Source: an optimization exercise on an open RTL-to-GDS flow (aim: small area). Production flows keep margins and buffers that such runs may drop.
RTL that was checked went through simulation tests only; none was proved equivalent to the original.
Not every run is shown, and edits may drop behaviour that the tests do not exercise.
No functional check of the RTL was part of run 11.
The flow treats the clock pin as an ideal source, which a real chip does not have.

==> run_1/io_fan.png <==
Scale bar: 50 µm.
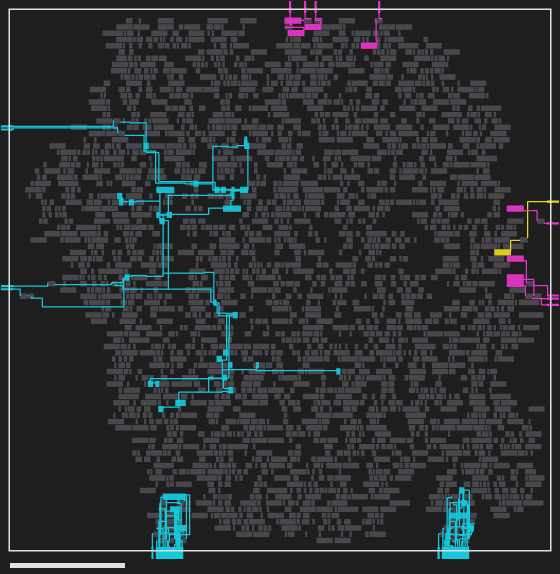
==> run_1/layer_met3.png <==
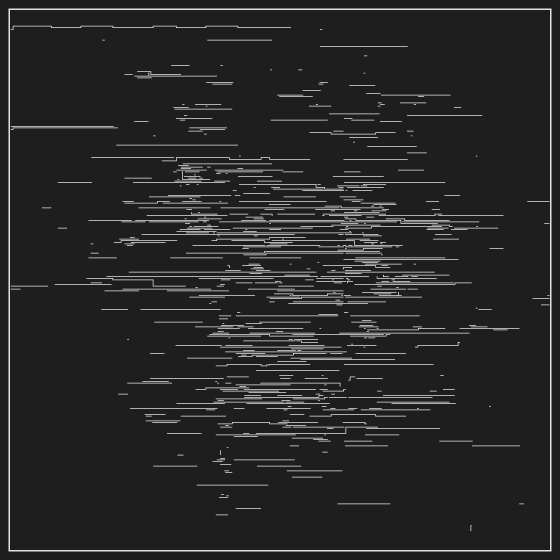
==> run_1/metal_density.png <==
Scale bar: 50 µm. The die is cut into 23 by 23 equal tiles; white is low, dark blue is high, scaled to the fullest tile. Values are wire area over tile area, all layers added.
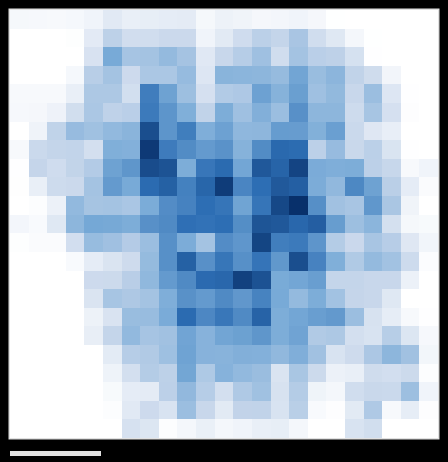
[flow/config.mk]
export PLATFORM = sky130hd
export DESIGN_NAME = ts_speed
export DESIGN_NICKNAME = ts_speed
export VERILOG_FILES = /design/flow/design.v
export SDC_FILE = /design/flow/constraint.sdc
export NUM_CORES = 4
export LEC_CHECK = 0
export CAP_MARGIN = 20
export CORE_MARGIN = 2
export CORE_UTILIZATION = 40
export SLEW_MARGIN = 20
[flow/constraint.sdc]
create_clock -name core_clock -period 5.0 [get_ports {clk}]
set_input_delay 1.0000 -clock core_clock [delete_from_list [all_inputs] [get_ports {clk}]]
set_output_delay 1.0000 -clock core_clock [all_outputs]
set_load 0.01 [all_outputs]
[flow/design.v]
`timescale 1ns / 1ps
module ts_speed(
		clk,
		rst,
		ts_din,
		ts_din_en,
		rate_dout,
		rate_dout_en,
		rate_con_start,
		rate_con_end
    );
    input clk;
    input rst;
    input	[31:0]ts_din;
    input 	ts_din_en;
    input	rate_con_start;
    input rate_con_end;
    output [7:0]rate_dout;
    output	rate_dout_en;
    reg [7:0]rate_dout;
    reg	rate_dout_en;
    reg[23:0]rate_1;
    reg[23:0]rate_2;
    reg[23:0]rate_3;
    reg[23:0]rate_4;
    reg[23:0]rate_5;
    reg[23:0]rate_6;
    reg[23:0]rate_7;
    reg[23:0]rate_8;
    reg[23:0]rate_9;
    reg[23:0]rate_10;
    reg[23:0]rate_11;
    reg[23:0]rate_12;
    reg[23:0]rate_13;
    reg[23:0]rate_14;
    reg[23:0]rate_15;
    reg	ts_din_en_r;
		parameter SECOND=24'h400;
    reg	[23:0]second_cnt;
    reg	[7:0]send_cnt;
    reg	[1:0]rate_cstate;
    reg	[1:0]rate_nstate;
    parameter	IDLE=0,
    					RATE_START=1,
    					RATE_REC=2,
    					RATE_SEND=3;
    always@(posedge clk)begin
    	ts_din_en_r		<=	ts_din_en;	
    	if(rst)
    		rate_cstate	<=	IDLE;
    	else
    		rate_cstate	<=	rate_nstate;
    end
    always@(*)begin
    	case(rate_cstate)
    		IDLE:
    			if(rate_con_start)
    				rate_nstate	=	RATE_START;
    			else
    				rate_nstate	=	IDLE;
    		RATE_START:
    			if(rate_con_end)
    				rate_nstate	=	IDLE;
    			else
    				rate_nstate	=	RATE_REC;
    		RATE_REC:
    			if(rate_con_end)
    				rate_nstate	=	IDLE;
    			else if(second_cnt==SECOND)
    				rate_nstate	=	RATE_SEND;
    			else
    				rate_nstate	=	RATE_REC;
    		RATE_SEND:
    			if(rate_con_end)
    				rate_nstate	=	IDLE;
    			else if(send_cnt==52)
    				rate_nstate	=	RATE_START;
    			else
    				rate_nstate	=	RATE_SEND;
    		default:
    			rate_nstate	=	IDLE;    			
    	endcase
    end
    always@(posedge clk)begin
    	if(rst)
    		second_cnt	<=0;
    	else if(rate_cstate==RATE_REC)
    		second_cnt	<=second_cnt+1;
    	else
    		second_cnt	<=0;
   	end
   	always@(posedge clk)begin
   		if(rst)
   			send_cnt	<=	0;
   		else 	if(rate_cstate==RATE_SEND)
   			send_cnt	<=	send_cnt+1;
   		else
   			send_cnt	<=0;
   	end
   	always@(posedge clk)begin
   		if(rst)
   			rate_1	<=0;
   		else if(rate_cstate	==RATE_START)
   			rate_1	<=0;
   		else if(rate_cstate==RATE_REC)begin
   			if(ts_din_en&&~ts_din_en_r&&ts_din==1)
   				rate_1	<=rate_1+1;
   			else
   				rate_1	<=rate_1;
   		end
   		else
   			rate_1	<=rate_1;
   	end
   	always@(posedge clk)begin
   		if(rst)
   			rate_2	<=0;
   		else if(rate_cstate	==RATE_START)
   			rate_2	<=0;
   		else if(rate_cstate==RATE_REC)begin
   			if(ts_din_en&&~ts_din_en_r&&ts_din==2)
   				rate_2	<=rate_2+1;
   			else
   				rate_2	<=rate_2;
   		end
   		else
   			rate_2	<=rate_2;
   	end
		always@(posedge clk)begin
   		if(rst)
   			rate_3	<=0;
   		else if(rate_cstate	==RATE_START)
   			rate_3	<=0;
   		else if(rate_cstate==RATE_REC)begin
   			if(ts_din_en&&~ts_din_en_r&&ts_din==3)
   				rate_3	<=rate_3+1;
   			else
   				rate_3	<=rate_3;
   		end
   		else
   			rate_3	<=rate_3;
   	end
   	always@(posedge clk)begin
   		if(rst)
   			rate_4	<=0;
   		else if(rate_cstate	==RATE_START)
   			rate_4	<=0;
   		else if(rate_cstate==RATE_REC)begin
   			if(ts_din_en&&~ts_din_en_r&&ts_din==4)
   				rate_4	<=rate_4+1;
   			else
   				rate_4	<=rate_4;
   		end
   		else
   			rate_4	<=rate_4;
   	end
   	always@(posedge clk)begin
   		if(rst)
   			rate_5	<=0;
   		else if(rate_cstate	==RATE_START)
   			rate_5	<=0;
   		else if(rate_cstate==RATE_REC)begin
   			if(ts_din_en&&~ts_din_en_r&&ts_din==5)
   				rate_5	<=rate_5+1;
   			else
   				rate_5	<=rate_5;
   		end
   		else
   			rate_5	<=rate_5;
   	end
		always@(posedge clk)begin
   		if(rst)
   			rate_6	<=0;
   		else if(rate_cstate	==RATE_START)
   			rate_6	<=0;
   		else if(rate_cstate==RATE_REC)begin
   			if(ts_din_en&&~ts_din_en_r&&ts_din==6)
   				rate_6	<=rate_6+1;
   			else
   				rate_6	<=rate_6;
   		end
   		else
   			rate_6	<=rate_6;
   	end
		always@(posedge clk)begin
   		if(rst)
   			rate_7	<=0;
   		else if(rate_cstate	==RATE_START)
   			rate_7	<=0;
   		else if(rate_cstate==RATE_REC)begin
   			if(ts_din_en&&~ts_din_en_r&&ts_din==7)
   				rate_7	<=rate_7+1;
   			else
   				rate_7	<=rate_7;
   		end
   		else
   			rate_7	<=rate_7;
   	end
   	always@(posedge clk)begin
   		if(rst)
   			rate_8	<=0;
   		else if(rate_cstate	==RATE_START)
   			rate_8	<=0;
   		else if(rate_cstate==RATE_REC)begin
   			if(ts_din_en&&~ts_din_en_r&&ts_din==8)
   				rate_8	<=rate_8+1;
   			else
   				rate_8	<=rate_8;
   		end
   		else
   			rate_8	<=rate_8;
   	end
   	always@(posedge clk)begin
   		if(rst)
   			rate_9	<=0;
   		else if(rate_cstate	==RATE_START)
   			rate_9	<=0;
   		else if(rate_cstate==RATE_REC)begin
   			if(ts_din_en&&~ts_din_en_r&&ts_din==9)
   				rate_9	<=rate_9+1;
   			else
   				rate_9	<=rate_9;
   		end
   		else
   			rate_9	<=rate_9;
   	end
   	always@(posedge clk)begin
   		if(rst)
   			rate_10	<=0;
   		else if(rate_cstate	==RATE_START)
   			rate_10	<=0;
   		else if(rate_cstate==RATE_REC)begin
   			if(ts_din_en&&~ts_din_en_r&&ts_din==10)
   				rate_10	<=rate_10+1;
   			else
   				rate_10	<=rate_10;
   		end
   		else
   			rate_10	<=rate_10;
   	end
   	always@(posedge clk)begin
   		if(rst)
   			rate_11	<=0;
   		else if(rate_cstate	==RATE_START)
   			rate_11	<=0;
   		else if(rate_cstate==RATE_REC)begin
   			if(ts_din_en&&~ts_din_en_r&&ts_din==11)
   				rate_11	<=rate_11+1;
   			else
   				rate_11	<=rate_11;
   		end
   		else
   			rate_11	<=rate_11;
   	end
   	always@(posedge clk)begin
   		if(rst)
   			rate_12	<=0;
   		else if(rate_cstate	==RATE_START)
   			rate_12	<=0;
   		else if(rate_cstate==RATE_REC)begin
   			if(ts_din_en&&~ts_din_en_r&&ts_din==12)
   				rate_12	<=rate_12+1;
   			else
   				rate_12	<=rate_12;
   		end
   		else
   			rate_12	<=rate_12;
   	end
   	always@(posedge clk)begin
   		if(rst)
   			rate_13	<=0;
   		else if(rate_cstate	==RATE_START)
   			rate_13	<=0;
   		else if(rate_cstate==RATE_REC)begin
   			if(ts_din_en&&~ts_din_en_r&&ts_din==13)
   				rate_13	<=rate_13+1;
   			else
   				rate_13	<=rate_13;
   		end
   		else
   			rate_13	<=rate_13;
   	end
   	always@(posedge clk)begin
   		if(rst)
   			rate_14	<=0;
   		else if(rate_cstate	==RATE_START)
   			rate_14	<=0;
   		else if(rate_cstate==RATE_REC)begin
   			if(ts_din_en&&~ts_din_en_r&&ts_din==14)
   				rate_14	<=rate_14+1;
   			else
   				rate_14	<=rate_14;
   		end
   		else
   			rate_14	<=rate_14;
   	end
   	always@(posedge clk)begin
   		if(rst)
   			rate_15	<=0;
   		else if(rate_cstate	==RATE_START)
   			rate_15	<=0;
   		else if(rate_cstate==RATE_REC)begin
   			if(ts_din_en&&~ts_din_en_r&&ts_din==15)
   				rate_15	<=rate_15+1;
   			else
   				rate_15	<=rate_15;
   		end
   		else
   			rate_15	<=rate_15;
   	end
   	always@(posedge clk)begin
   		if(rst)begin
   			rate_dout			<=	0;
   			rate_dout_en	<=	0;
   		end	
   		else if(rate_cstate==RATE_SEND)begin
   				rate_dout_en	<=	1;
   			case(send_cnt)
   				0:rate_dout	<=8'h04;
   				1:rate_dout	<=8'h05;
   				2:rate_dout	<=8'h00;
   				3:rate_dout	<=8'h01;
   				4:rate_dout	<=8'h00;
   				5:rate_dout	<=8'h01;
   				6:rate_dout	<=8'h00;
   				7:rate_dout	<=8'h01;
   				8:rate_dout	<=rate_1[23:16];
   				9:rate_dout	<=rate_1[15:8];
   				10:rate_dout	<=rate_1[7:0];
   				11:rate_dout	<=rate_2[23:16];
   				12:rate_dout	<=rate_2[15:8];
   				13:rate_dout	<=rate_2[7:0];
   				14:rate_dout	<=rate_3[23:16];
   				15:rate_dout	<=rate_3[15:8];
   				16:rate_dout	<=rate_3[7:0];
   				17:rate_dout	<=rate_4[23:16];
   				18:rate_dout	<=rate_4[15:8];
   				19:rate_dout	<=rate_4[7:0];
   				20:rate_dout	<=rate_5[23:16];
   				21:rate_dout	<=rate_5[15:8];
   				22:rate_dout	<=rate_5[7:0];
   				23:rate_dout	<=rate_6[23:16];
   				24:rate_dout	<=rate_6[15:8];
   				25:rate_dout	<=rate_6[7:0];
   				26:rate_dout	<=rate_7[23:16];
   				27:rate_dout	<=rate_7[15:8];
   				28:rate_dout	<=rate_7[7:0];
   				29:rate_dout	<=rate_8[23:16];
   				30:rate_dout	<=rate_8[15:8];
   				31:rate_dout	<=rate_8[7:0];
   				32:rate_dout	<=rate_9[23:16];
   				33:rate_dout	<=rate_9[15:8];
   				34:rate_dout	<=rate_9[7:0];
   				35:rate_dout	<=rate_10[23:16];
   				36:rate_dout	<=rate_10[15:8];
   				37:rate_dout	<=rate_10[7:0];
   				38:rate_dout	<=rate_11[23:16];
   				39:rate_dout	<=rate_11[15:8];
   				40:rate_dout	<=rate_11[7:0];
   				41:rate_dout	<=rate_12[23:16];
   				42:rate_dout	<=rate_12[15:8];
   				43:rate_dout	<=rate_12[7:0];
   				44:rate_dout	<=rate_13[23:16];
   				45:rate_dout	<=rate_13[15:8];
   				46:rate_dout	<=rate_13[7:0];
   				47:rate_dout	<=rate_14[23:16];
   				48:rate_dout	<=rate_14[15:8];
   				49:rate_dout	<=rate_14[7:0];
   				50:rate_dout	<=rate_15[23:16];
   				51:rate_dout	<=rate_15[15:8];
   				52:rate_dout	<=rate_15[7:0];
   				default:begin
   					rate_dout			<=	0;
   					rate_dout_en	<=	0;
   				end
   			endcase
   		end
   		else begin
   			rate_dout			<=	0;
   			rate_dout_en	<=	0;
   		end   		
   	end
endmodule
[flow/run.sh]
#!/bin/bash
# synth_recipe.tcl (not shown) runs the flow's synth.tcl, then flattens the netlist and writes it again
# the make line also repeats each setting of config.mk as NAME=value (left out here)
make -C /OpenROAD-flow-scripts/flow DESIGN_CONFIG=/design/flow/config.mk WORK_HOME=/design/flow/orfs CLKGATE_MAP_FILE= SYNTH_SCRIPT=/design/flow/synth_recipe.tcl finish
==> results_dict.tcl, run 1 <==
set metrics [dict create \
    dp.cells 3204 \
    period_minus_slack_ns 3.81 \
    fin_cells 3290 \
    nets 2625 \
    fill_cells 5124 \
    crit_fanout 14 \
    fp.dieArea_um2 55000 \
    crit_required_ns 5.38 \
    gr-total-overflow 0 \
    place.gp.congestion 1.01 \
    cts_buffers 48 \
    ys_warn_count 1 \
    cts_htree_levels 2 \
    std_cell_rows 84 \
    crit-reg2reg-launch "send_cnt[0]$_SDFF_PP0_" \
    cts_hold_buf 0 \
    drc 0 \
    cts_resized 0 \
    vias_per_cell 6.09 \
    synth_nets 2632 \
    path_cells "inv_1 -> ha_1 -> and3_1 -> a22o_1 -> a221oi_1 -> o211ai_1 -> nor4_1 -> a31oi_1" \
    syn_area_um2 21200 \
    ff2ff_setup_slack_ns 1.19 \
    rr_worst_depth 8 \
    critical_path_arrival_ns 4.19 \
    synth_edf_count 0 \
    cts_tree "done" \
    max_freq_mhz 263 \
    synth_area_leader_cell "dfxtp_1" \
    status "complete, no violations" \
    ys.flop_type "dfxtp_1" \
    yosysMostFrequentCell "dfxtp_1" \
    start_kind "flop" \
    firstDrtPassIters 7 \
    final_util 0.457 \
    setup_viol 0 \
    slowest_stage "a221oi_1" \
    post_dp_cell_area_um2 22400 \
    slew_viol_final 0 \
    end_kind "flop" \
    fin_crit_sh 0.761 \
    synth_top_cells_by_count "404 x dfxtp_1, 396 x nor2_1, 166 x xnor2_1" \
]
-- io_fan.png (at the start) --
color	port	direction	edge	end cells	buffers	wire
yellow	`rate_dout_en`	output	right	1	1	33.8 µm
magenta	`rate_dout`	output	4 top, 4 right	8	8	118 µm
cyan	`ts_din`	input	28 bottom, 4 left	39	34	1,630 µm
io pins: 46
Port Buffers: 45

-- layer_met3.png (at the start) --
main direction	horizontal
share of all routed wire	9.7%
nets with wire on the layer	316
wire length on this layer	7,250 µm
longest straight run	91.5 µm
drt total wl: 75,100 µm
GR Layer Usage met3: 0.0589
Vias: 20,038

-- metal_density.png (at the start) --
densest ninth of the die	middle
fullest tile	0.78
tiles over half the peak	21%
nearly empty tiles	19%
gr usage total: 0.270
wire length per cell: 22.8 µm

[run 1: worst max-delay path: cells and delay by family, from the launching register on]
family | cells | cell delay (ns)
simple gates | 2 | 0.92
flops | 1 | 0.44
fa+ha+maj | 1 | 0.53
compound gates | 4 | 1.59
buf+inv | 1 | 0.11
[run 1: cells by family (layout without fill, tap and decap cells)]
kind of cell               count (synthesis)  in the layout  share of synthesized area
adders and majority gates                 22             22                     0.0130
DFF                                      404            404                      0.381
xor gates and xnor gates                 331            331                      0.136
and+or+nand+nor                         1241           1241                      0.309
AOI/OAI and AO/OA                        334            334                      0.108
muxes                                     24             24                     0.0115
buffers and inverters                    217            246                     0.0409
[run 1: how the worst max path moves through the flow]
stage	from	endpoint
2_1_floorplan	ts_din[26]	rate_3[22]$_SDFFE_PP0P_
3_3_place_gp	ts_din[26]	rate_7[12]$_SDFFE_PP0P_
3_5_place_dp	ts_din[18]	rate_7[12]$_SDFFE_PP0P_
4_1_cts	send_cnt[3]$_SDFF_PP0_	rate_dout[1]$_SDFF_PP0_
5_1_grt	send_cnt[0]$_SDFF_PP0_	rate_dout[6]$_SDFF_PP0_
6_report	send_cnt[0]$_SDFF_PP0_	rate_dout[6]$_SDFF_PP0_
[run 1: per-layer routing]
metal | share of wire | vias up | GRT usage
li1 | - | 9215 | -
met1 | 0.42 | 9633 | 0.362
met2 | 0.44 | 963 | 0.418
met3 | 0.096 | 225 | 0.0589
met4 | 0.048 | 2 | 0.119
met5 | 0.00017 | - | 0
[run 1: cell usage in the layout, fill, tap and decap left out, types with 39 or more instances in the layout]
cell / count
a21oi_1: 75
a22oi_1: 83
and3_1: 48
and4_1: 39
buf_4: 48
clkbuf_16: 49
clkdlybuf4s50_1: 45
dfxtp_1: 403
inv_1: 64
nand2_1: 140
nand3_1: 165
nand4_1: 124
nor2_1: 396
nor3_1: 92
nor4_1: 66
o21ai_0: 51
or3_1: 48
xnor2_1: 166
xor2_1: 165
[run 1: layout make-up]
type / count / area [µm²] / share of cell area
clock inverter: 10 / 103 / 0.00427
sequential: 404 / 8090 / 0.337
inverter: 64 / 240 / 0.0100
multi-input combinational: 1952 / 12300 / 0.514
clock buffer: 76 / 1520 / 0.0632
timing repair buffer: 96 / 871 / 0.0363
tap: 688 / 861 / 0.0358
==> run_1/placement_by_type.png <==
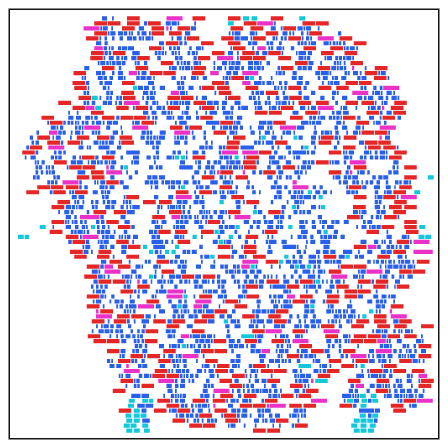

==> run 2: changes to the inputs <==
==> flow/design.v (replaced) <==
module ts_speed(
    clk,
    rst,
    ts_din,
    ts_din_en,
    rate_dout,
    rate_dout_en,
    rate_con_start,
    rate_con_end
);
    input         clk;
    input         rst;
    input  [31:0] ts_din;
    input         ts_din_en;
    input         rate_con_start;
    input         rate_con_end;
    output [7:0]  rate_dout;
    output        rate_dout_en;
    localparam LW = 7;                   
    localparam NS = 513 >> LW;           
    localparam PW = (NS >= 8) ? 4 : (NS >= 4) ? 3 : 2;    
    localparam IDLE = 2'd0, RATE_START = 2'd1, RATE_REC = 2'd2, RATE_SEND = 2'd3;
    reg  [1:0]  st;
    reg  [1:0]  st_n;
    reg         en_r;
    reg  [10:0] cnt;         
    reg         oen;         
    reg  [LW-1:0] lo [1:15];
    reg  [3:0]    slot [0:NS-1];
    wire in_rec  = (st == RATE_REC);
    wire in_send = (st == RATE_SEND);
    wire clr     = rst | (st == RATE_START);
    wire last_byte = oen & (cnt[5:0] == 6'd51);    
    always @(*) begin
        case (st)
            IDLE:       st_n = rate_con_start ? RATE_START : IDLE;
            RATE_START: st_n = rate_con_end ? IDLE : RATE_REC;
            RATE_REC:   st_n = rate_con_end ? IDLE : (cnt[10] ? RATE_SEND : RATE_REC);
            default:    st_n = rate_con_end ? IDLE : (last_byte ? RATE_START : RATE_SEND);
        endcase
    end
    always @(posedge clk) begin
        en_r <= ts_din_en;
        if (rst) begin
            st  <= IDLE;
            oen <= 1'b0;
        end else begin
            st  <= st_n;
            oen <= in_send;
        end
        if (in_rec | (in_send & oen))
            cnt <= cnt + 11'd1;
        else
            cnt <= 11'd0;
    end
    wire [5:0] n = cnt[5:0];
    reg  [3:0] ch;
    reg  [1:0] ph;
    always @(*) begin
        ch = 4'd0;
        ph = 2'd0;
        if (n >= 6'd8) begin
            ch = (n - 6'd5) / 6'd3;
            ph = (n - 6'd5) % 6'd3;
        end
    end
    wire [3:0] sel = in_rec ? ts_din[3:0] : ch;
    reg  [LW-1:0] rd;
    integer i;
    always @(*) begin
        rd = {LW{1'bx}};
        for (i = 1; i < 16; i = i + 1)
            if (sel == i) rd = lo[i];
    end
    wire hit  = in_rec & ts_din_en & ~en_r & (ts_din[31:4] == 28'd0);
    wire wrap = hit & (&rd) & (ts_din[3:0] != 4'd0);
    wire [LW-1:0] wbus = clr ? {LW{1'b0}} : rd + 1'b1;
    genvar k;
    generate
        for (k = 1; k < 16; k = k + 1) begin : g_lo
            always @(posedge clk)
                if (clr | (hit & (ts_din[3:0] == k)))
                    lo[k] <= wbus;
        end
    endgenerate
    always @(posedge clk) begin
        if (clr | wrap) begin
            slot[0] <= clr ? 4'd0 : ts_din[3:0];
            for (i = 1; i < NS; i = i + 1)
                slot[i] <= clr ? 4'd0 : slot[i-1];
        end
    end
    reg [PW-1:0] p;
    always @(*) begin
        p = {PW{1'b0}};
        for (i = 0; i < NS; i = i + 1)
            p = p + (slot[i] == ch);
    end
    wire [9:0] cval = {p, rd};
    reg [7:0] byte_n;
    always @(*) begin
        case (n)
            6'd0: byte_n = 8'h04;
            6'd1: byte_n = 8'h05;
            6'd2, 6'd4, 6'd6: byte_n = 8'h00;
            6'd3, 6'd5, 6'd7: byte_n = 8'h01;
            default:
                case (ph)
                    2'd1:    byte_n = {6'd0, cval[9:8]};
                    2'd2:    byte_n = cval[7:0];
                    default: byte_n = 8'h00;
                endcase
        endcase
    end
    assign rate_dout    = oen ? byte_n : 8'h00;
    assign rate_dout_en = oen;
endmodule
==> run_2/placement_by_type.png <==
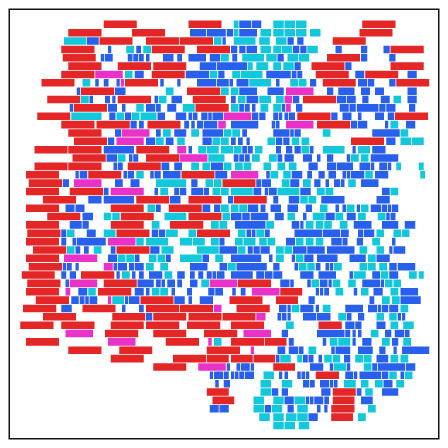
color	class	cells
blue	combinational and other logic	499
red	flops	136
cyan	other buffers and delay cells	263
magenta	clock drivers and dummy loads	31
Layout Utilization: 0.612
row count: 49
Seq/total area: 0.359

==> run_2/io_fan.png <==
Scale bar: 50 µm.
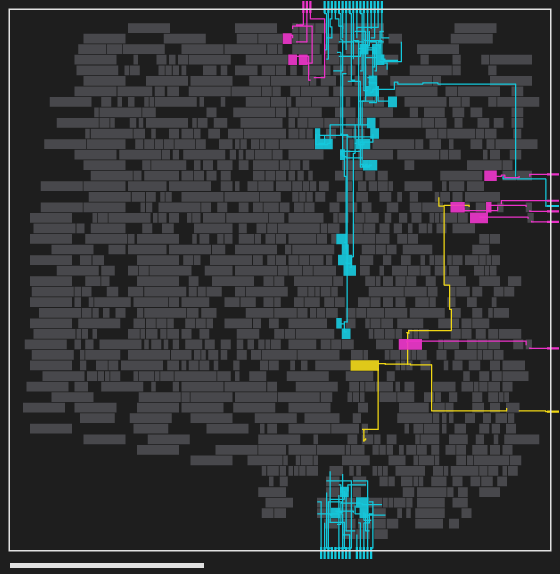
color	port	direction	edge	end cells	buffers	wire
cyan	`ts_din`	input	17 top, 14 bottom, 1 right	27	36	968 µm
yellow	`rate_dout_en`	output	right	1	1	143 µm
magenta	`rate_dout`	output	5 right, 3 top	8	8	173 µm

==> run_2/metal_density.png <==
Scale bar: 50 µm. The die is cut into 28 by 28 equal tiles; white is low, dark blue is high, scaled to the fullest tile. Values are wire area over tile area, all layers added.
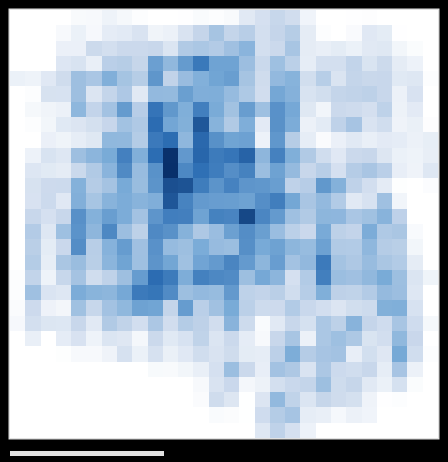
mean over tiles	0.21
nearly empty tiles	20%
densest ninth of the die	middle
tiles over half the peak	15%
drt total wl: 24,200 µm
wire length per cell: 20.9 µm

==> run 2 against run 1 <==
The layout now fails its checks (setup timing); synthesized cell count fell by 74%; critical path depth rose by 24; utilization rose by 15 points; sequential cell count fell by 268; global-route usage fell by 2.3 points; via count fell by 67%; first-iteration DRC count fell by 76%; count of clock-buffer cells in the layout fell by 59; hold slack improved by 0.047 ns; die area fell by 65%; routed wire length fell by 68%; final area fell by 54%; critical path type is now reg2out; largest cell class is now sequential cells.
==> results_dict.tcl, run 2 <==
set metrics [dict create \
    status "finished with violations" \
    violations "setup timing" \
    post_dp_cell_area_um2 9480 \
    multiInputGateArea_um2 3780 \
    synth_top_cells_by_count "121 x edfxtp_1, 57 x nand2_1, 53 x nor2_1" \
    port_buffers 45 \
    final_common_cell "buf_4" \
    syn_area_um2 7320 \
    max_freq_mhz 147 \
    gr-total-overflow 0 \
    setup_viol 129 \
    setup_slack_ns -1.78 \
    fill_cells 1410 \
    slowest_stage "or3_4" \
    seqCellArea_um2 3940 \
    ys.flop_type "edfxtp_1" \
    cts_tree "done" \
    vias 6603 \
    synth_nets 713 \
    grtUsageMet1 0.300 \
    yosysMostFrequentCell "edfxtp_1" \
    crit_required_ns 4.00 \
    mostFrequentLayoutCells "183 x buf_4, 121 x edfxtp_1, 54 x nand2_1" \
    busiest_layer "met2" \
    grtUsageMet2 0.421 \
    cts_htree_levels 4 \
    fp.dieArea_um2 19400 \
    cts_buffers 17 \
    cp.buffers_inverters 6 \
    end_kind "primary output" \
    synth_edf_count 121 \
    io_pins 46 \
    nets 970 \
    start_kind "flop" \
    crit_family "compound AO/OA/AOI/OAI gates" \
    ys_warn_count 3 \
    synth_area_leader_cell "edfxtp_1" \
    slew_viol_final 0 \
    fin_crit_sh 1.36 \
    cts_hold_buf 0 \
]
-- run 2: per-layer routing --
metal,up-vias,wire length (µm)
met4,0,1100
met2,251,12000
met1,3233,9510
li1,3039,-
met5,-,0
met3,80,1630
-- run 2: area by class of cell --
type | instances | area share
Inverter | 24 | 0.00911
Tap cell | 229 | 0.0261
Multi-Input combinational cell | 475 | 0.344
Clock inverter | 14 | 0.0122
Clock buffer | 17 | 0.0387
Sequential cell | 136 | 0.359
Timing Repair Buffer | 263 | 0.211
-- run 2: logic make-up (layout without fill, tap and decap cells) --
logic type      after synthesis  in the layout  share of synthesized area
simple gates                230            230                      0.159
compound gates              178            181                      0.182
flops                       136            136                      0.537
buf+inv                      52            318                     0.0330
xor+xnor                     31             31                     0.0371
mux                          17             17                     0.0241
fa+ha+maj                    16             16                     0.0284
-- run 2: metrics by stage --
step                      setup WS, ns  std cells
after floorplan                  -1.62        660
after global placement           -1.75       1078
after detailed placement         -1.97       1079
after CTS                        -1.84       1145
after global routing             -2.03       1158
final                            -1.78       1158
-- run 2: path summary, 6_finish.rpt --
| check | start | endpoint | slack, ns | depth (start not counted) |
|---|---|---|---|---|
| setup / recovery | cnt[0]$_SDFF_PN0_ | rate_dout[0] | -1.78 | 32 |
| hold / removal | cnt[9]$_SDFF_PN0_ | cnt[9]$_SDFF_PN0_ | 0.52 | 2 |
| setup reg to reg | cnt[0]$_SDFF_PN0_ | lo[9][6]$_DFFE_PP_ | -1.35 | 36 |
| hold reg to reg | cnt[9]$_SDFF_PN0_ | cnt[9]$_SDFF_PN0_ | 0.52 | 2 |
-- run 2: repair_timing --
item / in CTS / in global routing
gates resized for setup: 122 / 18
pin swaps: 49 / 22
endpoints found under the setup margin: 129 / 129
setup buffers: 32 / 11
gates cloned: 4 / 2
-- run 2: worst min-delay path, cell delays in order (launching register included) --
cell,delay (ns)
dfxtp_1,0.34
xor2_1,0.07
nor2_1,0.07
==> run_2/flops_by_reg.png <==
Other sequential cells in the stronger gray, the rest of the logic in the fainter gray.
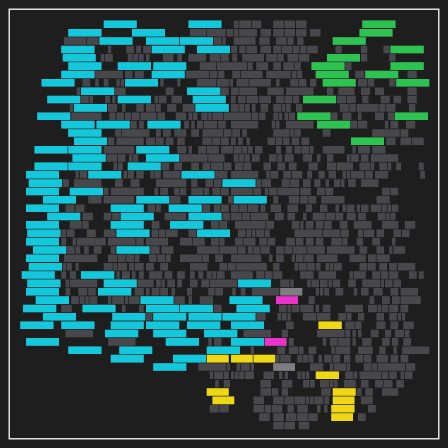

==> run 3: changes to the inputs <==
==> flow/design.v (replaced) <==
module ts_speed(
    clk,
    rst,
    ts_din,
    ts_din_en,
    rate_dout,
    rate_dout_en,
    rate_con_start,
    rate_con_end
);
    input         clk;
    input         rst;
    input  [31:0] ts_din;
    input         ts_din_en;
    input         rate_con_start;
    input         rate_con_end;
    output [7:0]  rate_dout;
    output        rate_dout_en;
    localparam IDLE = 2'd0, RATE_START = 2'd1, RATE_REC = 2'd2, RATE_SEND = 2'd3;
    localparam [10:0] CNT_START = {9'd200, 2'd1};    
    localparam [10:0] REC_END   = {9'd29,  2'd2};    
    localparam [10:0] SEND_END  = {9'd47,  2'd1};    
    reg  [1:0]  st;
    reg         en_r;
    reg  [10:0] cnt;
    reg         oen;         
    reg  [6:0]  lo [1:15];
    reg  [3:0]  slot0, slot1, slot2, slot3;
    wire in_start = (st == RATE_START);
    wire in_rec   = (st == RATE_REC);
    wire clr      = rst | in_start;
    always @(posedge clk) begin
        en_r <= ts_din_en;
        if (rst)
            st <= IDLE;
        else case (st)
            IDLE:       st <= rate_con_start ? RATE_START : IDLE;
            RATE_START: st <= rate_con_end ? IDLE : RATE_REC;
            RATE_REC:   st <= rate_con_end ? IDLE : (cnt == REC_END) ? RATE_SEND : RATE_REC;
            default:    st <= rate_con_end ? IDLE : (cnt == SEND_END) ? RATE_START : RATE_SEND;
        endcase
        oen <= ~rst & (st == RATE_SEND);
        if (in_start)
            cnt <= CNT_START;
        else begin
            cnt[1:0]  <= cnt[1] ? 2'd0 : cnt[1:0] + 2'd1;
            cnt[10:2] <= cnt[10:2] + cnt[1];
        end
    end
    wire [3:0] sel = in_rec ? ts_din[3:0] : cnt[5:2];
    reg  [6:0] rd;
    integer i;
    always @(*) begin
        rd = 7'd0;
        for (i = 1; i < 16; i = i + 1)
            if (sel == i) rd = lo[i];
    end
    wire hit  = in_rec & ts_din_en & ~en_r & (ts_din[31:4] == 28'd0);
    wire wrap = hit & (&rd);
    wire [6:0] wbus = clr ? 7'd0 : rd + 7'd1;
    genvar k;
    generate
        for (k = 1; k < 16; k = k + 1) begin : g_lo
            always @(posedge clk)
                if (clr | (hit & (sel == k)))
                    lo[k] <= wbus;
        end
    endgenerate
    always @(posedge clk) begin
        if (clr | wrap) begin
            slot0 <= clr ? 4'd0 : sel;
            slot1 <= clr ? 4'd0 : slot0;
            slot2 <= clr ? 4'd0 : slot1;
            slot3 <= clr ? 4'd0 : slot2;
        end
    end
    wire [2:0] p = (slot0 == sel) + (slot1 == sel) + (slot2 == sel) + (slot3 == sel);
    wire [9:0] cval = {p, rd};
    wire [5:0] up = cnt[7:2];
    wire [1:0] ph = cnt[1:0];
    reg  [7:0] byte_n;
    always @(*) begin
        if (up[5] & (up[3:0] != 4'd0))
            case (ph)
                2'd1:    byte_n = {6'd0, cval[9:8]};
                2'd2:    byte_n = cval[7:0];
                default: byte_n = 8'h00;
            endcase
        else if (~up[5] & ~up[0])                
            byte_n = {5'd0, 1'b1, 1'b0, ph[1]};
        else if (~up[5])                         
            byte_n = {7'd0, ph == 2'd1};
        else                                     
            byte_n = {7'd0, ph != 2'd1};
    end
    assign rate_dout    = oen ? byte_n : 8'h00;
    assign rate_dout_en = oen;
endmodule
--- a/flow/config.mk
+++ b/flow/config.mk
@@ -5,7 +5,12 @@
 export SDC_FILE = /design/flow/constraint.sdc
 export NUM_CORES = 4
 export LEC_CHECK = 0
+export ABC_AREA = 1
 export CAP_MARGIN = 20
 export CORE_MARGIN = 2
-export CORE_UTILIZATION = 40
+export CORE_UTILIZATION = 60
+export CTS_BUF_LIST = sky130_fd_sc_hd__clkbuf_8
+export CTS_CLUSTER_DIAMETER = 100
+export CTS_CLUSTER_SIZE = 50
+export GPL_TIMING_DRIVEN = 0
 export SLEW_MARGIN = 20
==> run_3/flops_by_reg.png <==
Other sequential cells in the stronger gray, the rest of the logic in the fainter gray.
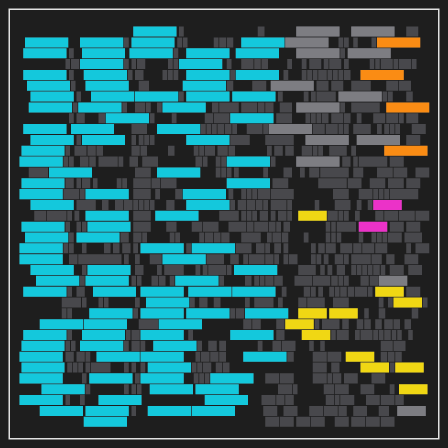
color	signal	placed flops
cyan	`lo`	105
magenta	`st`	2
yellow	`cnt`	11
orange	`slot3`	4
not colored	14
Seq/total area: 0.525
register area: 3930 µm²

==> run_3/routing.png <==
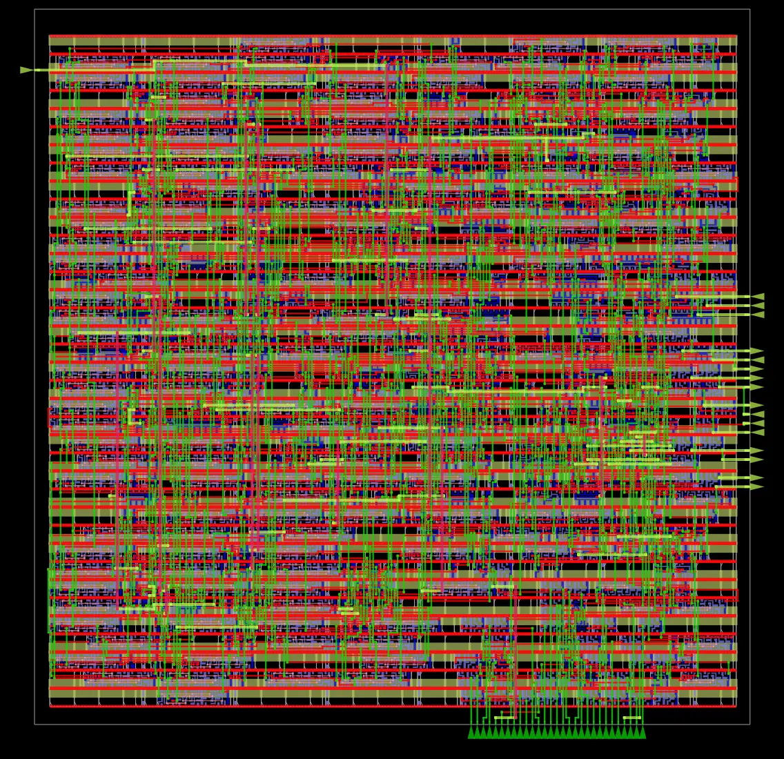
wl on met1: 5900 µm
top layer in use: met4
gr usage total: 0.255
met3 WL post-DR: 621 µm
drt total wl: 13,500 µm

==> run 3 against run 2 <==
The run now finishes clean; routed wire length shrank 44%; hold slack got worse by 0.023 ns; die area is 41% lower; fmax rose by 41%; global-route usage grew 0.72 points; via count decreased by 33%; area after synthesis down 12%; final area decreased by 32%; utilization is 11 points higher; cell count decreased by 30%.
==> results_dict.tcl, run 3 <==
set metrics [dict create \
    status "complete, no violations" \
    ys_warn_count 2 \
    setup_slack_ns 0.186 \
    hold_start "cnt[1]$_SDFF_PP0_" \
    end_kind "primary output" \
    std_cell_rows 37 \
    cts_tree "done" \
    synth_nets 643 \
    startpoint "ts_din[0]" \
    synth_area_leader_cell "edfxtp_1" \
    port_buffers 45 \
    syn_area_um2 6420 \
    mostFrequentLayoutCells "121 x edfxtp_1, 109 x nand2_1, 73 x nor2_1" \
    fin_crit_sh 0.963 \
    final_common_cell "edfxtp_1" \
    holdPathStages 1 \
    routedWlPerCell_um 16.6 \
    max_freq_mhz 208 \
    ff2ff_setup_slack_ns 0.99 \
    crit_required_ns 4.00 \
    synth_top_cells_by_count "121 x edfxtp_1, 109 x nand2_1, 76 x nor2_1" \
    cts_htree_levels 4 \
    gr-total-overflow 0 \
    cts_buffers 17 \
    synth_edf_count 121 \
    wl_met2_um 6580 \
]
==> run_3/io_fan.png <==
Scale bar: 20 µm.
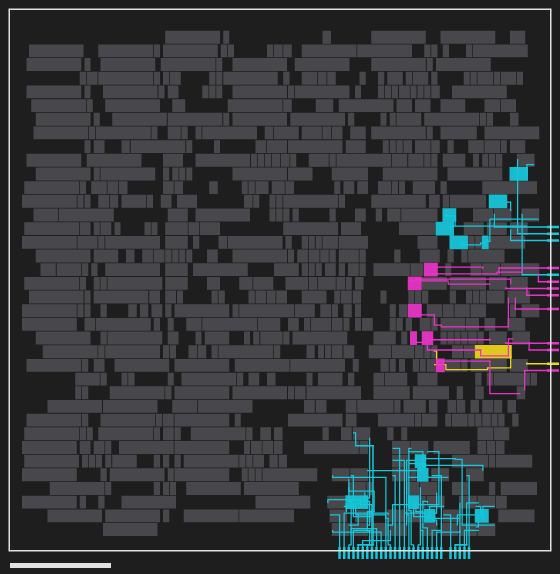

## run 3: cell types whose count changed after synthesis, sizes merged, moves of 11 or more
cell / change
a21oi: -13
and2: -25
and3: -12
inv: +49
mux2i: -12
nand2: +71
nand4: +16
nor2: +42
nor3: -11
o21ai: -29
xnor2: -11
## run 3: final timing paths
| kind | endpoint |
|---|---|
| setup / recovery | rate_dout[3] |
| setup reg to reg | lo[2][2]$_DFFE_PP_ |
| hold / removal | cnt[1]$_SDFF_PP0_ |
| hold reg to reg | cnt[1]$_SDFF_PP0_ |
## run 3: repair_timing
item                                    4_1_cts  5_1_grt
setup buffers                                 0        3
resized for setup                             1        4
endpoints found under the setup margin        1        2
hold buffers                                  0        0
pin swaps                                     0        1
## run 3: cells by family (layout without fill, tap and decap cells)
group / count (synthesis) / in the layout / synth area share
compound gates: 46 / 46 / 0.0429
xor+xnor: 16 / 16 / 0.0218
fa+ha+maj: 9 / 9 / 0.0187
buf+inv: 83 / 163 / 0.0527
flops: 136 / 136 / 0.613
simple gates: 307 / 307 / 0.251
## run 3: final cells by class
cell class                      instances  area (µm²)  share of cell area
Tap cell                              136         170              0.0227
Inverter                               75         289              0.0386
Clock inverter                         15         158              0.0211
Sequential cell                       136        3930               0.525
Clock buffer                           17         234              0.0313
Buffer                                  8        48.8             0.00652
Multi-Input combinational cell        378        2180               0.291
Timing Repair Buffer                   48         470              0.0628
## run 3: stage by stage
stage	area [µm²]	std cells
6_report	7490	813
4_1_cts	7450	810
5_1_grt	7490	813
2_1_floorplan	6420	597
3_3_place_gp	7040	778
3_5_place_dp	7060	778
## run 3: worst max-delay path: stages
cell	delay, ns
clkdlybuf4s50_1	0.45
nand3_2	0.14
nand2_8	0.07
buf_4	0.17
nand2_4	0.12
inv_2	0.05
nand2_2	0.12
nor2_1	0.05
nor2_1	0.14
nand4_1	0.15
nor2_1	0.20
nand4_1	0.11
nor2_1	0.16
nand4_1	0.14
nand2_2	0.17
nor2_1	0.08
clkdlybuf4s50_1	0.48
## run 3: layer usage
metal | vias up | GRT usage
met4 | 0 | 0.114
met5 | - | 0
met3 | 35 | 0.0521
li1 | 2169 | -
met2 | 140 | 0.419
met1 | 2089 | 0.329
==> run_3/placement_by_type.png <==
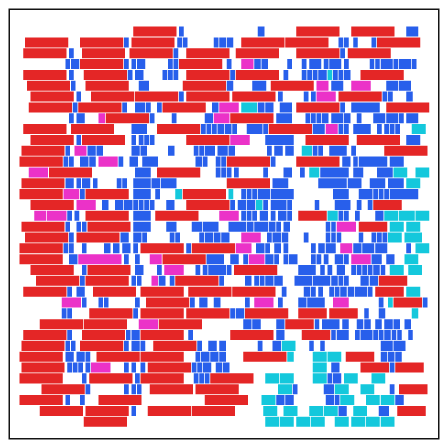

==> run 4: changes to the inputs <==
==> flow/config.mk (replaced) <==
export PLATFORM = sky130hd
export DESIGN_NAME = ts_speed
export DESIGN_NICKNAME = ts_speed
export VERILOG_FILES = /design/flow/design.v
export SDC_FILE = /design/flow/constraint.sdc
export NUM_CORES = 4
export LEC_CHECK = 0
export ABC_AREA = 1
export CAP_MARGIN = 20
export CORE_MARGIN = 2
export CORE_UTILIZATION = 40
export SLEW_MARGIN = 20
==> run_4/placement_by_type.png <==
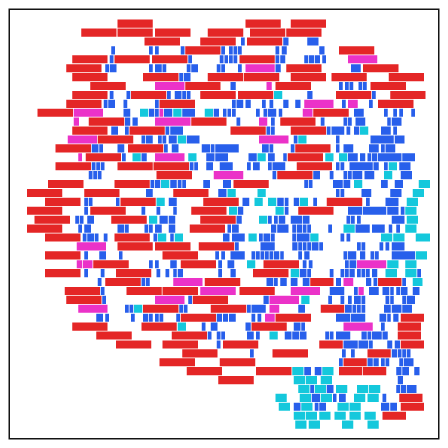
color	class	cells
cyan	other buffers and delay cells	81
magenta	clock drivers and dummy loads	32
blue	combinational and other logic	453
red	flops	136
Seq/total area: 0.495
row count: 46
total core area: 15,800 µm²

==> run_4/metal_density.png <==
Scale bar: 50 µm. The die is cut into 26 by 26 equal tiles; white is low, dark blue is high, scaled to the fullest tile. Values are wire area over tile area, all layers added.
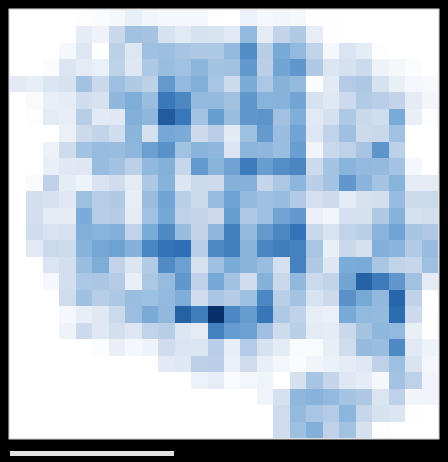
nearly empty tiles	23%
fullest tile	0.56
tiles over half the peak	11%
gr usage total: 0.183
wire length per cell: 15.8 µm
Vias: 4,467
drt total wl: 14,500 µm

==> run 4 against run 3 <==
Still clean on timing, DRC and antenna; final area up 6.1%; hold slack worse by 0.0017 ns; area after synthesis unchanged; via count up 0.77%; sequential cell count unchanged; cell count up 13%; highest routed layer unchanged.
==> results_dict.tcl, run 4 <==
set metrics [dict create \
    dp.cells 886 \
    max_freq_mhz 209 \
    syn_area_um2 6420 \
    crit_required_ns 4.00 \
    fin_crit_sh 0.958 \
    cts.clk_slew.worst_paths_ns 0.06 \
    synth_area_leader_cell "edfxtp_1" \
    period_minus_slack_ns 4.79 \
    synth_edf_count 121 \
    gr-total-overflow 0 \
    cp_common_cell "nand2_1" \
    synth_nets 643 \
    seqCellArea_um2 3930 \
    largest_register_ffs 105 \
    ys_warn_count 2 \
    cts_buffers 17 \
    final_common_cell "edfxtp_1" \
    multiInputGateArea_um2 2150 \
    mostFrequentLayoutCells "121 x edfxtp_1, 109 x nand2_1, 73 x nor2_1" \
    cts_htree_levels 4 \
    fin_cells 918 \
    slowest_stage "fa_1" \
    cts_tree "done" \
    hold_slack_ns 0.492 \
    cts_hold_buf 0 \
    synth_top_cells_by_count "121 x edfxtp_1, 109 x nand2_1, 76 x nor2_1" \
    worstMarginPinSlew_ns 0.808 \
    drc 0 \
    postCtsSetupBuffers 0 \
    port_buffers 45 \
    fp.dieArea_um2 17100 \
    cp_slowest_stage_delay_ns 0.57 \
    end_kind "primary output" \
    cts_resized 1 \
    path_cells "clkdlybuf4s50_1 -> nand3_2 -> nand2_8 -> nand2_1 -> a21oi_1 -> nand4_1 -> fa_1 -> inv_1 -> ha_1 -> ha_1 -> nand2_1 -> o21ai_0 -> nand2_1 -> a21oi_1 -> dlygate4sd2_1" \
    drt_iter0_drc 288 \
    io_pins 46 \
    ff2ff_setup_slack_ns 1.20 \
    status "complete, no violations" \
    firstDrtPassIters 5 \
]
==> run_4/flops_by_reg.png <==
Other sequential cells in the stronger gray, the rest of the logic in the fainter gray.
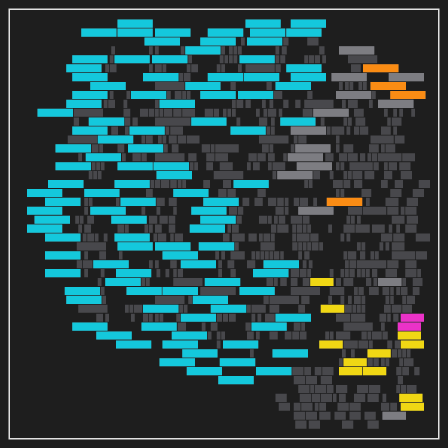
color	signal	placed flops
yellow	`cnt`	11
orange	`slot3`	4
cyan	`lo`	105
magenta	`st`	2
Layout Utilization: 0.503

## run 4: cell counts after synthesis
No cell type changed its count.
## run 4: final cells by class
cell class                      instances  area share
Tap cell                              216      0.0340
Clock buffer                           18      0.0540
Clock inverter                         14      0.0181
Timing Repair Buffer                   81      0.0909
Sequential cell                       136       0.495
Inverter                               75      0.0364
Multi-Input combinational cell        378       0.271
## run 4: logic make-up after synthesis
group                      count (synthesis)  share of synthesized area
and+or+nand+nor                          307                      0.251
xor gates and xnor gates                  16                     0.0218
adders and majority gates                  9                     0.0187
DFF                                      136                      0.613
buffers and inverters                     83                     0.0527
AOI/OAI and AO/OA                         46                     0.0429
## run 4: final timing paths
check	end	depth (start not counted)	from
worst min register to register	cnt[1]$_SDFF_PP0_	1	cnt[1]$_SDFF_PP0_
worst max register to register	lo[8][1]$_DFFE_PP_	19	st[1]$_SDFF_PP0_
worst max-delay path	rate_dout[0]	15	ts_din[1]
worst min-delay path	cnt[1]$_SDFF_PP0_	1	cnt[1]$_SDFF_PP0_
## run 4: per-stage QoR
step	area [µm²]	setup slack, ns	TNS, ns
after floorplan	6420	1.05	0
after global placement	7360	0.00587	0
after detailed placement	7360	-0.0751	-0.0751
after CTS	7930	0.132	0
after global routing	7940	0.00989	0
final	7940	0.209	0
## run 4: metal layers
metal | up-vias | share of wire | GRT usage
met5 | - | 0 | 0
met4 | 0 | 0.021 | 0.0720
met3 | 20 | 0.047 | 0.0440
met2 | 101 | 0.50 | 0.313
met1 | 2117 | 0.43 | 0.225
li1 | 2229 | - | -
## run 4: worst max-delay path: cells and delay by family
| kind | cells | cell delay [ns] |
|---|---|---|
| adder cells (fa/ha/maj) | 3 | 1.03 |
| buffers and inverters | 3 | 0.82 |
| AND/OR/NAND/NOR | 6 | 0.58 |
| AO/OA/AOI/OAI | 3 | 0.35 |
==> run_4/routing.png <==
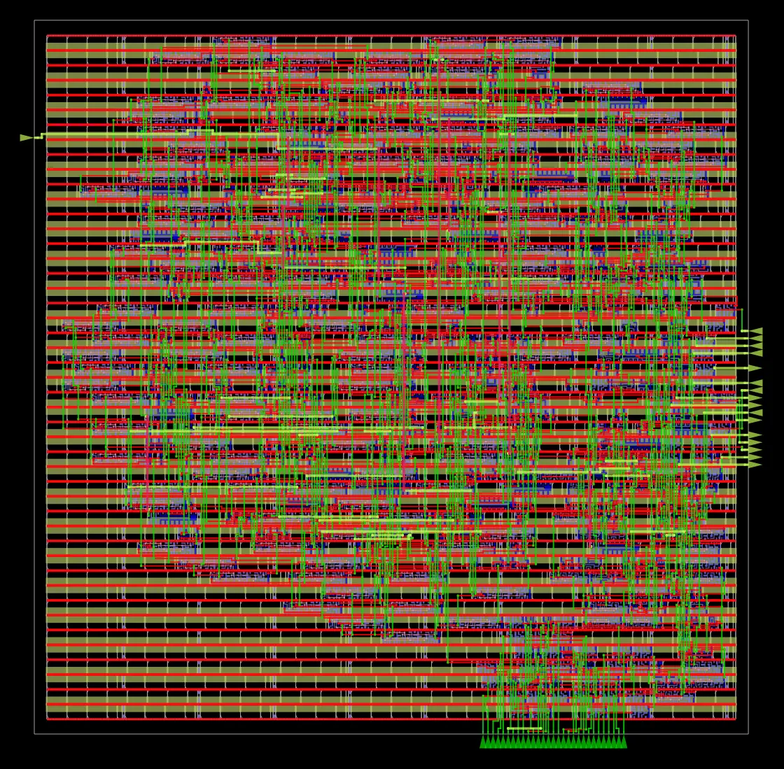

==> run 5: changes to the inputs <==
--- a/flow/config.mk
+++ b/flow/config.mk
@@ -5,7 +5,6 @@
 export SDC_FILE = /design/flow/constraint.sdc
 export NUM_CORES = 4
 export LEC_CHECK = 0
-export ABC_AREA = 1
 export CAP_MARGIN = 20
 export CORE_MARGIN = 2
 export CORE_UTILIZATION = 40
==> run_5/routing.png <==
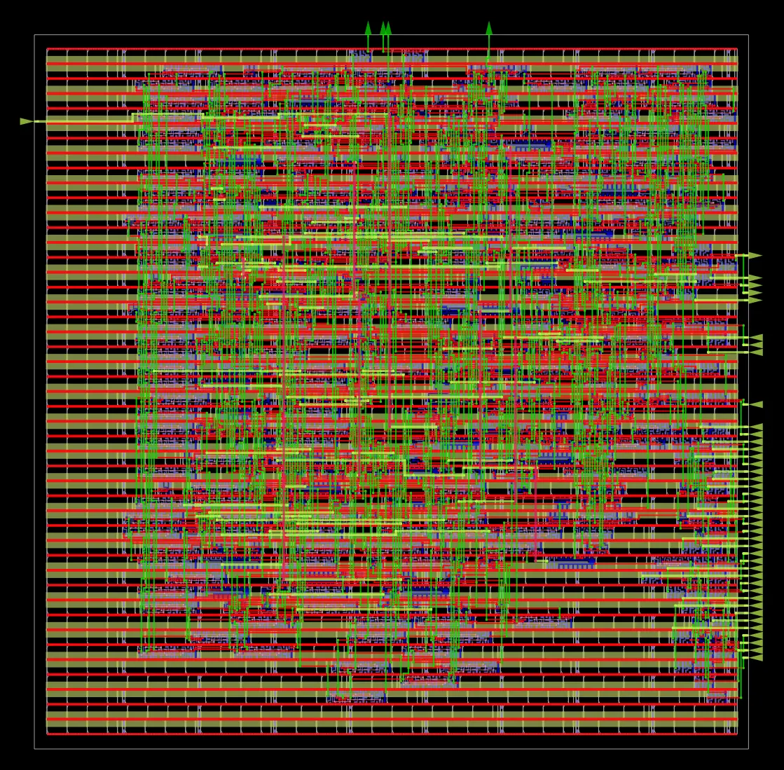
Vias: 4,533
gr usage total: 0.200

==> run_5/metal_density.png <==
Scale bar: 50 µm. The die is cut into 26 by 26 equal tiles; white is low, dark blue is high, scaled to the fullest tile. Values are wire area over tile area, all layers added.
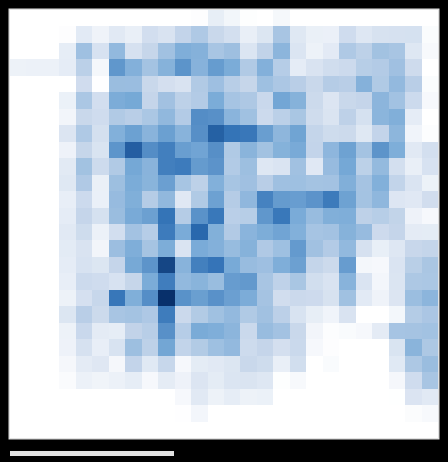
tiles over half the peak	10%
emptiest ninth of the die	bottom left
nearly empty tiles	26%
fullest tile	0.68
densest ninth of the die	middle
wire length per cell: 20.3 µm
drt total wl: 16,500 µm

==> run_5/flops_by_reg.png <==
Other sequential cells in the stronger gray, the rest of the logic in the fainter gray.
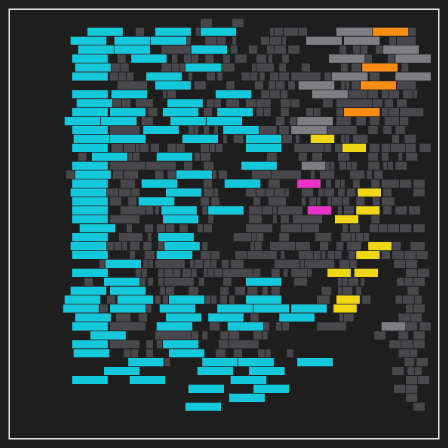
color	signal	placed flops
cyan	`lo`	105
orange	`slot3`	4
yellow	`cnt`	11
magenta	`st`	2
not colored	14
Layout Utilization: 0.517
Seq/total area: 0.482

==> run 5 against run 4 <==
Non-clock buffer count is 31 higher; via count grew 1.5%; count of clock-buffer cells in the layout decreased by 1; first-iteration DRC count grew 110%; cell count down 12%; area after synthesis shrank 0.39%.
==> results_dict.tcl, run 5 <==
set metrics [dict create \
    status "complete, no violations" \
    dp.cells 775 \
    crit-reg2reg-launch "st[0]$_SDFF_PP0_" \
    highest_layer "met4" \
    wl_met3_um 1170 \
    final_common_cell "edfxtp_1" \
    crit_required_ns 4.00 \
    path_cells "clkdlybuf4s50_1 -> mux2_2 -> xnor2_2 -> nand4_1 -> fa_1 -> inv_1 -> ha_1 -> ha_1 -> a22o_1 -> a22o_1 -> dlygate4sd2_1" \
    cp_slowest_stage_delay_ns 0.56 \
    end_kind "primary output" \
    synth_top_cells_by_count "121 x edfxtp_1, 34 x nor2_1, 20 x a21oi_1" \
    mostFrequentLayoutCells "121 x edfxtp_1, 66 x buf_4, 43 x clkdlybuf4s50_1" \
    tns_ns 0 \
    io_pins 46 \
    syn_inst 476 \
    synth_area_leaders "edfxtp_1 57%, dfxtp_1 4.7%, nor2_1 2.0%" \
    syn2layout_area_growth_pct 27.6 \
    holdPathStages 2 \
    firstDrtPassIters 7 \
    worstMarginPinSlew_ns 0.778 \
    port_buffers 45 \
    core_area_um2 15800 \
    ys_warn_count 2 \
    std_cell_rows 46 \
    synth_edf_count 121 \
    slowest_stage "fa_1" \
    yosysUniqueCellTypes 72 \
    final_hold_viol_count 0 \
    grt_pass1_vias 4571 \
    cts.clk_slew.worst_paths_ns 0.06 \
    drive_gt1_frac 0.244 \
    cts_buffers 17 \
    hold_start "cnt[10]$_SDFF_PP0_" \
    ff2ff_setup_slack_ns 1.14 \
    fin_crit_sh 0.987 \
    cts_tree "done" \
    gr-total-overflow 0 \
    fin_cells 811 \
    period_minus_slack_ns 4.94 \
    cts_htree_levels 4 \
    holdPathEnd "cnt[10]$_SDFF_PP0_" \
    hold_slack_ns 0.531 \
    grt_antenna_before_repair 0 \
    wl_met2_um 8040 \
    drt_iter0_drc 611 \
    wl_met1_um 7000 \
    synth_nets 522 \
    r2r_end "lo[7][2]$_DFFE_PP_" \
    rr_worst_depth 12 \
    largest_register_ffs 105 \
    vias_per_cell 5.59 \
    fp.dieArea_um2 17000 \
    drc 0 \
    synth_area_leader_cell "edfxtp_1" \
    max_freq_mhz 203 \
]
run 5: worst max path at each step:
stage	slack [ns]	to	start	cells after the start
2_1_floorplan	0.79	rate_dout[0]	ts_din[0]	10
3_3_place_gp	-0.08	rate_dout[0]	ts_din[2]	12
3_5_place_dp	-0.14	rate_dout[0]	ts_din[2]	12
4_1_cts	0.02	rate_dout[1]	ts_din[3]	12
5_1_grt	-0.005	rate_dout[0]	ts_din[0]	11
6_report	0.06	rate_dout[0]	ts_din[0]	11
run 5: what timing repair did:
item / in CTS / in global routing
setup buffers: 0 / 4
hold buffers: 0 / 0
setup endpoints to repair: 1 / 4
pin swaps: 0 / 4
resized for setup: 1 / 10
run 5: logic make-up (layout without fill, tap and decap cells):
kind of cell,Yosys count,after routing,share of synthesized area
AO/OA/AOI/OAI,123,123,0.146
XOR/XNOR,24,24,0.0329
adder cells (fa/ha/maj),9,9,0.0188
buffers and inverters,32,151,0.0309
flip-flops,136,136,0.616
multiplexers,18,18,0.0341
AND/OR/NAND/NOR,134,134,0.122
run 5: stage by stage:
| stage | util | area, µm² | setup WS [ns] |
|---|---|---|---|
| 5_1_grt | 0.517 | 8160 | -0.00543 |
| 3_5_place_dp | 0.471 | 7430 | -0.139 |
| 3_3_place_gp | 0.471 | 7430 | -0.0808 |
| 4_1_cts | 0.512 | 8070 | 0.0193 |
| 6_report | 0.517 | 8160 | 0.0649 |
| 2_1_floorplan | - | 6390 | 0.789 |
run 5: worst max-delay path: cells and delay by family:
family | cells | cell delay (ns)
muxes | 1 | 0.36
and+or+nand+nor | 1 | 0.16
adders and majority gates | 3 | 1.02
AOI/OAI and AO/OA | 2 | 0.46
xor gates and xnor gates | 1 | 0.19
buffers and inverters | 3 | 0.76
run 5: layout make-up:
class                      instances  area [µm²]
fill                            1345        7610
sequential                       136        3930
multi-input combinational        308        2320
timing repair buffer             112         967
clock buffer                      17         425
tap                              216         270
clock inverter                    15         210
inverter                           7        26.3
run 5: per-layer routing:
layer | vias up | track usage
met5 | - | 0
met3 | 24 | 0.0456
met2 | 179 | 0.338
met1 | 2233 | 0.252
li1 | 2097 | -
met4 | 0 | 0.0770
==> run_5/io_fan.png <==
Scale bar: 50 µm.
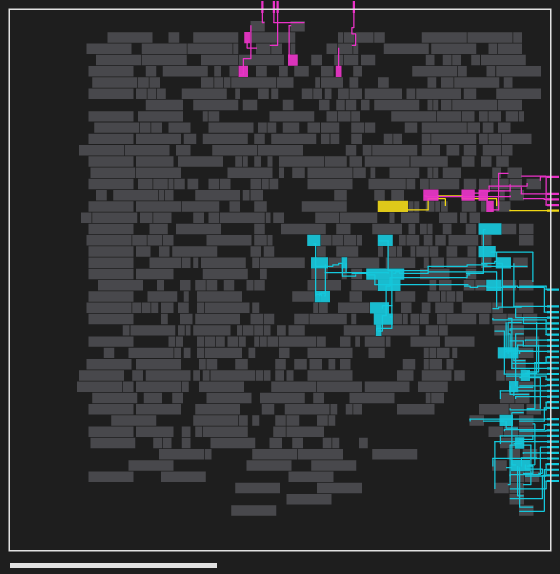

==> run 6: changes to the inputs <==
==> flow/flow/run.sh (new file) <==
#!/bin/bash
# Layout flow: the standard ORFS flow (standard.sh, standard synthesis
# unchanged) with two changes to how the layout is built:
#  - port buffers use sky130_fd_sc_hd__buf_1 instead of the flow's default;
#  - clock tree synthesis inserts no dummy loads.
# The make output goes to standard.log; each ORFS step keeps its own log
# under orfs/logs/.
set -euo pipefail
bash standard.sh \
  "BUFFER_PORTS_ARGS=-buffer_cell sky130_fd_sc_hd__buf_1" \
  "CTS_ARGS=-sink_clustering_enable -repair_clock_nets -sink_clustering_size 50 -sink_clustering_max_diameter 100 -buf_list sky130_fd_sc_hd__clkbuf_8 -dont_use_dummy_load" \
  finish > standard.log 2>&1
==> flow/standard.sh (new file) <==
#!/bin/bash
# synth_recipe.tcl (not shown) runs the flow's synth.tcl, then flattens the netlist and writes it again
# the make line also repeats each setting of config.mk as NAME=value (left out here)
make -C /OpenROAD-flow-scripts/flow DESIGN_CONFIG=/design/flow/config.mk WORK_HOME=/design/flow/orfs CLKGATE_MAP_FILE= SYNTH_SCRIPT=/design/flow/synth_recipe.tcl "${@:-finish}"
--- a/flow/config.mk
+++ b/flow/config.mk
@@ -5,7 +5,12 @@
 export SDC_FILE = /design/flow/constraint.sdc
 export NUM_CORES = 4
 export LEC_CHECK = 0
+export ABC_AREA = 1
 export CAP_MARGIN = 20
 export CORE_MARGIN = 2
-export CORE_UTILIZATION = 40
+export CORE_UTILIZATION = 60
+export CTS_BUF_LIST = sky130_fd_sc_hd__clkbuf_8
+export CTS_CLUSTER_DIAMETER = 100
+export CTS_CLUSTER_SIZE = 50
+export GPL_TIMING_DRIVEN = 0
 export SLEW_MARGIN = 20
removed: flow/run.sh
==> run_6/io_fan.png <==
Scale bar: 20 µm.
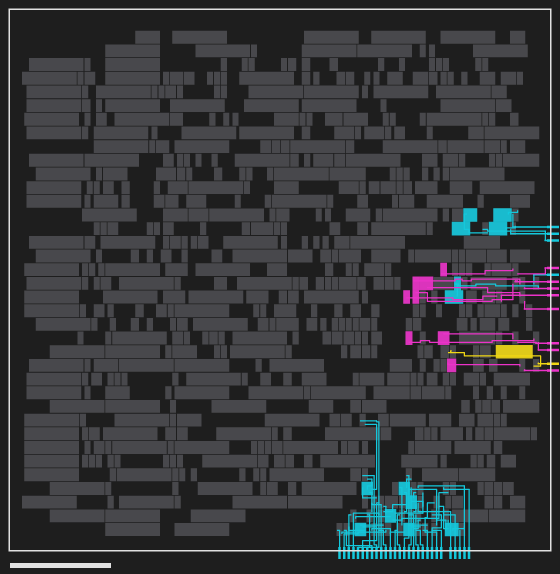
color	port	direction	edge	end cells	buffers	wire
cyan	`ts_din`	input	28 bottom, 4 right	13	32	516 µm
yellow	`rate_dout_en`	output	right	1	1	25.3 µm
magenta	`rate_dout`	output	right	8	8	210 µm

==> run_6/routing.png <==
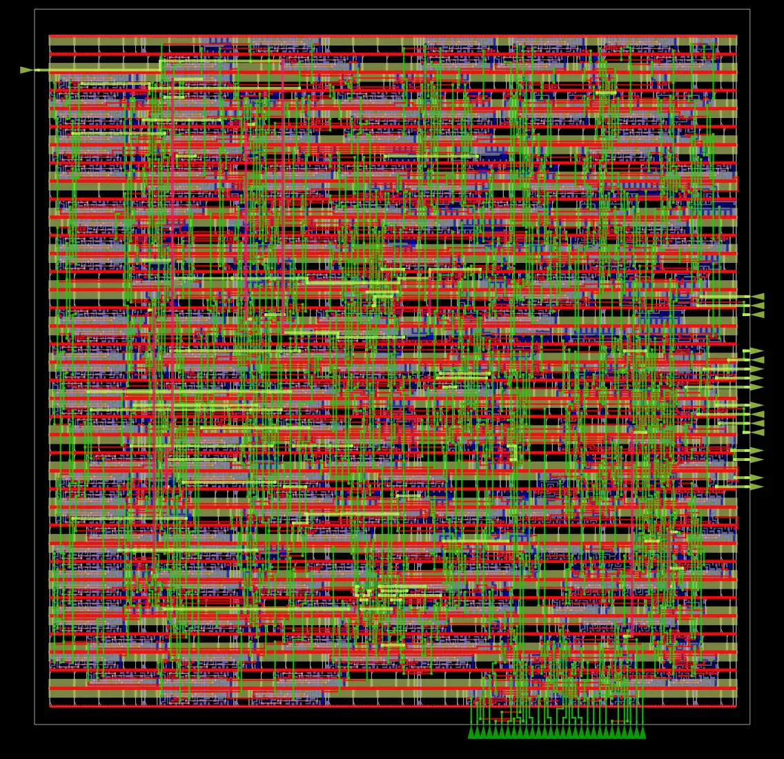
gr usage total: 0.246
met2 wire len: 6510 µm

==> run 6 against run 5 <==
Still clean on timing, DRC and antenna; first-iteration DRC count down 50%; final area down 14%; utilization up 16 points; clock skew up 0.014 ns; routed wire length down 21%; synthesized cell count up 25%; fmax up 12%; critical path type unchanged.
==> results_dict.tcl, run 6 <==
set metrics [dict create \
    drc 0 \
    yosysUniqueCellTypes 47 \
    syn2layout_area_growth_pct 9.59 \
    rr_worst_depth 20 \
    seqCellArea_um2 3930 \
    final_common_cell "edfxtp_1" \
    cts_hold_buf 0 \
    fp.dieArea_um2 11500 \
    fin_crit_sh 0.880 \
    max_freq_mhz 227 \
    holdPathStages 1 \
    fill_cells 818 \
    vias_per_cell 5.39 \
    cts_resized 0 \
    hold_slack_ns 0.501 \
    drt_iter0_drc 306 \
    drt_wl_total_um 13100 \
    period_minus_slack_ns 4.40 \
    grt_pass1_vias 4147 \
    synth_nets 643 \
    postCtsSetupBuffers 0 \
    firstDrtPassIters 5 \
    holdPathEnd "cnt[1]$_SDFF_PP0_" \
    status "complete, no violations" \
    pre_cts_ws_ns 0.565 \
    core_area_um2 10400 \
    final_util 0.678 \
    crit_required_ns 4.00 \
    cts.clk_slew.worst_paths_ns 0.07 \
    synth_top_cells_by_count "121 x edfxtp_1, 109 x nand2_1, 76 x nor2_1" \
    final_hold_viol_count 0 \
    gr-total-overflow 0 \
    crit-reg2reg-launch "st[1]$_SDFF_PP0_" \
    setup_slack_ns 0.600 \
    port_buffers 45 \
    synth_area_leaders "edfxtp_1 57%, nand2_1 6.4%, dfxtp_1 4.7%" \
    hold_start "cnt[1]$_SDFF_PP0_" \
    ff2ff_setup_slack_ns 1.16 \
    end_kind "primary output" \
]
==> run_6/metal_density.png <==
Scale bar: 20 µm. The die is cut into 21 by 21 equal tiles; white is low, dark blue is high, scaled to the fullest tile. Values are wire area over tile area, all layers added.
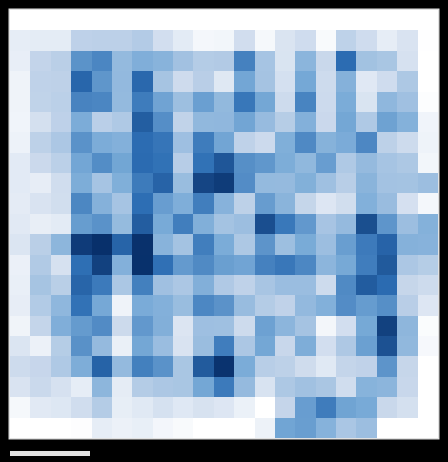
nearly empty tiles	8.8%
tiles over half the peak	27%
mean over tiles	0.18
densest ninth of the die	middle
fullest tile	0.49
Vias: 4,294
wire length per cell: 16.4 µm

## run 6: cell count changes after synthesis, sizes merged, moves of 14 or more
cell / previous run / this run
inv: 7 / 73
nor2: 35 / 95
nand3: 7 / 25
nand4: 9 / 25
o22ai: 19 / 2
nand2: 16 / 128
a22oi: 14 / 0
and2: 16 / 0
## run 6: metrics by stage
stage	cell area (µm²)	cells
after floorplan	6420	597
after global placement	6760	778
after detailed placement	6780	779
after CTS	7010	796
after global routing	7030	796
final	7030	796
## run 6: area by class of cell
class	count	share of cell area
Buffer	8	0.00694
Clock buffer	17	0.0333
Inverter	75	0.0411
Multi-Input combinational cell	378	0.310
Sequential cell	136	0.559
Tap cell	136	0.0242
Timing Repair Buffer	46	0.0247
## run 6: worst max-delay path by stage
stage                     depth (start not counted)  slack (ns)                endpoint  startpoint
after floorplan                                  13        1.05            rate_dout[0]   ts_din[1]
after global placement                           18        0.35  slot3[2]$_SDFFCE_PN0P_   ts_din[1]
after detailed placement                         15        0.56            rate_dout[0]   ts_din[0]
after CTS                                        15        0.56            rate_dout[0]   ts_din[0]
after global routing                             15        0.41            rate_dout[0]   ts_din[0]
final                                            15        0.60            rate_dout[0]   ts_din[0]
## run 6: kinds of logic after synthesis
| logic type | after synthesis | share of synthesized area |
|---|---|---|
| adders and majority gates | 9 | 0.0187 |
| xor gates and xnor gates | 16 | 0.0218 |
| and+or+nand+nor | 307 | 0.251 |
| DFF | 136 | 0.613 |
| AOI/OAI and AO/OA | 46 | 0.0429 |
| buffers and inverters | 83 | 0.0527 |
## run 6: worst max-delay path, cell delays in order
cell and delay (ns):
buf_1 0.12, nand3_2 0.14, nand2_8 0.17, xor2_1 0.08
a21oi_1 0.13, nand4_1 0.15, fa_1 0.56, inv_1 0.04
ha_1 0.19, ha_1 0.29, nand2_1 0.05, o21ai_0 0.08
nand2_1 0.07, a21oi_1 0.14, buf_1 0.17
## run 6: layer usage
metal	GRT usage	vias to the layer above	wire length [µm]
met1	0.321	2004	5750
met2	0.415	127	6510
met5	0	-	0
met4	0.0806	0	215
li1	-	2145	-
met3	0.0484	18	612
==> run_6/flops_by_reg.png <==
Other sequential cells in the stronger gray, the rest of the logic in the fainter gray.
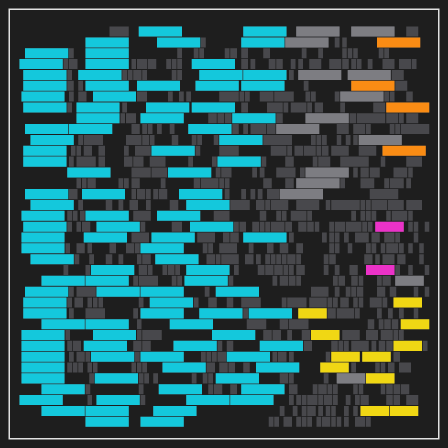

==> run 7: changes to the inputs <==
==> flow/flow/run.sh (replaced) <==
#!/bin/bash
# Layout flow: the standard ORFS flow (standard.sh with synth_recipe.tcl)
# with these changes to how the layout is built:
#  - synthesis maps the logic with an area-oriented ABC script
#    (flow/abc_area.script, used through ABC_AREA=1 from a copy of ORFS's
#    scripts folder that differs only in that file); flip-flop mapping,
#    flattening and naming are the standard synthesis's;
#  - port buffers use sky130_fd_sc_hd__buf_1;
#  - clock tree synthesis inserts no dummy loads.
# The make output goes to standard.log; each ORFS step keeps its own log
# under orfs/logs/.
set -euo pipefail
rm -rf myscripts
cp -r "$FLOW_HOME/scripts" myscripts
chmod -R u+w myscripts
cp -f flow/abc_area.script myscripts/abc_area.script
bash standard.sh \
  "SCRIPTS_DIR=$PWD/myscripts" \
  "BUFFER_PORTS_ARGS=-buffer_cell sky130_fd_sc_hd__buf_1" \
  "CTS_ARGS=-sink_clustering_enable -repair_clock_nets -sink_clustering_size 50 -sink_clustering_max_diameter 100 -buf_list sky130_fd_sc_hd__clkbuf_8 -dont_use_dummy_load" \
  finish > standard.log 2>&1
==> flow/flow/abc_area.script (new file) <==
strash
dch -f
amap
strash
dch -f
amap
strash
dch -f
amap
topo
==> run_7/flops_by_reg.png <==
Other sequential cells in the stronger gray, the rest of the logic in the fainter gray.
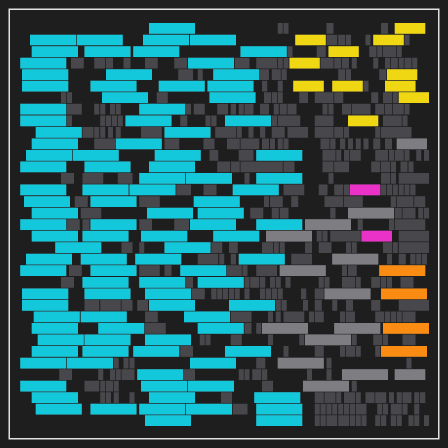
color	signal	placed flops
magenta	`st`	2
orange	`slot3`	4
cyan	`lo`	105
yellow	`cnt`	11
not colored	14
Layout Utilization: 0.691
Seq/total area: 0.619

==> run_7/routing.png <==
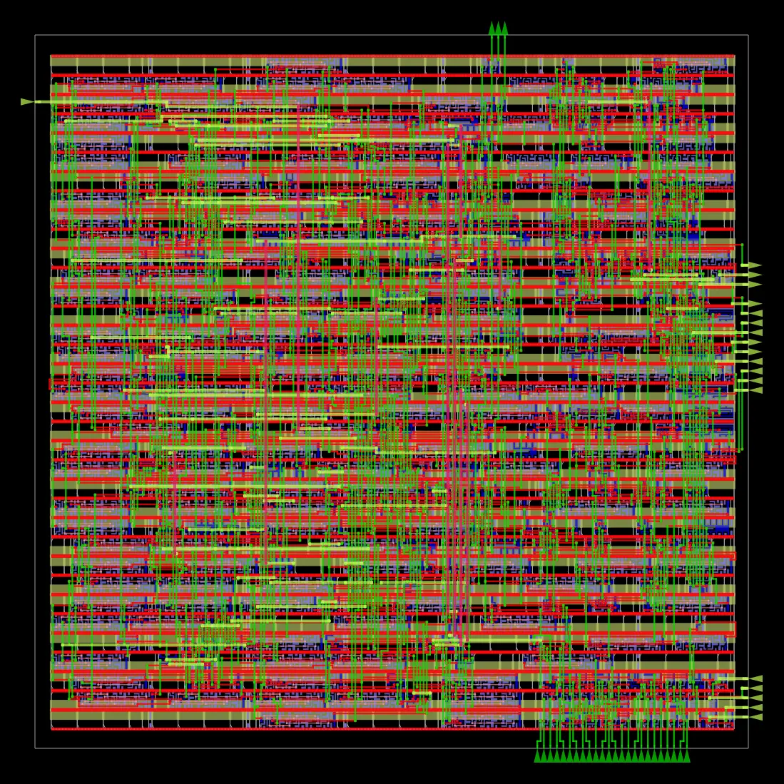
met2 wire len: 6240 µm
wl on met1: 5230 µm
wire length per cell: 20.4 µm
gr usage total: 0.269

==> run_7/placement_by_type.png <==
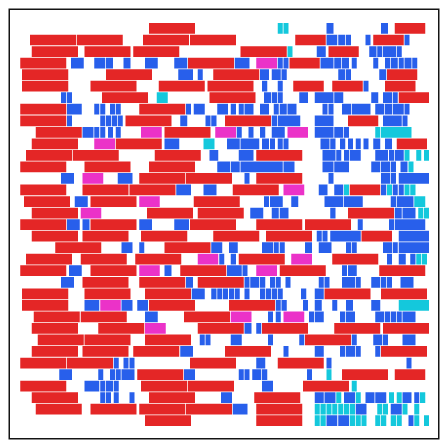
color	class	cells
red	flops	136
cyan	other buffers and delay cells	50
magenta	clock drivers	17
blue	combinational and other logic	308
Design Area, Final: 6350 µm²
row count: 35

==> run 7 against run 6 <==
Still clean on timing, DRC and antenna; synthesized cell count decreased by 26%; cell count fell by 22%; critical path type is now reg2out.
==> results_dict.tcl, run 7 <==
set metrics [dict create \
    status "complete, no violations" \
    post_dp_cell_area_um2 5990 \
    cts_hold_buf 0 \
    crit_required_ns 4.00 \
    fin_crit_sh 0.935 \
    worstMarginPinSlew_ns 0.962 \
    grtUsageMet1 0.356 \
    ff2ff_setup_slack_ns 0.62 \
    grt_antenna_before_repair 0 \
    hold_start "cnt[10]$_SDFF_PP0_" \
    grt_pass1_vias 3830 \
    synth_top_family_by_area "simple AND/OR/NAND/NOR gates" \
    port_buffers 45 \
    drc 0 \
    grtUsageMet2 0.443 \
    final_common_cell "edfxtp_1" \
    holdPathStages 1 \
    yosys.area_share.adder 0.0213 \
    synth_seq_area_share 0.698 \
    grt_max_degree 40 \
    final_hold_viol_count 0 \
    synth_mux_area_frac 0 \
    cp_slowest_stage_delay_ns 0.50 \
    drt_iter0_drc 378 \
    synth_nets 490 \
    period_minus_slack_ns 4.67 \
    gr-total-overflow 0 \
    hold_slack_ns 0.494 \
    dp.cells 603 \
    fill_cells 677 \
    synth_xor_area_frac 0 \
    firstDrtPassIters 5 \
    vias 3877 \
    fin_cells 622 \
    ys_ff_latch 136 \
    fp.dieArea_um2 10200 \
    syn2layout_area_growth_pct 12.8 \
    vias_per_cell 6.23 \
    rr_worst_depth 20 \
    drt_wl_total_um 12700 \
    busiest_layer "met2" \
    core_area_um2 9200 \
    grt_use_met3 0.0472 \
    yosys.area_share.simple 0.128 \
    slowest_stage "fa_1" \
    end_kind "primary output" \
    path_cells "inv_2 -> nor2_4 -> buf_4 -> o22ai_4 -> a221oi_1 -> o221ai_1 -> a221oi_1 -> o21ai_1 -> fa_1 -> clkinv_1 -> ha_1 -> ha_1 -> a22oi_1 -> o32a_1 -> nor2_1 -> buf_1" \
    top_register "lo" \
    holdPathEnd "cnt[10]$_SDFF_PP0_" \
    max_freq_mhz 214 \
    synth_compound_area_frac 0.126 \
    yosysUniqueCellTypes 35 \
    synth_top_cells_by_count "121 x edfxtp_1, 90 x nor2_1, 40 x clkinv_1" \
    synth_area_leaders "edfxtp_1 64%, nor2_1 6.0%, dfxtp_1 5.3%" \
]
run 7: cell types whose count changed in the layout (fill, tap and decap cells not counted), moves of 9 or more:
cell / previous run / this run
nand2_1: 109 / 28
inv_1: 59 / 0
clkinv_1: 2 / 34
nand4_1: 23 / 5
xor2_1: 13 / 0
a22oi_1: 0 / 12
nor2_1: 73 / 85
nor2_2: 16 / 4
o22ai_1: 2 / 14
nand3_1: 19 / 8
a222oi_1: 0 / 10
a221oi_1: 0 / 9
run 7: worst max path at each step:
stage                         end  slack, ns             start  cells after the start
4_1_cts              rate_dout[0]       0.02  st[1]$_SDFF_PP0_                     17
3_3_place_gp   lo[9][5]$_DFFE_PP_      -0.75         ts_din[0]                     12
5_1_grt              rate_dout[0]       0.04  st[1]$_SDFF_PP0_                     16
6_report             rate_dout[0]       0.33  st[1]$_SDFF_PP0_                     16
3_5_place_dp   lo[1][4]$_DFFE_PP_      -0.74         ts_din[0]                     17
2_1_floorplan        rate_dout[0]       0.49         ts_din[0]                     13
run 7: logic make-up after synthesis:
kind of cell,after synthesis
buffers and inverters,40
and+or+nand+nor,165
AOI/OAI and AO/OA,94
DFF,136
adders and majority gates,9
run 7: worst max-delay path: cells and delay by family, from the launching register on:
family	cells	cell delay (ns)
AO/OA/AOI/OAI	7	1.18
adder cells (fa/ha/maj)	3	0.96
buffers and inverters	4	0.49
flip-flops	1	0.36
AND/OR/NAND/NOR	2	0.27
run 7: metal layers:
layer | routed length [µm] | share of wire
met2 | 6240 | 0.49
met1 | 5230 | 0.41
met5 | 0 | 0
met3 | 866 | 0.068
met4 | 359 | 0.028
run 7: repair_timing:
item / in CTS / in global routing
setup endpoints to repair: 97 / 32
gates resized for setup: 15 / 9
pin swaps: 1 / 1
buffers inserted: 1 / 1
run 7: metrics by stage:
stage	util	setup slack, ns
4_1_cts	0.686	0.0152
6_report	0.691	0.326
2_1_floorplan	-	0.485
5_1_grt	0.691	0.0400
3_5_place_dp	0.652	-0.742
3_3_place_gp	0.646	-0.751
run 7: area by class of cell:
class | count | area share
repair buffers | 50 | 0.0364
multi-input cells | 268 | 0.261
well taps | 111 | 0.0219
inverters | 40 | 0.0246
flip-flops and latches | 136 | 0.619
clock buffers | 17 | 0.0368
==> run_7/io_fan.png <==
Scale bar: 20 µm.
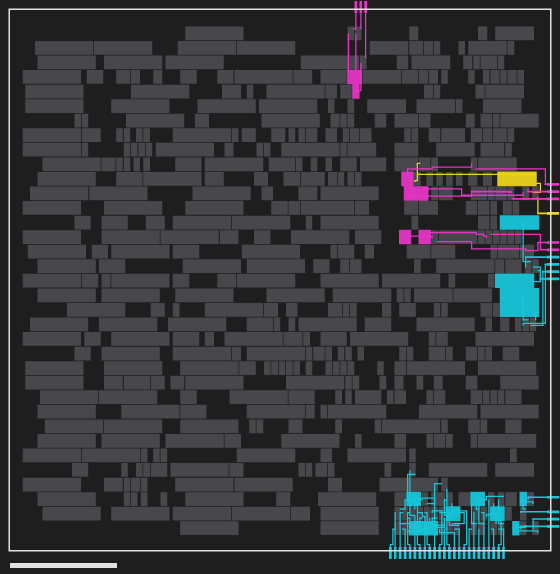

==> run 8: changes to the inputs <==
--- a/flow/flow/run.sh
+++ b/flow/flow/run.sh
@@ -6,7 +6,9 @@
 #    scripts folder that differs only in that file); flip-flop mapping,
 #    flattening and naming are the standard synthesis's;
 #  - port buffers use sky130_fd_sc_hd__buf_1;
-#  - clock tree synthesis inserts no dummy loads.
+#  - clock tree synthesis inserts no dummy loads, and afterwards each clock
+#    buffer is shrunk to the smallest size that keeps every flip-flop clock
+#    pin's slew under 95 ps (flow/post_cts.tcl).
 # The make output goes to standard.log; each ORFS step keeps its own log
 # under orfs/logs/.
 set -euo pipefail
@@ -16,6 +18,7 @@
 cp -f flow/abc_area.script myscripts/abc_area.script
 bash standard.sh \
   "SCRIPTS_DIR=$PWD/myscripts" \
+  "POST_CTS_TCL=$PWD/flow/post_cts.tcl" \
   "BUFFER_PORTS_ARGS=-buffer_cell sky130_fd_sc_hd__buf_1" \
   "CTS_ARGS=-sink_clustering_enable -repair_clock_nets -sink_clustering_size 50 -sink_clustering_max_diameter 100 -buf_list sky130_fd_sc_hd__clkbuf_8 -dont_use_dummy_load" \
   finish > standard.log 2>&1
==> flow/flow/post_cts.tcl (new file) <==
set clk_slew_target 0.095
if { [info exists ::env(CLK_SLEW_TARGET)] } { set clk_slew_target $::env(CLK_SLEW_TARGET) }
set clkbuf_sizes {sky130_fd_sc_hd__clkbuf_2 sky130_fd_sc_hd__clkbuf_4 sky130_fd_sc_hd__clkbuf_8 sky130_fd_sc_hd__clkbuf_16}

proc worst_clock_pin_slew {} {
  set worst 0.0
  foreach pin [get_pins -hierarchical */CLK] {
    foreach prop {slew_max_rise slew_max_fall} {
      set s [get_property $pin $prop]
      if { $s > $worst } { set worst $s }
    }
  }
  return $worst
}

estimate_parasitics -placement
puts "clock buffer resize: worst flip-flop clock slew before [worst_clock_pin_slew]"
set bufs {}
foreach inst [get_cells clkbuf_*] {
  lappend bufs [get_full_name $inst]
}
# Leaves (names with more levels) first, root (clkbuf_0_*) last.
set bufs [lsort -decreasing -dictionary $bufs]
foreach name $bufs {
  set inst [get_cells $name]
  set orig [get_property [get_lib_cells -of_objects $inst] name]
  set kept $orig
  foreach size $clkbuf_sizes {
    if { $size eq $orig } { break }
    replace_cell $inst $size
    if { [worst_clock_pin_slew] <= $clk_slew_target } {
      set kept $size
      break
    }
  }
  if { $kept ne [get_property [get_lib_cells -of_objects $inst] name] } {
    replace_cell $inst $kept
  }
  puts "clock buffer resize: $name $orig -> $kept"
}
puts "clock buffer resize: worst flip-flop clock slew after [worst_clock_pin_slew]"
detailed_placement
check_placement -verbose
==> run_8/io_fan.png <==
Scale bar: 20 µm.
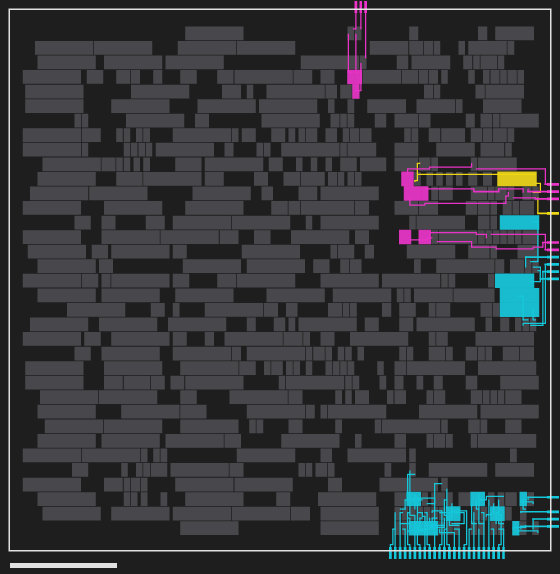
color	port	direction	edge	end cells	buffers	wire
yellow	`rate_dout_en`	output	right	1	1	35.4 µm
cyan	`ts_din`	input	24 bottom, 8 right	12	32	368 µm
magenta	`rate_dout`	output	5 right, 3 top	8	8	174 µm

==> run_8/placement_by_type.png <==
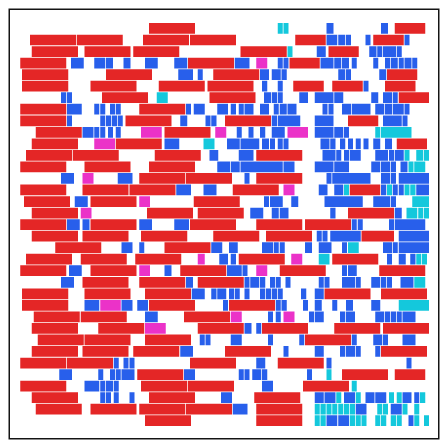
color	class	cells
cyan	other buffers and delay cells	55
blue	combinational and other logic	308
magenta	clock drivers	17
red	flops	136
Layout Utilization: 0.691
Design Area, Final: 6360 µm²
total core area: 9200 µm²
Seq/total area: 0.619

==> run 8 against run 7 <==
Synthesized cell count is the same; cell count grew 0.80%; via count grew 1.1%; area after synthesis is the same; sequential cell count is the same; critical endpoint unchanged; die area is the same; clock skew grew 0.0058 ns; still clean on timing, DRC and antenna; setup slack lost 0.16 ns; largest cell class unchanged; count of clock-buffer cells in the layout is the same.
==> results_dict.tcl, run 8 <==
set metrics [dict create \
    period_minus_slack_ns 4.83 \
    gr-total-overflow 0 \
    top_register "lo" \
    end_kind "primary output" \
    final_hold_viol_count 0 \
    grt_antenna_before_repair 0 \
    hold_path.class "in2reg" \
    ys_ff_latch 136 \
    routedWlPerCell_um 20.3 \
    firstDrtPassIters 7 \
    grt_pass1_vias 3828 \
    status "complete, no violations" \
    worstMarginPinSlew_ns 0.985 \
    synth_top_cells_by_count "121 x edfxtp_1, 90 x nor2_1, 40 x clkinv_1" \
    yosysUniqueCellTypes 35 \
    vias 3920 \
    cts.clk_slew.worst_paths_ns 0.10 \
    ff2ff_setup_slack_ns 0.71 \
    synth_area_leaders "edfxtp_1 64%, nor2_1 6.0%, dfxtp_1 5.3%" \
    grt_max_degree 40 \
    post_dp_cell_area_um2 5990 \
    holdPathStages 1 \
    hold_start "ts_din_en" \
    syn2layout_area_growth_pct 12.8 \
    rr_worst_depth 21 \
    fp.dieArea_um2 10200 \
    std_cell_rows 35 \
]
==> run_8/routing.png <==
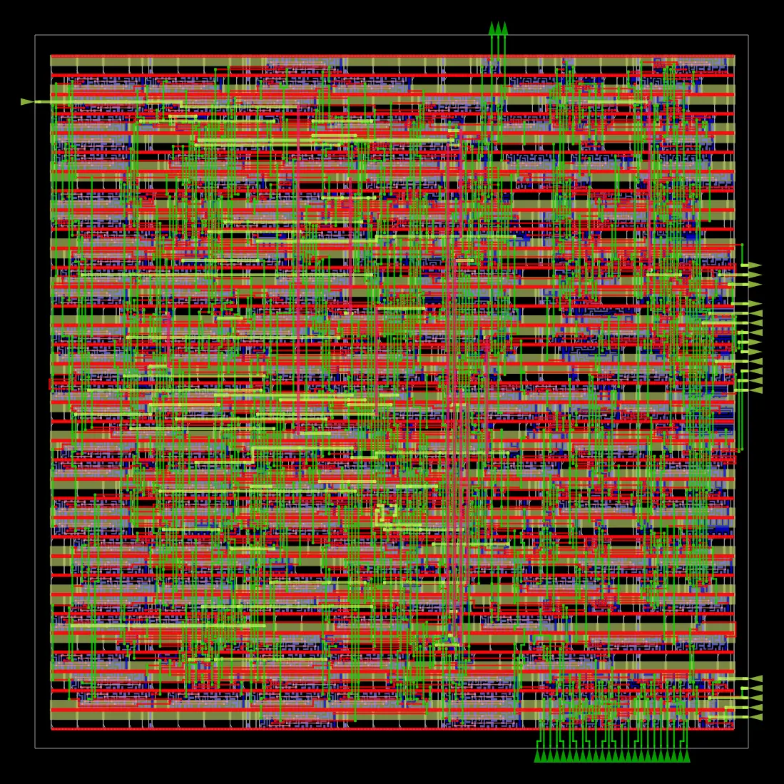
gr usage total: 0.268
met2 wire len: 6230 µm

==> run 8: cell counts after synthesis <==
Identical to the previous run, type by type.
==> run 8: worst max path at each step <==
stage                     startpoint                  to  slack [ns]  cells after the start
detailed placement         ts_din[0]  lo[1][4]$_DFFE_PP_       -0.74                     17
global placement           ts_din[0]  lo[9][5]$_DFFE_PP_       -0.75                     12
finish              st[1]$_SDFF_PP0_        rate_dout[0]        0.17                     17
global route        st[1]$_SDFF_PP0_        rate_dout[0]       -0.05                     17
floorplan                  ts_din[0]        rate_dout[0]        0.49                     13
==> run 8: area by class of cell <==
| type | count | area [µm²] |
|---|---|---|
| Inverter | 40 | 156 |
| Tap cell | 111 | 139 |
| Clock buffer | 17 | 156 |
| Fill cell | 676 | 2840 |
| Timing Repair Buffer | 55 | 274 |
| Sequential cell | 136 | 3940 |
| Multi-Input combinational cell | 268 | 1700 |
==> run 8: per-stage QoR <==
step / setup TNS [ns] / hold slack, ns / setup slack, ns / instances
floorplan: 0 / 0.448 / 0.485 / 444
global placement: -56.81 / 0.467 / -0.751 / 600
detailed placement: -37.77 / 0.473 / -0.742 / 603
global route: -0.0517 / 0.431 / -0.0517 / 627
finish: 0 / 0.449 / 0.170 / 627
==> run 8: per-layer routing <==
layer / routed length (µm) / vias to the layer above / GRT usage
li1: - / 1856 / -
met1: 5430 / 1902 / 0.357
met2: 6230 / 140 / 0.442
met3: 779 / 22 / 0.0492
met4: 323 / 0 / 0.103
met5: 0 / - / 0
==> run 8: kinds of logic (layout without fill, tap and decap cells) <==
group | Yosys count | after routing | synth area share
compound gates | 94 | 94 | 0.126
flops | 136 | 136 | 0.698
fa+ha+maj | 9 | 9 | 0.0213
simple gates | 165 | 165 | 0.128
buf+inv | 40 | 112 | 0.0266
==> run 8: critical path, cell delays in order, from the launching register on <==
cell,delay (ns)
dfxtp_2,0.34
inv_2,0.05
nor2_4,0.13
clkinv_4,0.12
o22ai_4,0.21
nor2_1,0.06
a221oi_1,0.21
o221ai_1,0.17
a221oi_1,0.23
o21ai_1,0.15
fa_1,0.53
inv_2,0.05
ha_4,0.15
ha_4,0.26
a22oi_2,0.05
o32a_1,0.18
nor2_1,0.14
buf_2,0.15
==> run_8/flops_by_reg.png <==
Other sequential cells in the stronger gray, the rest of the logic in the fainter gray.
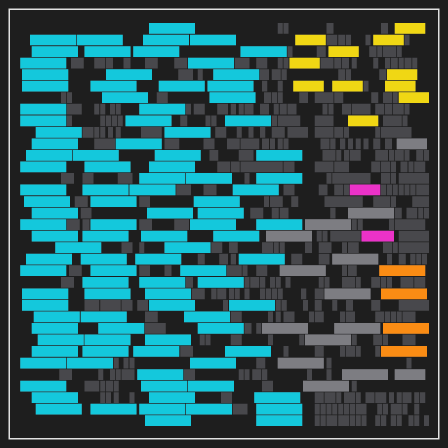

==> run 9: changes to the inputs <==
--- a/flow/design.v
+++ b/flow/design.v
@@ -68,13 +68,14 @@
     endgenerate
     always @(posedge clk) begin
         if (clr | wrap) begin
-            slot0 <= clr ? 4'd0 : sel;
+            slot0 <= clr ? 4'd0 : ts_din[3:0];
             slot1 <= clr ? 4'd0 : slot0;
             slot2 <= clr ? 4'd0 : slot1;
             slot3 <= clr ? 4'd0 : slot2;
         end
     end
-    wire [2:0] p = (slot0 == sel) + (slot1 == sel) + (slot2 == sel) + (slot3 == sel);
+    wire [3:0] ch = cnt[5:2];    
+    wire [2:0] p = (slot0 == ch) + (slot1 == ch) + (slot2 == ch) + (slot3 == ch);
     wire [9:0] cval = {p, rd};
     wire [5:0] up = cnt[7:2];
     wire [1:0] ph = cnt[1:0];
--- a/flow/flow/run.sh
+++ b/flow/flow/run.sh
@@ -6,8 +6,8 @@
 #    scripts folder that differs only in that file); flip-flop mapping,
 #    flattening and naming are the standard synthesis's;
 #  - port buffers use sky130_fd_sc_hd__buf_1;
-#  - clock tree synthesis inserts no dummy loads, and afterwards each clock
-#    buffer is shrunk to the smallest size that keeps every flip-flop clock
+#  - clock tree synthesis inserts no dummy loads, and afterwards each leaf
+#    clock buffer is shrunk to the smallest size that keeps every flip-flop clock
 #    pin's slew under 95 ps (flow/post_cts.tcl).
 # The make output goes to standard.log; each ORFS step keeps its own log
 # under orfs/logs/.
--- a/flow/flow/post_cts.tcl
+++ b/flow/flow/post_cts.tcl
@@ -17,9 +17,11 @@
 puts "clock buffer resize: worst flip-flop clock slew before [worst_clock_pin_slew]"
 set bufs {}
 foreach inst [get_cells clkbuf_*] {
+  # The root buffer (clkbuf_0_*) keeps its size, so the clock's insertion
+  # delay stays as CTS made it.
+  if { [string match clkbuf_0_* [get_full_name $inst]] } { continue }
   lappend bufs [get_full_name $inst]
 }
-# Leaves (names with more levels) first, root (clkbuf_0_*) last.
 set bufs [lsort -decreasing -dictionary $bufs]
 foreach name $bufs {
   set inst [get_cells $name]
--- a/flow/config.mk
+++ b/flow/config.mk
@@ -6,11 +6,11 @@
 export NUM_CORES = 4
 export LEC_CHECK = 0
 export ABC_AREA = 1
-export CAP_MARGIN = 20
+export CAP_MARGIN = 0
 export CORE_MARGIN = 2
 export CORE_UTILIZATION = 60
 export CTS_BUF_LIST = sky130_fd_sc_hd__clkbuf_8
 export CTS_CLUSTER_DIAMETER = 100
 export CTS_CLUSTER_SIZE = 50
 export GPL_TIMING_DRIVEN = 0
-export SLEW_MARGIN = 20
+export SLEW_MARGIN = 0
==> run_9/flops_by_reg.png <==
Other sequential cells in the stronger gray, the rest of the logic in the fainter gray.
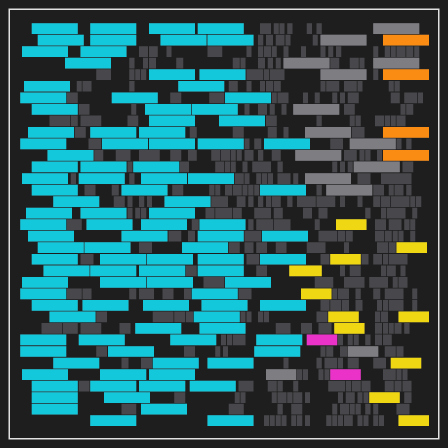
Seq/total area: 0.628
register area: 3940 µm²
Layout Utilization: 0.681

==> run_9/routing.png <==
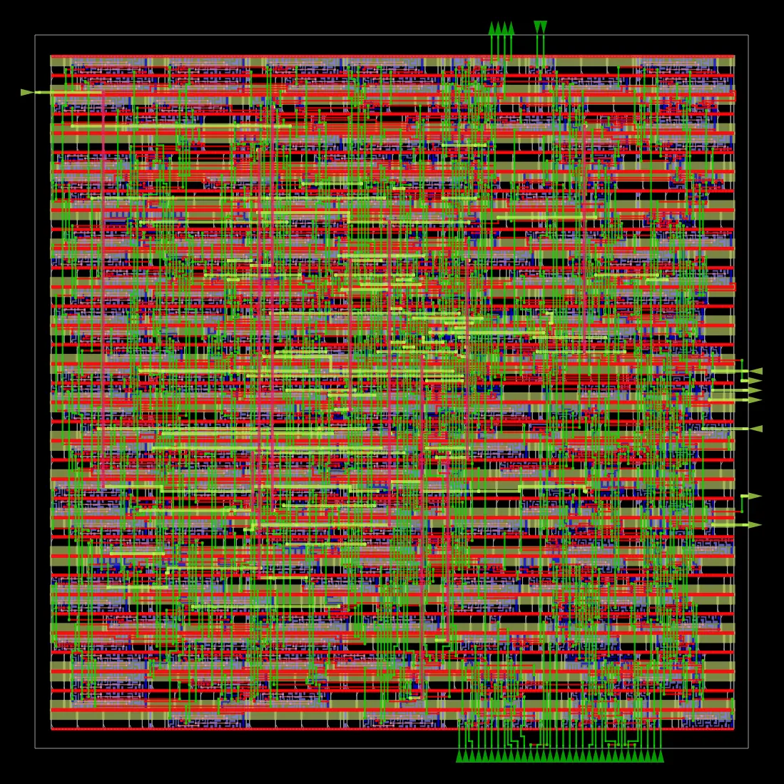
drt total wl: 13,400 µm
met3 WL post-DR: 807 µm
gr usage total: 0.277
Vias: 3,978

==> run 9 against run 8 <==
Register-to-register slack lost 0.12 ns; critical path depth shrank 3; final area shrank 1.5%; non-clock buffer count shrank 7; critical path type unchanged.
==> results_dict.tcl, run 9 <==
set metrics [dict create \
    status "complete, no violations" \
    yosys.area_share.simple 0.129 \
    final_hold_viol_count 0 \
    grt_pass1_vias 3796 \
    synth_mux_area_frac 0 \
    gr-total-overflow 0 \
    yosysUniqueCellTypes 36 \
    cts.clk_slew.worst_paths_ns 0.08 \
    firstDrtPassIters 5 \
    yosys.area_share.adder 0.0213 \
    highest_layer "met4" \
    core_area_um2 9200 \
    std_cell_rows 35 \
    synth_top_cells_by_count "121 x edfxtp_1, 71 x nor2_1, 44 x clkinv_1" \
    fp.dieArea_um2 10200 \
    path_cells "clkinvlp_4 -> o22ai_1 -> o221ai_1 -> a221oi_1 -> o221ai_1 -> fa_1 -> clkinv_1 -> ha_1 -> ha_1 -> a22oi_1 -> o21a_1 -> a31oi_1 -> o311a_1 -> buf_1" \
    synth_area_leaders "edfxtp_1 64%, dfxtp_1 5.3%, nor2_1 4.7%" \
    end_kind "primary output" \
    cp_slowest_stage_delay_ns 0.57 \
    syn2layout_area_growth_pct 11.0 \
    grt_antenna_before_repair 0 \
    synth_compound_area_frac 0.123 \
    slowest_stage "fa_1" \
    synth_xor_area_frac 0 \
    synth_top_family_by_area "simple AND/OR/NAND/NOR gates" \
    routedWlPerCell_um 21.5 \
    top_register "lo" \
]
==> run_9/io_fan.png <==
Scale bar: 20 µm.
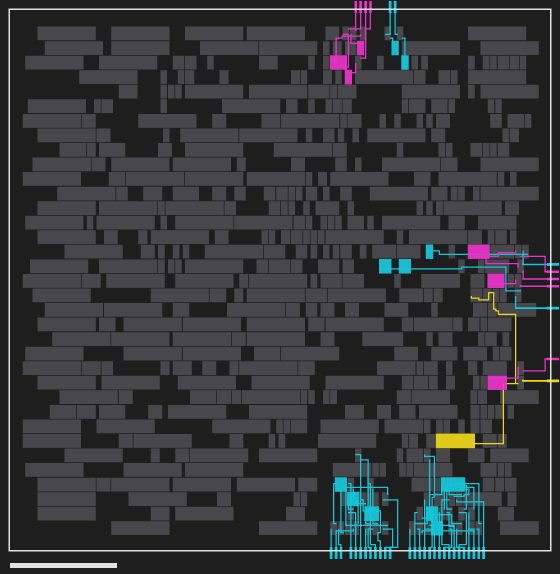

run 9: logic make-up (layout without fill, tap and decap cells):
kind of cell | Yosys count | in the layout
AND/OR/NAND/NOR | 164 | 164
flip-flops | 136 | 136
AO/OA/AOI/OAI | 94 | 94
buffers and inverters | 44 | 109
adder cells (fa/ha/maj) | 9 | 9
run 9: per-stage QoR:
stage	worst slack [ns]	area, µm²	TNS (ns)	std cells	hold WS [ns]
floorplan	0.921	5640	0	447	0.458
global placement	-0.390	5950	-9.35	603	0.478
detailed placement	-0.251	5960	-4.01	604	0.485
global route	0.0255	6260	0	623	0.560
finish	0.261	6260	0	623	0.512
run 9: area by class of cell:
| cell class | instances | area share |
|---|---|---|
| Inverter | 44 | 0.0276 |
| Multi-Input combinational cell | 267 | 0.262 |
| Timing Repair Buffer | 48 | 0.0312 |
| Sequential cell | 136 | 0.628 |
| Clock buffer | 17 | 0.0284 |
| Tap cell | 111 | 0.0222 |
run 9: worst max-delay path, delay by kind of cell, from the launching register on:
kind | cells | cell delay, ns
flops | 1 | 0.46
buf+inv | 3 | 0.46
compound gates | 8 | 1.39
fa+ha+maj | 3 | 1.03
run 9: final timing paths:
| check | from | to | slack, ns | depth (start not counted) |
|---|---|---|---|---|
| worst max-delay path | cnt[2]$_SDFF_PP0_ | rate_dout[0] | 0.26 | 14 |
| worst min register to register | cnt[1]$_SDFF_PP0_ | cnt[1]$_SDFF_PP0_ | 0.51 | 1 |
| worst min-delay path | cnt[1]$_SDFF_PP0_ | cnt[1]$_SDFF_PP0_ | 0.51 | 1 |
| worst max register to register | st[1]$_SDFF_PP0_ | lo[2][4]$_DFFE_PP_ | 0.59 | 17 |
run 9: per-layer routing:
metal,vias up,global-route usage
met1,1957,0.354
met2,149,0.470
met3,22,0.0652
met5,-,0
met4,0,0.0936
li1,1850,-
==> run_9/metal_density.png <==
Scale bar: 20 µm. The die is cut into 20 by 20 equal tiles; white is low, dark blue is high, scaled to the fullest tile. Values are wire area over tile area, all layers added.
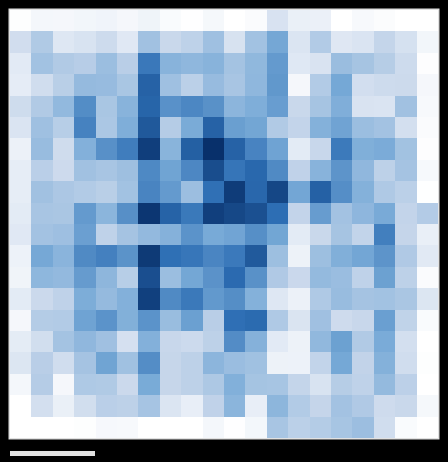

==> run 10: changes to the inputs <==
--- a/flow/config.mk
+++ b/flow/config.mk
@@ -6,11 +6,11 @@
 export NUM_CORES = 4
 export LEC_CHECK = 0
 export ABC_AREA = 1
-export CAP_MARGIN = 0
+export CAP_MARGIN = 20
 export CORE_MARGIN = 2
 export CORE_UTILIZATION = 60
 export CTS_BUF_LIST = sky130_fd_sc_hd__clkbuf_8
 export CTS_CLUSTER_DIAMETER = 100
 export CTS_CLUSTER_SIZE = 50
 export GPL_TIMING_DRIVEN = 0
-export SLEW_MARGIN = 0
+export SLEW_MARGIN = 20
==> run_10/metal_density.png <==
Scale bar: 20 µm. The die is cut into 20 by 20 equal tiles; white is low, dark blue is high, scaled to the fullest tile. Values are wire area over tile area, all layers added.
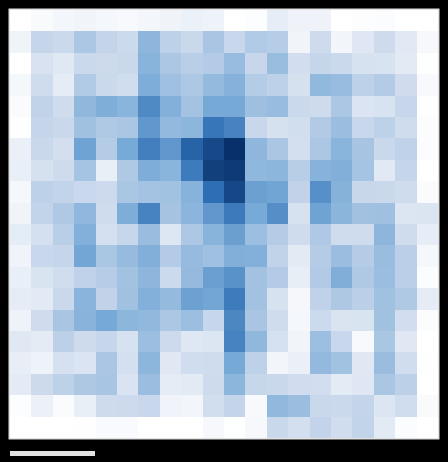
drt total wl: 13,500 µm
gr usage total: 0.285

==> run_10/io_fan.png <==
Scale bar: 20 µm.
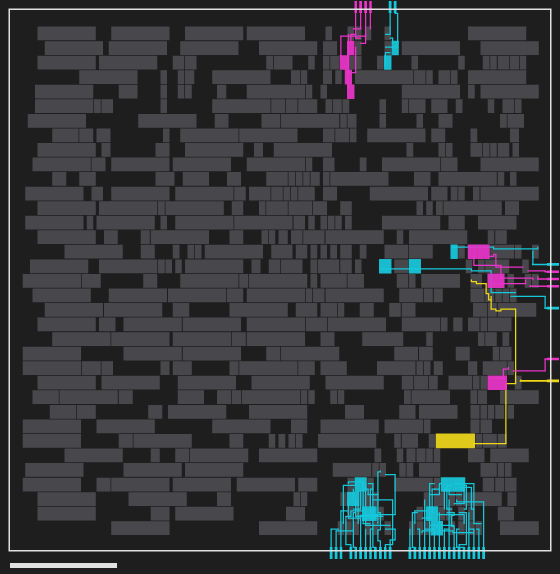

==> run_10/flops_by_reg.png <==
Other sequential cells in the stronger gray, the rest of the logic in the fainter gray.
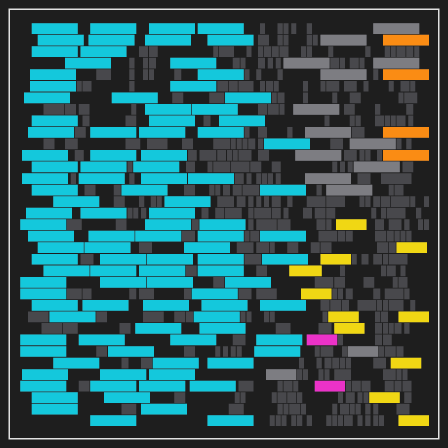
color	signal	placed flops
cyan	`lo`	105
orange	`slot3`	4
magenta	`st`	2
yellow	`cnt`	11
not colored	14
Layout Utilization: 0.679
Seq/total area: 0.630

==> run 10 against run 9 <==
Hold slack better by 0.023 ns.
==> results_dict.tcl, run 10 <==
set metrics [dict create \
    period_minus_slack_ns 4.82 \
    cp_slowest_stage_delay_ns 0.50 \
    relSlewSlack 0.280 \
    routedWlPerCell_um 21.7 \
    finClkSkew_ns 0.0325 \
    yosys.area.top_type_share 0.644 \
    drc 0 \
    antenna_left 0 \
    vias_per_cell 6.39 \
    synth_nets 493 \
    nets 558 \
    gr-total-overflow 0 \
    hold_start "cnt[1]$_SDFF_PP0_" \
    cts.clk_slew.worst_paths_ns 0.10 \
    vias 3968 \
    reg_top3 "lo x105, cnt x11" \
    drt_iter0_drc 402 \
    ys.flop_type "edfxtp_1" \
    fill_cells 684 \
    die-height_um 101 \
    r2r_end "lo[3][6]$_DFFE_PP_" \
    largest_register_ffs 105 \
    synth_top_cells_by_count "121 x edfxtp_1, 71 x nor2_1, 44 x clkinv_1" \
    cts_tree "done" \
    grt_antenna_before_repair 0 \
    holdPathStages 1 \
    n_antenna_cell 0 \
    firstDrtPassIters 6 \
    hold_path.class "reg2reg" \
    place.gp.congestion 0.905 \
    yosysUniqueCellTypes 36 \
    slew_viol_final 0 \
    final_hold_viol_count 0 \
    yosysMostFrequentCell "edfxtp_1" \
    critical_path_arrival_ns 3.82 \
    status "complete, no violations" \
    setup_viol 0 \
    end_kind "primary output" \
    drive_gt1_frac 0.0824 \
    hold_slack_ns 0.535 \
    slowest_stage "nor2_2" \
    crit-reg2reg-launch "st[1]$_SDFF_PP0_" \
    max_freq_mhz 208 \
    syn2layout_area_growth_pct 10.7 \
    grt_pass1_vias 3826 \
    std_cell_rows 35 \
    path_cells "clkinv_1 -> nor2_4 -> clkinv_1 -> o22ai_1 -> nand2_1 -> nor2_2 -> a221oi_1 -> nand4_1 -> o22ai_1 -> nand2_1 -> a22oi_1 -> o21a_1 -> a31oi_1 -> o311a_1 -> buf_1" \
    synth_area_leaders "edfxtp_1 64%, dfxtp_1 5.3%, nor2_1 4.7%" \
    synth_async_sr_flop_share 0 \
    ff2ff_setup_slack_ns 0.52 \
    initial_core_util 0.613 \
    holdPathEnd "cnt[1]$_SDFF_PP0_" \
    fp.dieArea_um2 10200 \
    rr_worst_depth 18 \
    ys_warn_count 2 \
    core_area_um2 9200 \
    top_register "lo" \
    worstMarginPinSlew_ns 1.08 \
]
[run 10: how the worst max path moves through the flow]
stage                                start                      to
after detailed placement         ts_din[0]  slot3[3]$_SDFFCE_PN0P_
after global routing      st[1]$_SDFF_PP0_            rate_dout[0]
final                     st[1]$_SDFF_PP0_            rate_dout[0]
after floorplan                  ts_din[0]  slot0[0]$_SDFFCE_PN0P_
after global placement           ts_din[0]      lo[9][5]$_DFFE_PP_
[run 10: layout make-up]
type	instances	area, µm²	area share
tap	111	139	0.0222
clock buffer	17	171	0.0275
multi-input combinational	267	1650	0.265
sequential	136	3940	0.630
timing repair buffer	46	176	0.0283
inverter	44	169	0.0271
[run 10: worst max-delay path, delay by kind of cell (launching register included)]
kind | cells | cell delay (ns)
AOI/OAI and AO/OA | 7 | 1.15
DFF | 1 | 0.34
buffers and inverters | 3 | 0.54
and+or+nand+nor | 5 | 1.37
[run 10: through the flow]
stage / TNS (ns) / instances / cell area (µm²) / setup WS, ns
6_report: 0 / 621 / 6240 / 0.185
5_1_grt: -0.141 / 621 / 6240 / -0.0830
3_5_place_dp: 0 / 604 / 5960 / 0.0920
3_3_place_gp: -9.35 / 603 / 5950 / -0.390
2_1_floorplan: 0 / 447 / 5640 / 0.921
[run 10: logic make-up after synthesis]
group	Yosys count	synth area share
AO/OA/AOI/OAI	94	0.123
AND/OR/NAND/NOR	164	0.129
buffers and inverters	44	0.0293
adder cells (fa/ha/maj)	9	0.0213
flip-flops	136	0.698
[run 10: routing by layer]
metal,GRT usage,wire length (µm),up-vias
li1,-,-,1839
met4,0.125,545,0
met1,0.363,5290,1928
met5,0,0,-
met2,0.466,6760,166
met3,0.0693,885,35
==> run_10/routing.png <==
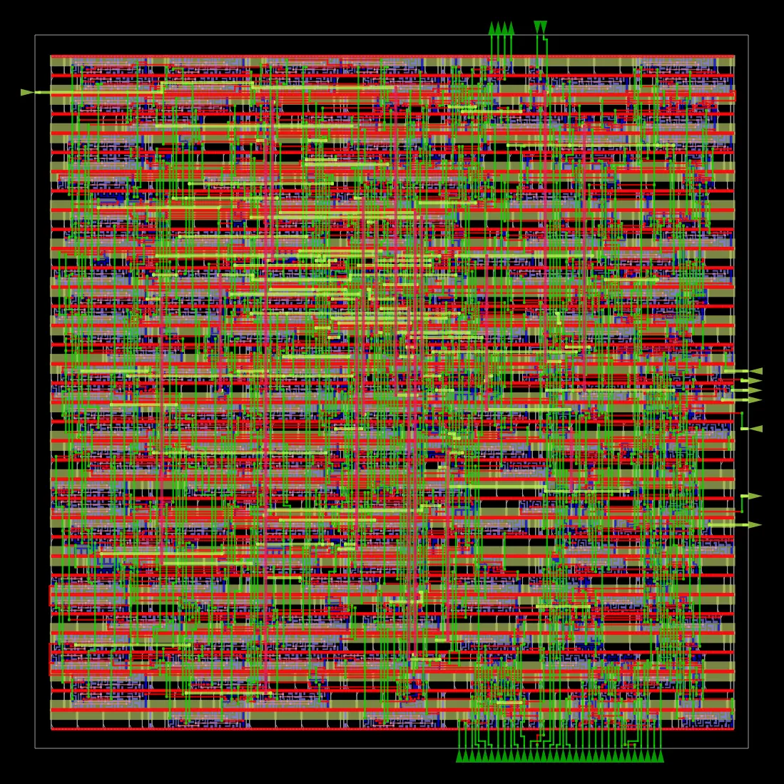

==> run 11: changes to the inputs <==
--- a/flow/design.v
+++ b/flow/design.v
@@ -47,7 +47,7 @@
             cnt[10:2] <= cnt[10:2] + cnt[1];
         end
     end
-    wire [3:0] sel = in_rec ? ts_din[3:0] : cnt[5:2];
+    wire [3:0] sel = oen ? cnt[5:2] : ts_din[3:0];
     reg  [6:0] rd;
     integer i;
     always @(*) begin
==> run_11/routing.png <==
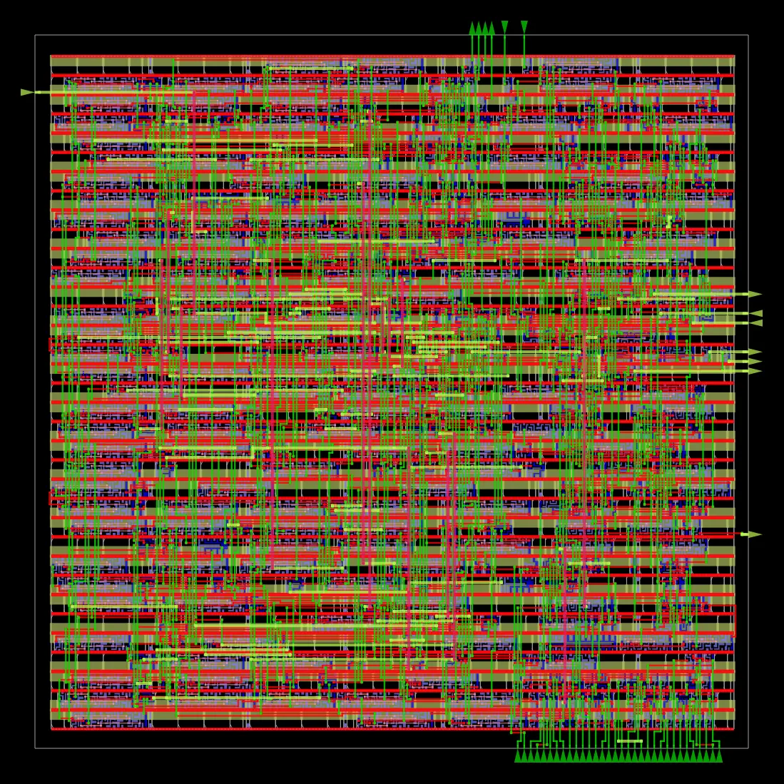
met2 wire len: 6490 µm
drt total wl: 13,200 µm
wl on met1: 5350 µm
met3 WL post-DR: 943 µm

==> run_11/io_fan.png <==
Scale bar: 20 µm.
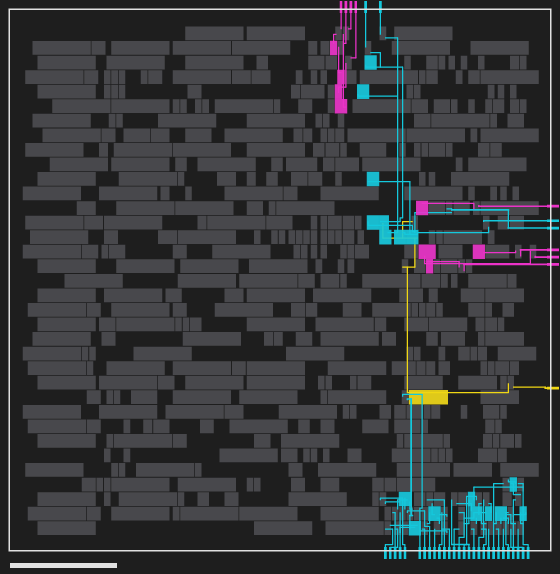
color	port	direction	edge	end cells	buffers	wire
yellow	`rate_dout_en`	output	right	1	1	72.7 µm
magenta	`rate_dout`	output	4 right, 4 top	8	8	138 µm
cyan	`ts_din`	input	28 bottom, 2 top, 2 right	17	32	548 µm

==> run_11/metal_density.png <==
Scale bar: 20 µm. The die is cut into 20 by 20 equal tiles; white is low, dark blue is high, scaled to the fullest tile. Values are wire area over tile area, all layers added.
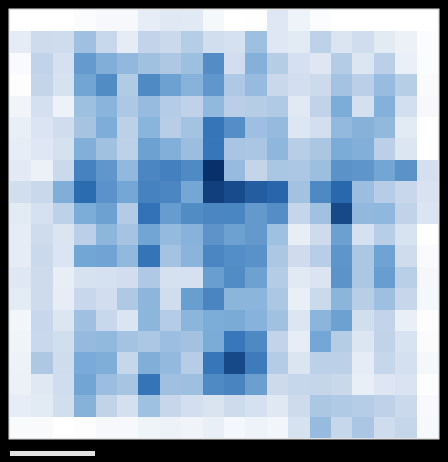
densest ninth of the die	middle
fullest tile	0.68
tiles over half the peak	19%
Vias: 3,935
gr usage total: 0.281
wire length per cell: 21.3 µm

==> run 11 against run 10 <==
Sequential cell count is the same; count of clock-buffer cells in the layout unchanged; critical endpoint unchanged; register-to-register slack lost 0.06 ns; via count decreased by 0.83%; final area down 0.98%; setup slack better by 0.078 ns; utilization shrank 0.67 points; still clean; cell count rose by 0.16%; global-route usage fell by 0.40 points.
==> results_dict.tcl, run 11 <==
set metrics [dict create \
    slew_viol_final 0 \
    synth_compound_area_frac 0.121 \
    core_area_um2 9200 \
    status "complete, no violations" \
    synth_top_cells_by_count "121 x edfxtp_1, 82 x nor2_1, 40 x clkinv_1" \
    cp_slowest_stage_delay_ns 0.64 \
    grt_pass1_vias 3831 \
    ys_warn_count 2 \
    reg_top3 "lo x105, cnt x11" \
    grt_antenna_before_repair 0 \
    relSlewSlack 0.330 \
    die-height_um 101 \
    ys.flop_type "edfxtp_1" \
    firstDrtPassIters 5 \
    synth_mux_area_frac 0 \
    slowest_stage "nor2_1" \
    drt_iter0_drc 318 \
    std_cell_rows 35 \
    setup_viol 0 \
    synth_nets 492 \
    gr-total-overflow 0 \
    drive_gt1_frac 0.0548 \
    synth_xor_area_frac 0 \
    synth_top_family_by_area "simple AND/OR/NAND/NOR gates" \
    fp.dieArea_um2 10200 \
    initial_core_util 0.613 \
    path_cells "clkinv_1 -> nand2_1 -> o21ai_0 -> or2_0 -> nor2_1 -> nand2_1 -> nand4_1 -> a221o_1 -> o22ai_1 -> nand2_1 -> a22oi_1 -> o32a_1 -> nor2_1 -> buf_1" \
    final_util 0.672 \
    worstMarginPinSlew_ns 1.00 \
]
-- run 11: metal layers --
layer / part of all wire / wire [µm] / GRT usage
met4: 0.033 / 438 / 0.115
met2: 0.49 / 6490 / 0.455
met3: 0.071 / 943 / 0.0714
met1: 0.40 / 5350 / 0.364
met5: 0 / 0 / 0
-- run 11: kinds of logic (layout without fill, tap and decap cells) --
kind of cell | Yosys count | count (layout)
AOI/OAI and AO/OA | 89 | 89
and+or+nand+nor | 172 | 172
DFF | 136 | 136
adders and majority gates | 9 | 9
buffers and inverters | 40 | 105
-- run 11: critical path, delay by kind of cell (launching register included) --
kind	cells	cell delay, ns
buf+inv	2	0.46
simple gates	7	1.68
flops	1	0.51
compound gates	5	0.70
-- run 11: final timing paths --
kind                                          from                     end  slack [ns]  cells past startpoint
worst min register to register  cnt[10]$_SDFF_PP0_      cnt[10]$_SDFF_PP0_        0.48                      1
worst min-delay path            cnt[10]$_SDFF_PP0_      cnt[10]$_SDFF_PP0_        0.48                      1
worst max-delay path             cnt[2]$_SDFF_PP0_            rate_dout[0]        0.26                     14
worst max register to register   cnt[2]$_SDFF_PP0_  slot2[2]$_SDFFCE_PN0P_        0.46                     17
-- run 11: stage by stage --
step / area, µm² / TNS (ns) / cells
detailed placement: 6000 / -8.01 / 604
global route: 6180 / -0.00547 / 622
floorplan: 5640 / 0 / 446
finish: 6180 / 0 / 622
global placement: 5950 / -28.58 / 602
-- run 11: layout make-up --
type	count	area (µm²)	area share
multi-input combinational	270	1580	0.256
timing repair buffer	48	211	0.0342
inverter	40	150	0.0243
tap	111	139	0.0225
clock buffer	17	165	0.0267
sequential	136	3930	0.636

==> layout pictures side by side <==
Placement by cell class.
(a)
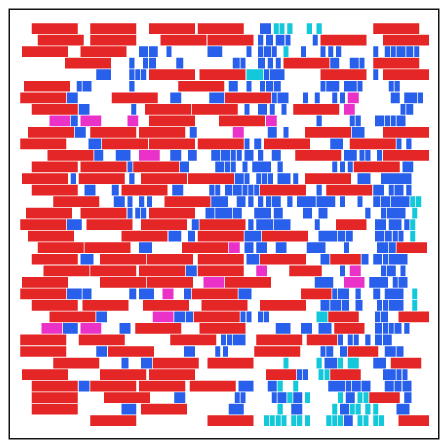
(b)
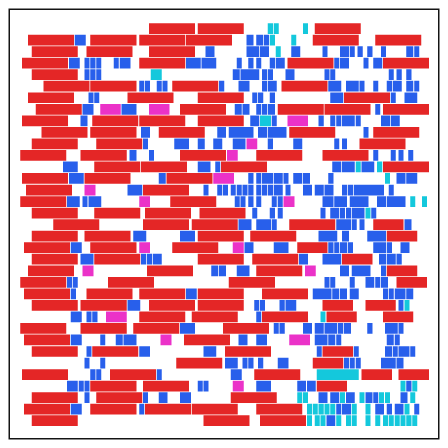
(c)
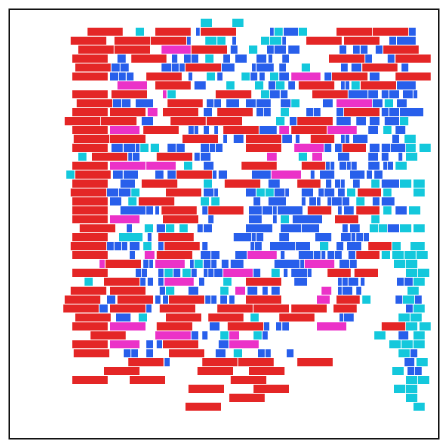
(d)
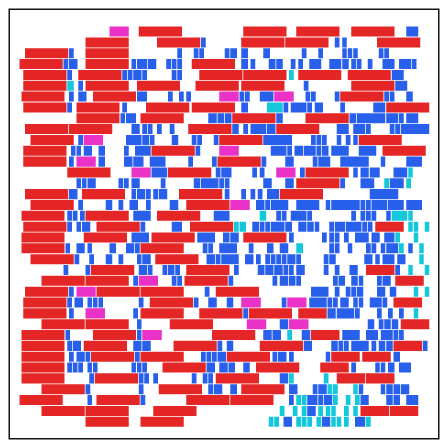
run 9: (a)
run 5: (c)
run 6: (d)
run 11: (b)


==> gallery <==
Wiring heat map.
image #1
Scale bar: 20 µm. The die is cut into 20 by 20 equal tiles; white is low, dark blue is high, scaled to the fullest tile. Values are wire area over tile area, all layers added.
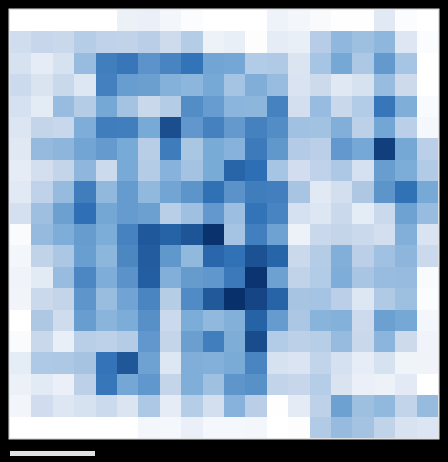
image #2
Scale bar: 20 µm. The die is cut into 21 by 21 equal tiles; white is low, dark blue is high, scaled to the fullest tile. Values are wire area over tile area, all layers added.
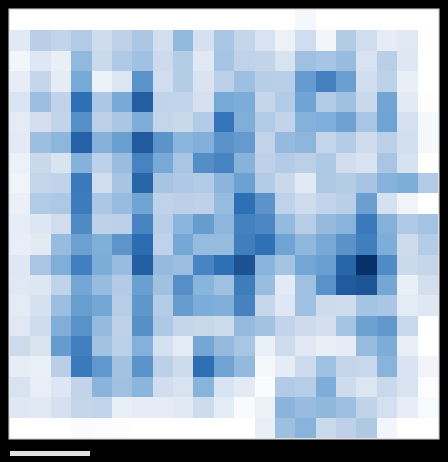
| from | picture |
|---|---|
| run 3 | image #2 |
| run 8 | image #1 |

Key to image #2:
tiles over half the peak	18%
fullest tile	0.59
mean over tiles	0.19

## re-timing with driven ports
How much do the figures lean on ideal ports? The routed layouts below were timed once more, with nothing changed but the port constraints.
Step 1 (the two cells are an assumption about what drives the block):
set clk [get_ports {clk}]
set_driving_cell -lib_cell sky130_fd_sc_hd__clkbuf_16 $clk
set_driving_cell -lib_cell sky130_fd_sc_hd__buf_2 [delete_from_list [all_inputs] $clk]
Step 2 also shifts input and output timing later by t, the mid clock arrival at the registers, as if the neighbouring blocks saw the same clock.
Three values: no drivers, after step 1, after step 2; two values: the first two.
| run | t, ns | slack for setup (ns) | clock arrival spread, ns | worst data-port slew with drivers (ns) |
|---|---|---|---|---|
| run 1 | 0.639 | 1.194 / 1.194 / 0.843 | 0.025 / 0.025 | 0.07 |
| run 2 | 0.459 | -1.784 / -1.825 / -1.366 | 0.008 / 0.008 | 0.04 |
| run 3 | 0.478 | 0.186 / 0.158 / 0.092 | 0.019 / 0.018 | 0.05 |
| run 4 | 0.456 | 0.209 / 0.181 / 0.181 | 0.009 / 0.009 | 0.04 |
| run 5 | 0.472 | 0.065 / 0.041 / 0.041 | 0.009 / 0.009 | 0.04 |
| run 6 | 0.452 | 0.600 / 0.576 / 0.576 | 0.023 / 0.022 | 0.05 |
| run 7 | 0.450 | 0.326 / 0.292 / 0.184 | 0.026 / 0.026 | 0.03 |
| run 8 | 0.681 | 0.170 / 0.139 / 0.244 | 0.032 / 0.032 | 0.03 |
| run 9 | 0.433 | 0.261 / 0.225 / 0.270 | 0.026 / 0.027 | 0.04 |
| run 10 | 0.446 | 0.185 / 0.147 / 0.245 | 0.033 / 0.033 | 0.04 |
| run 11 | 0.430 | 0.263 / 0.230 / -0.027 | 0.035 / 0.034 | 0.04 |
Met with ideal ports but missed after step 2: setup timing in run 11. For run 1, which loses most, drivers alone change the setup slack by 0.000 ns; drivers and shift together by -0.351 ns.
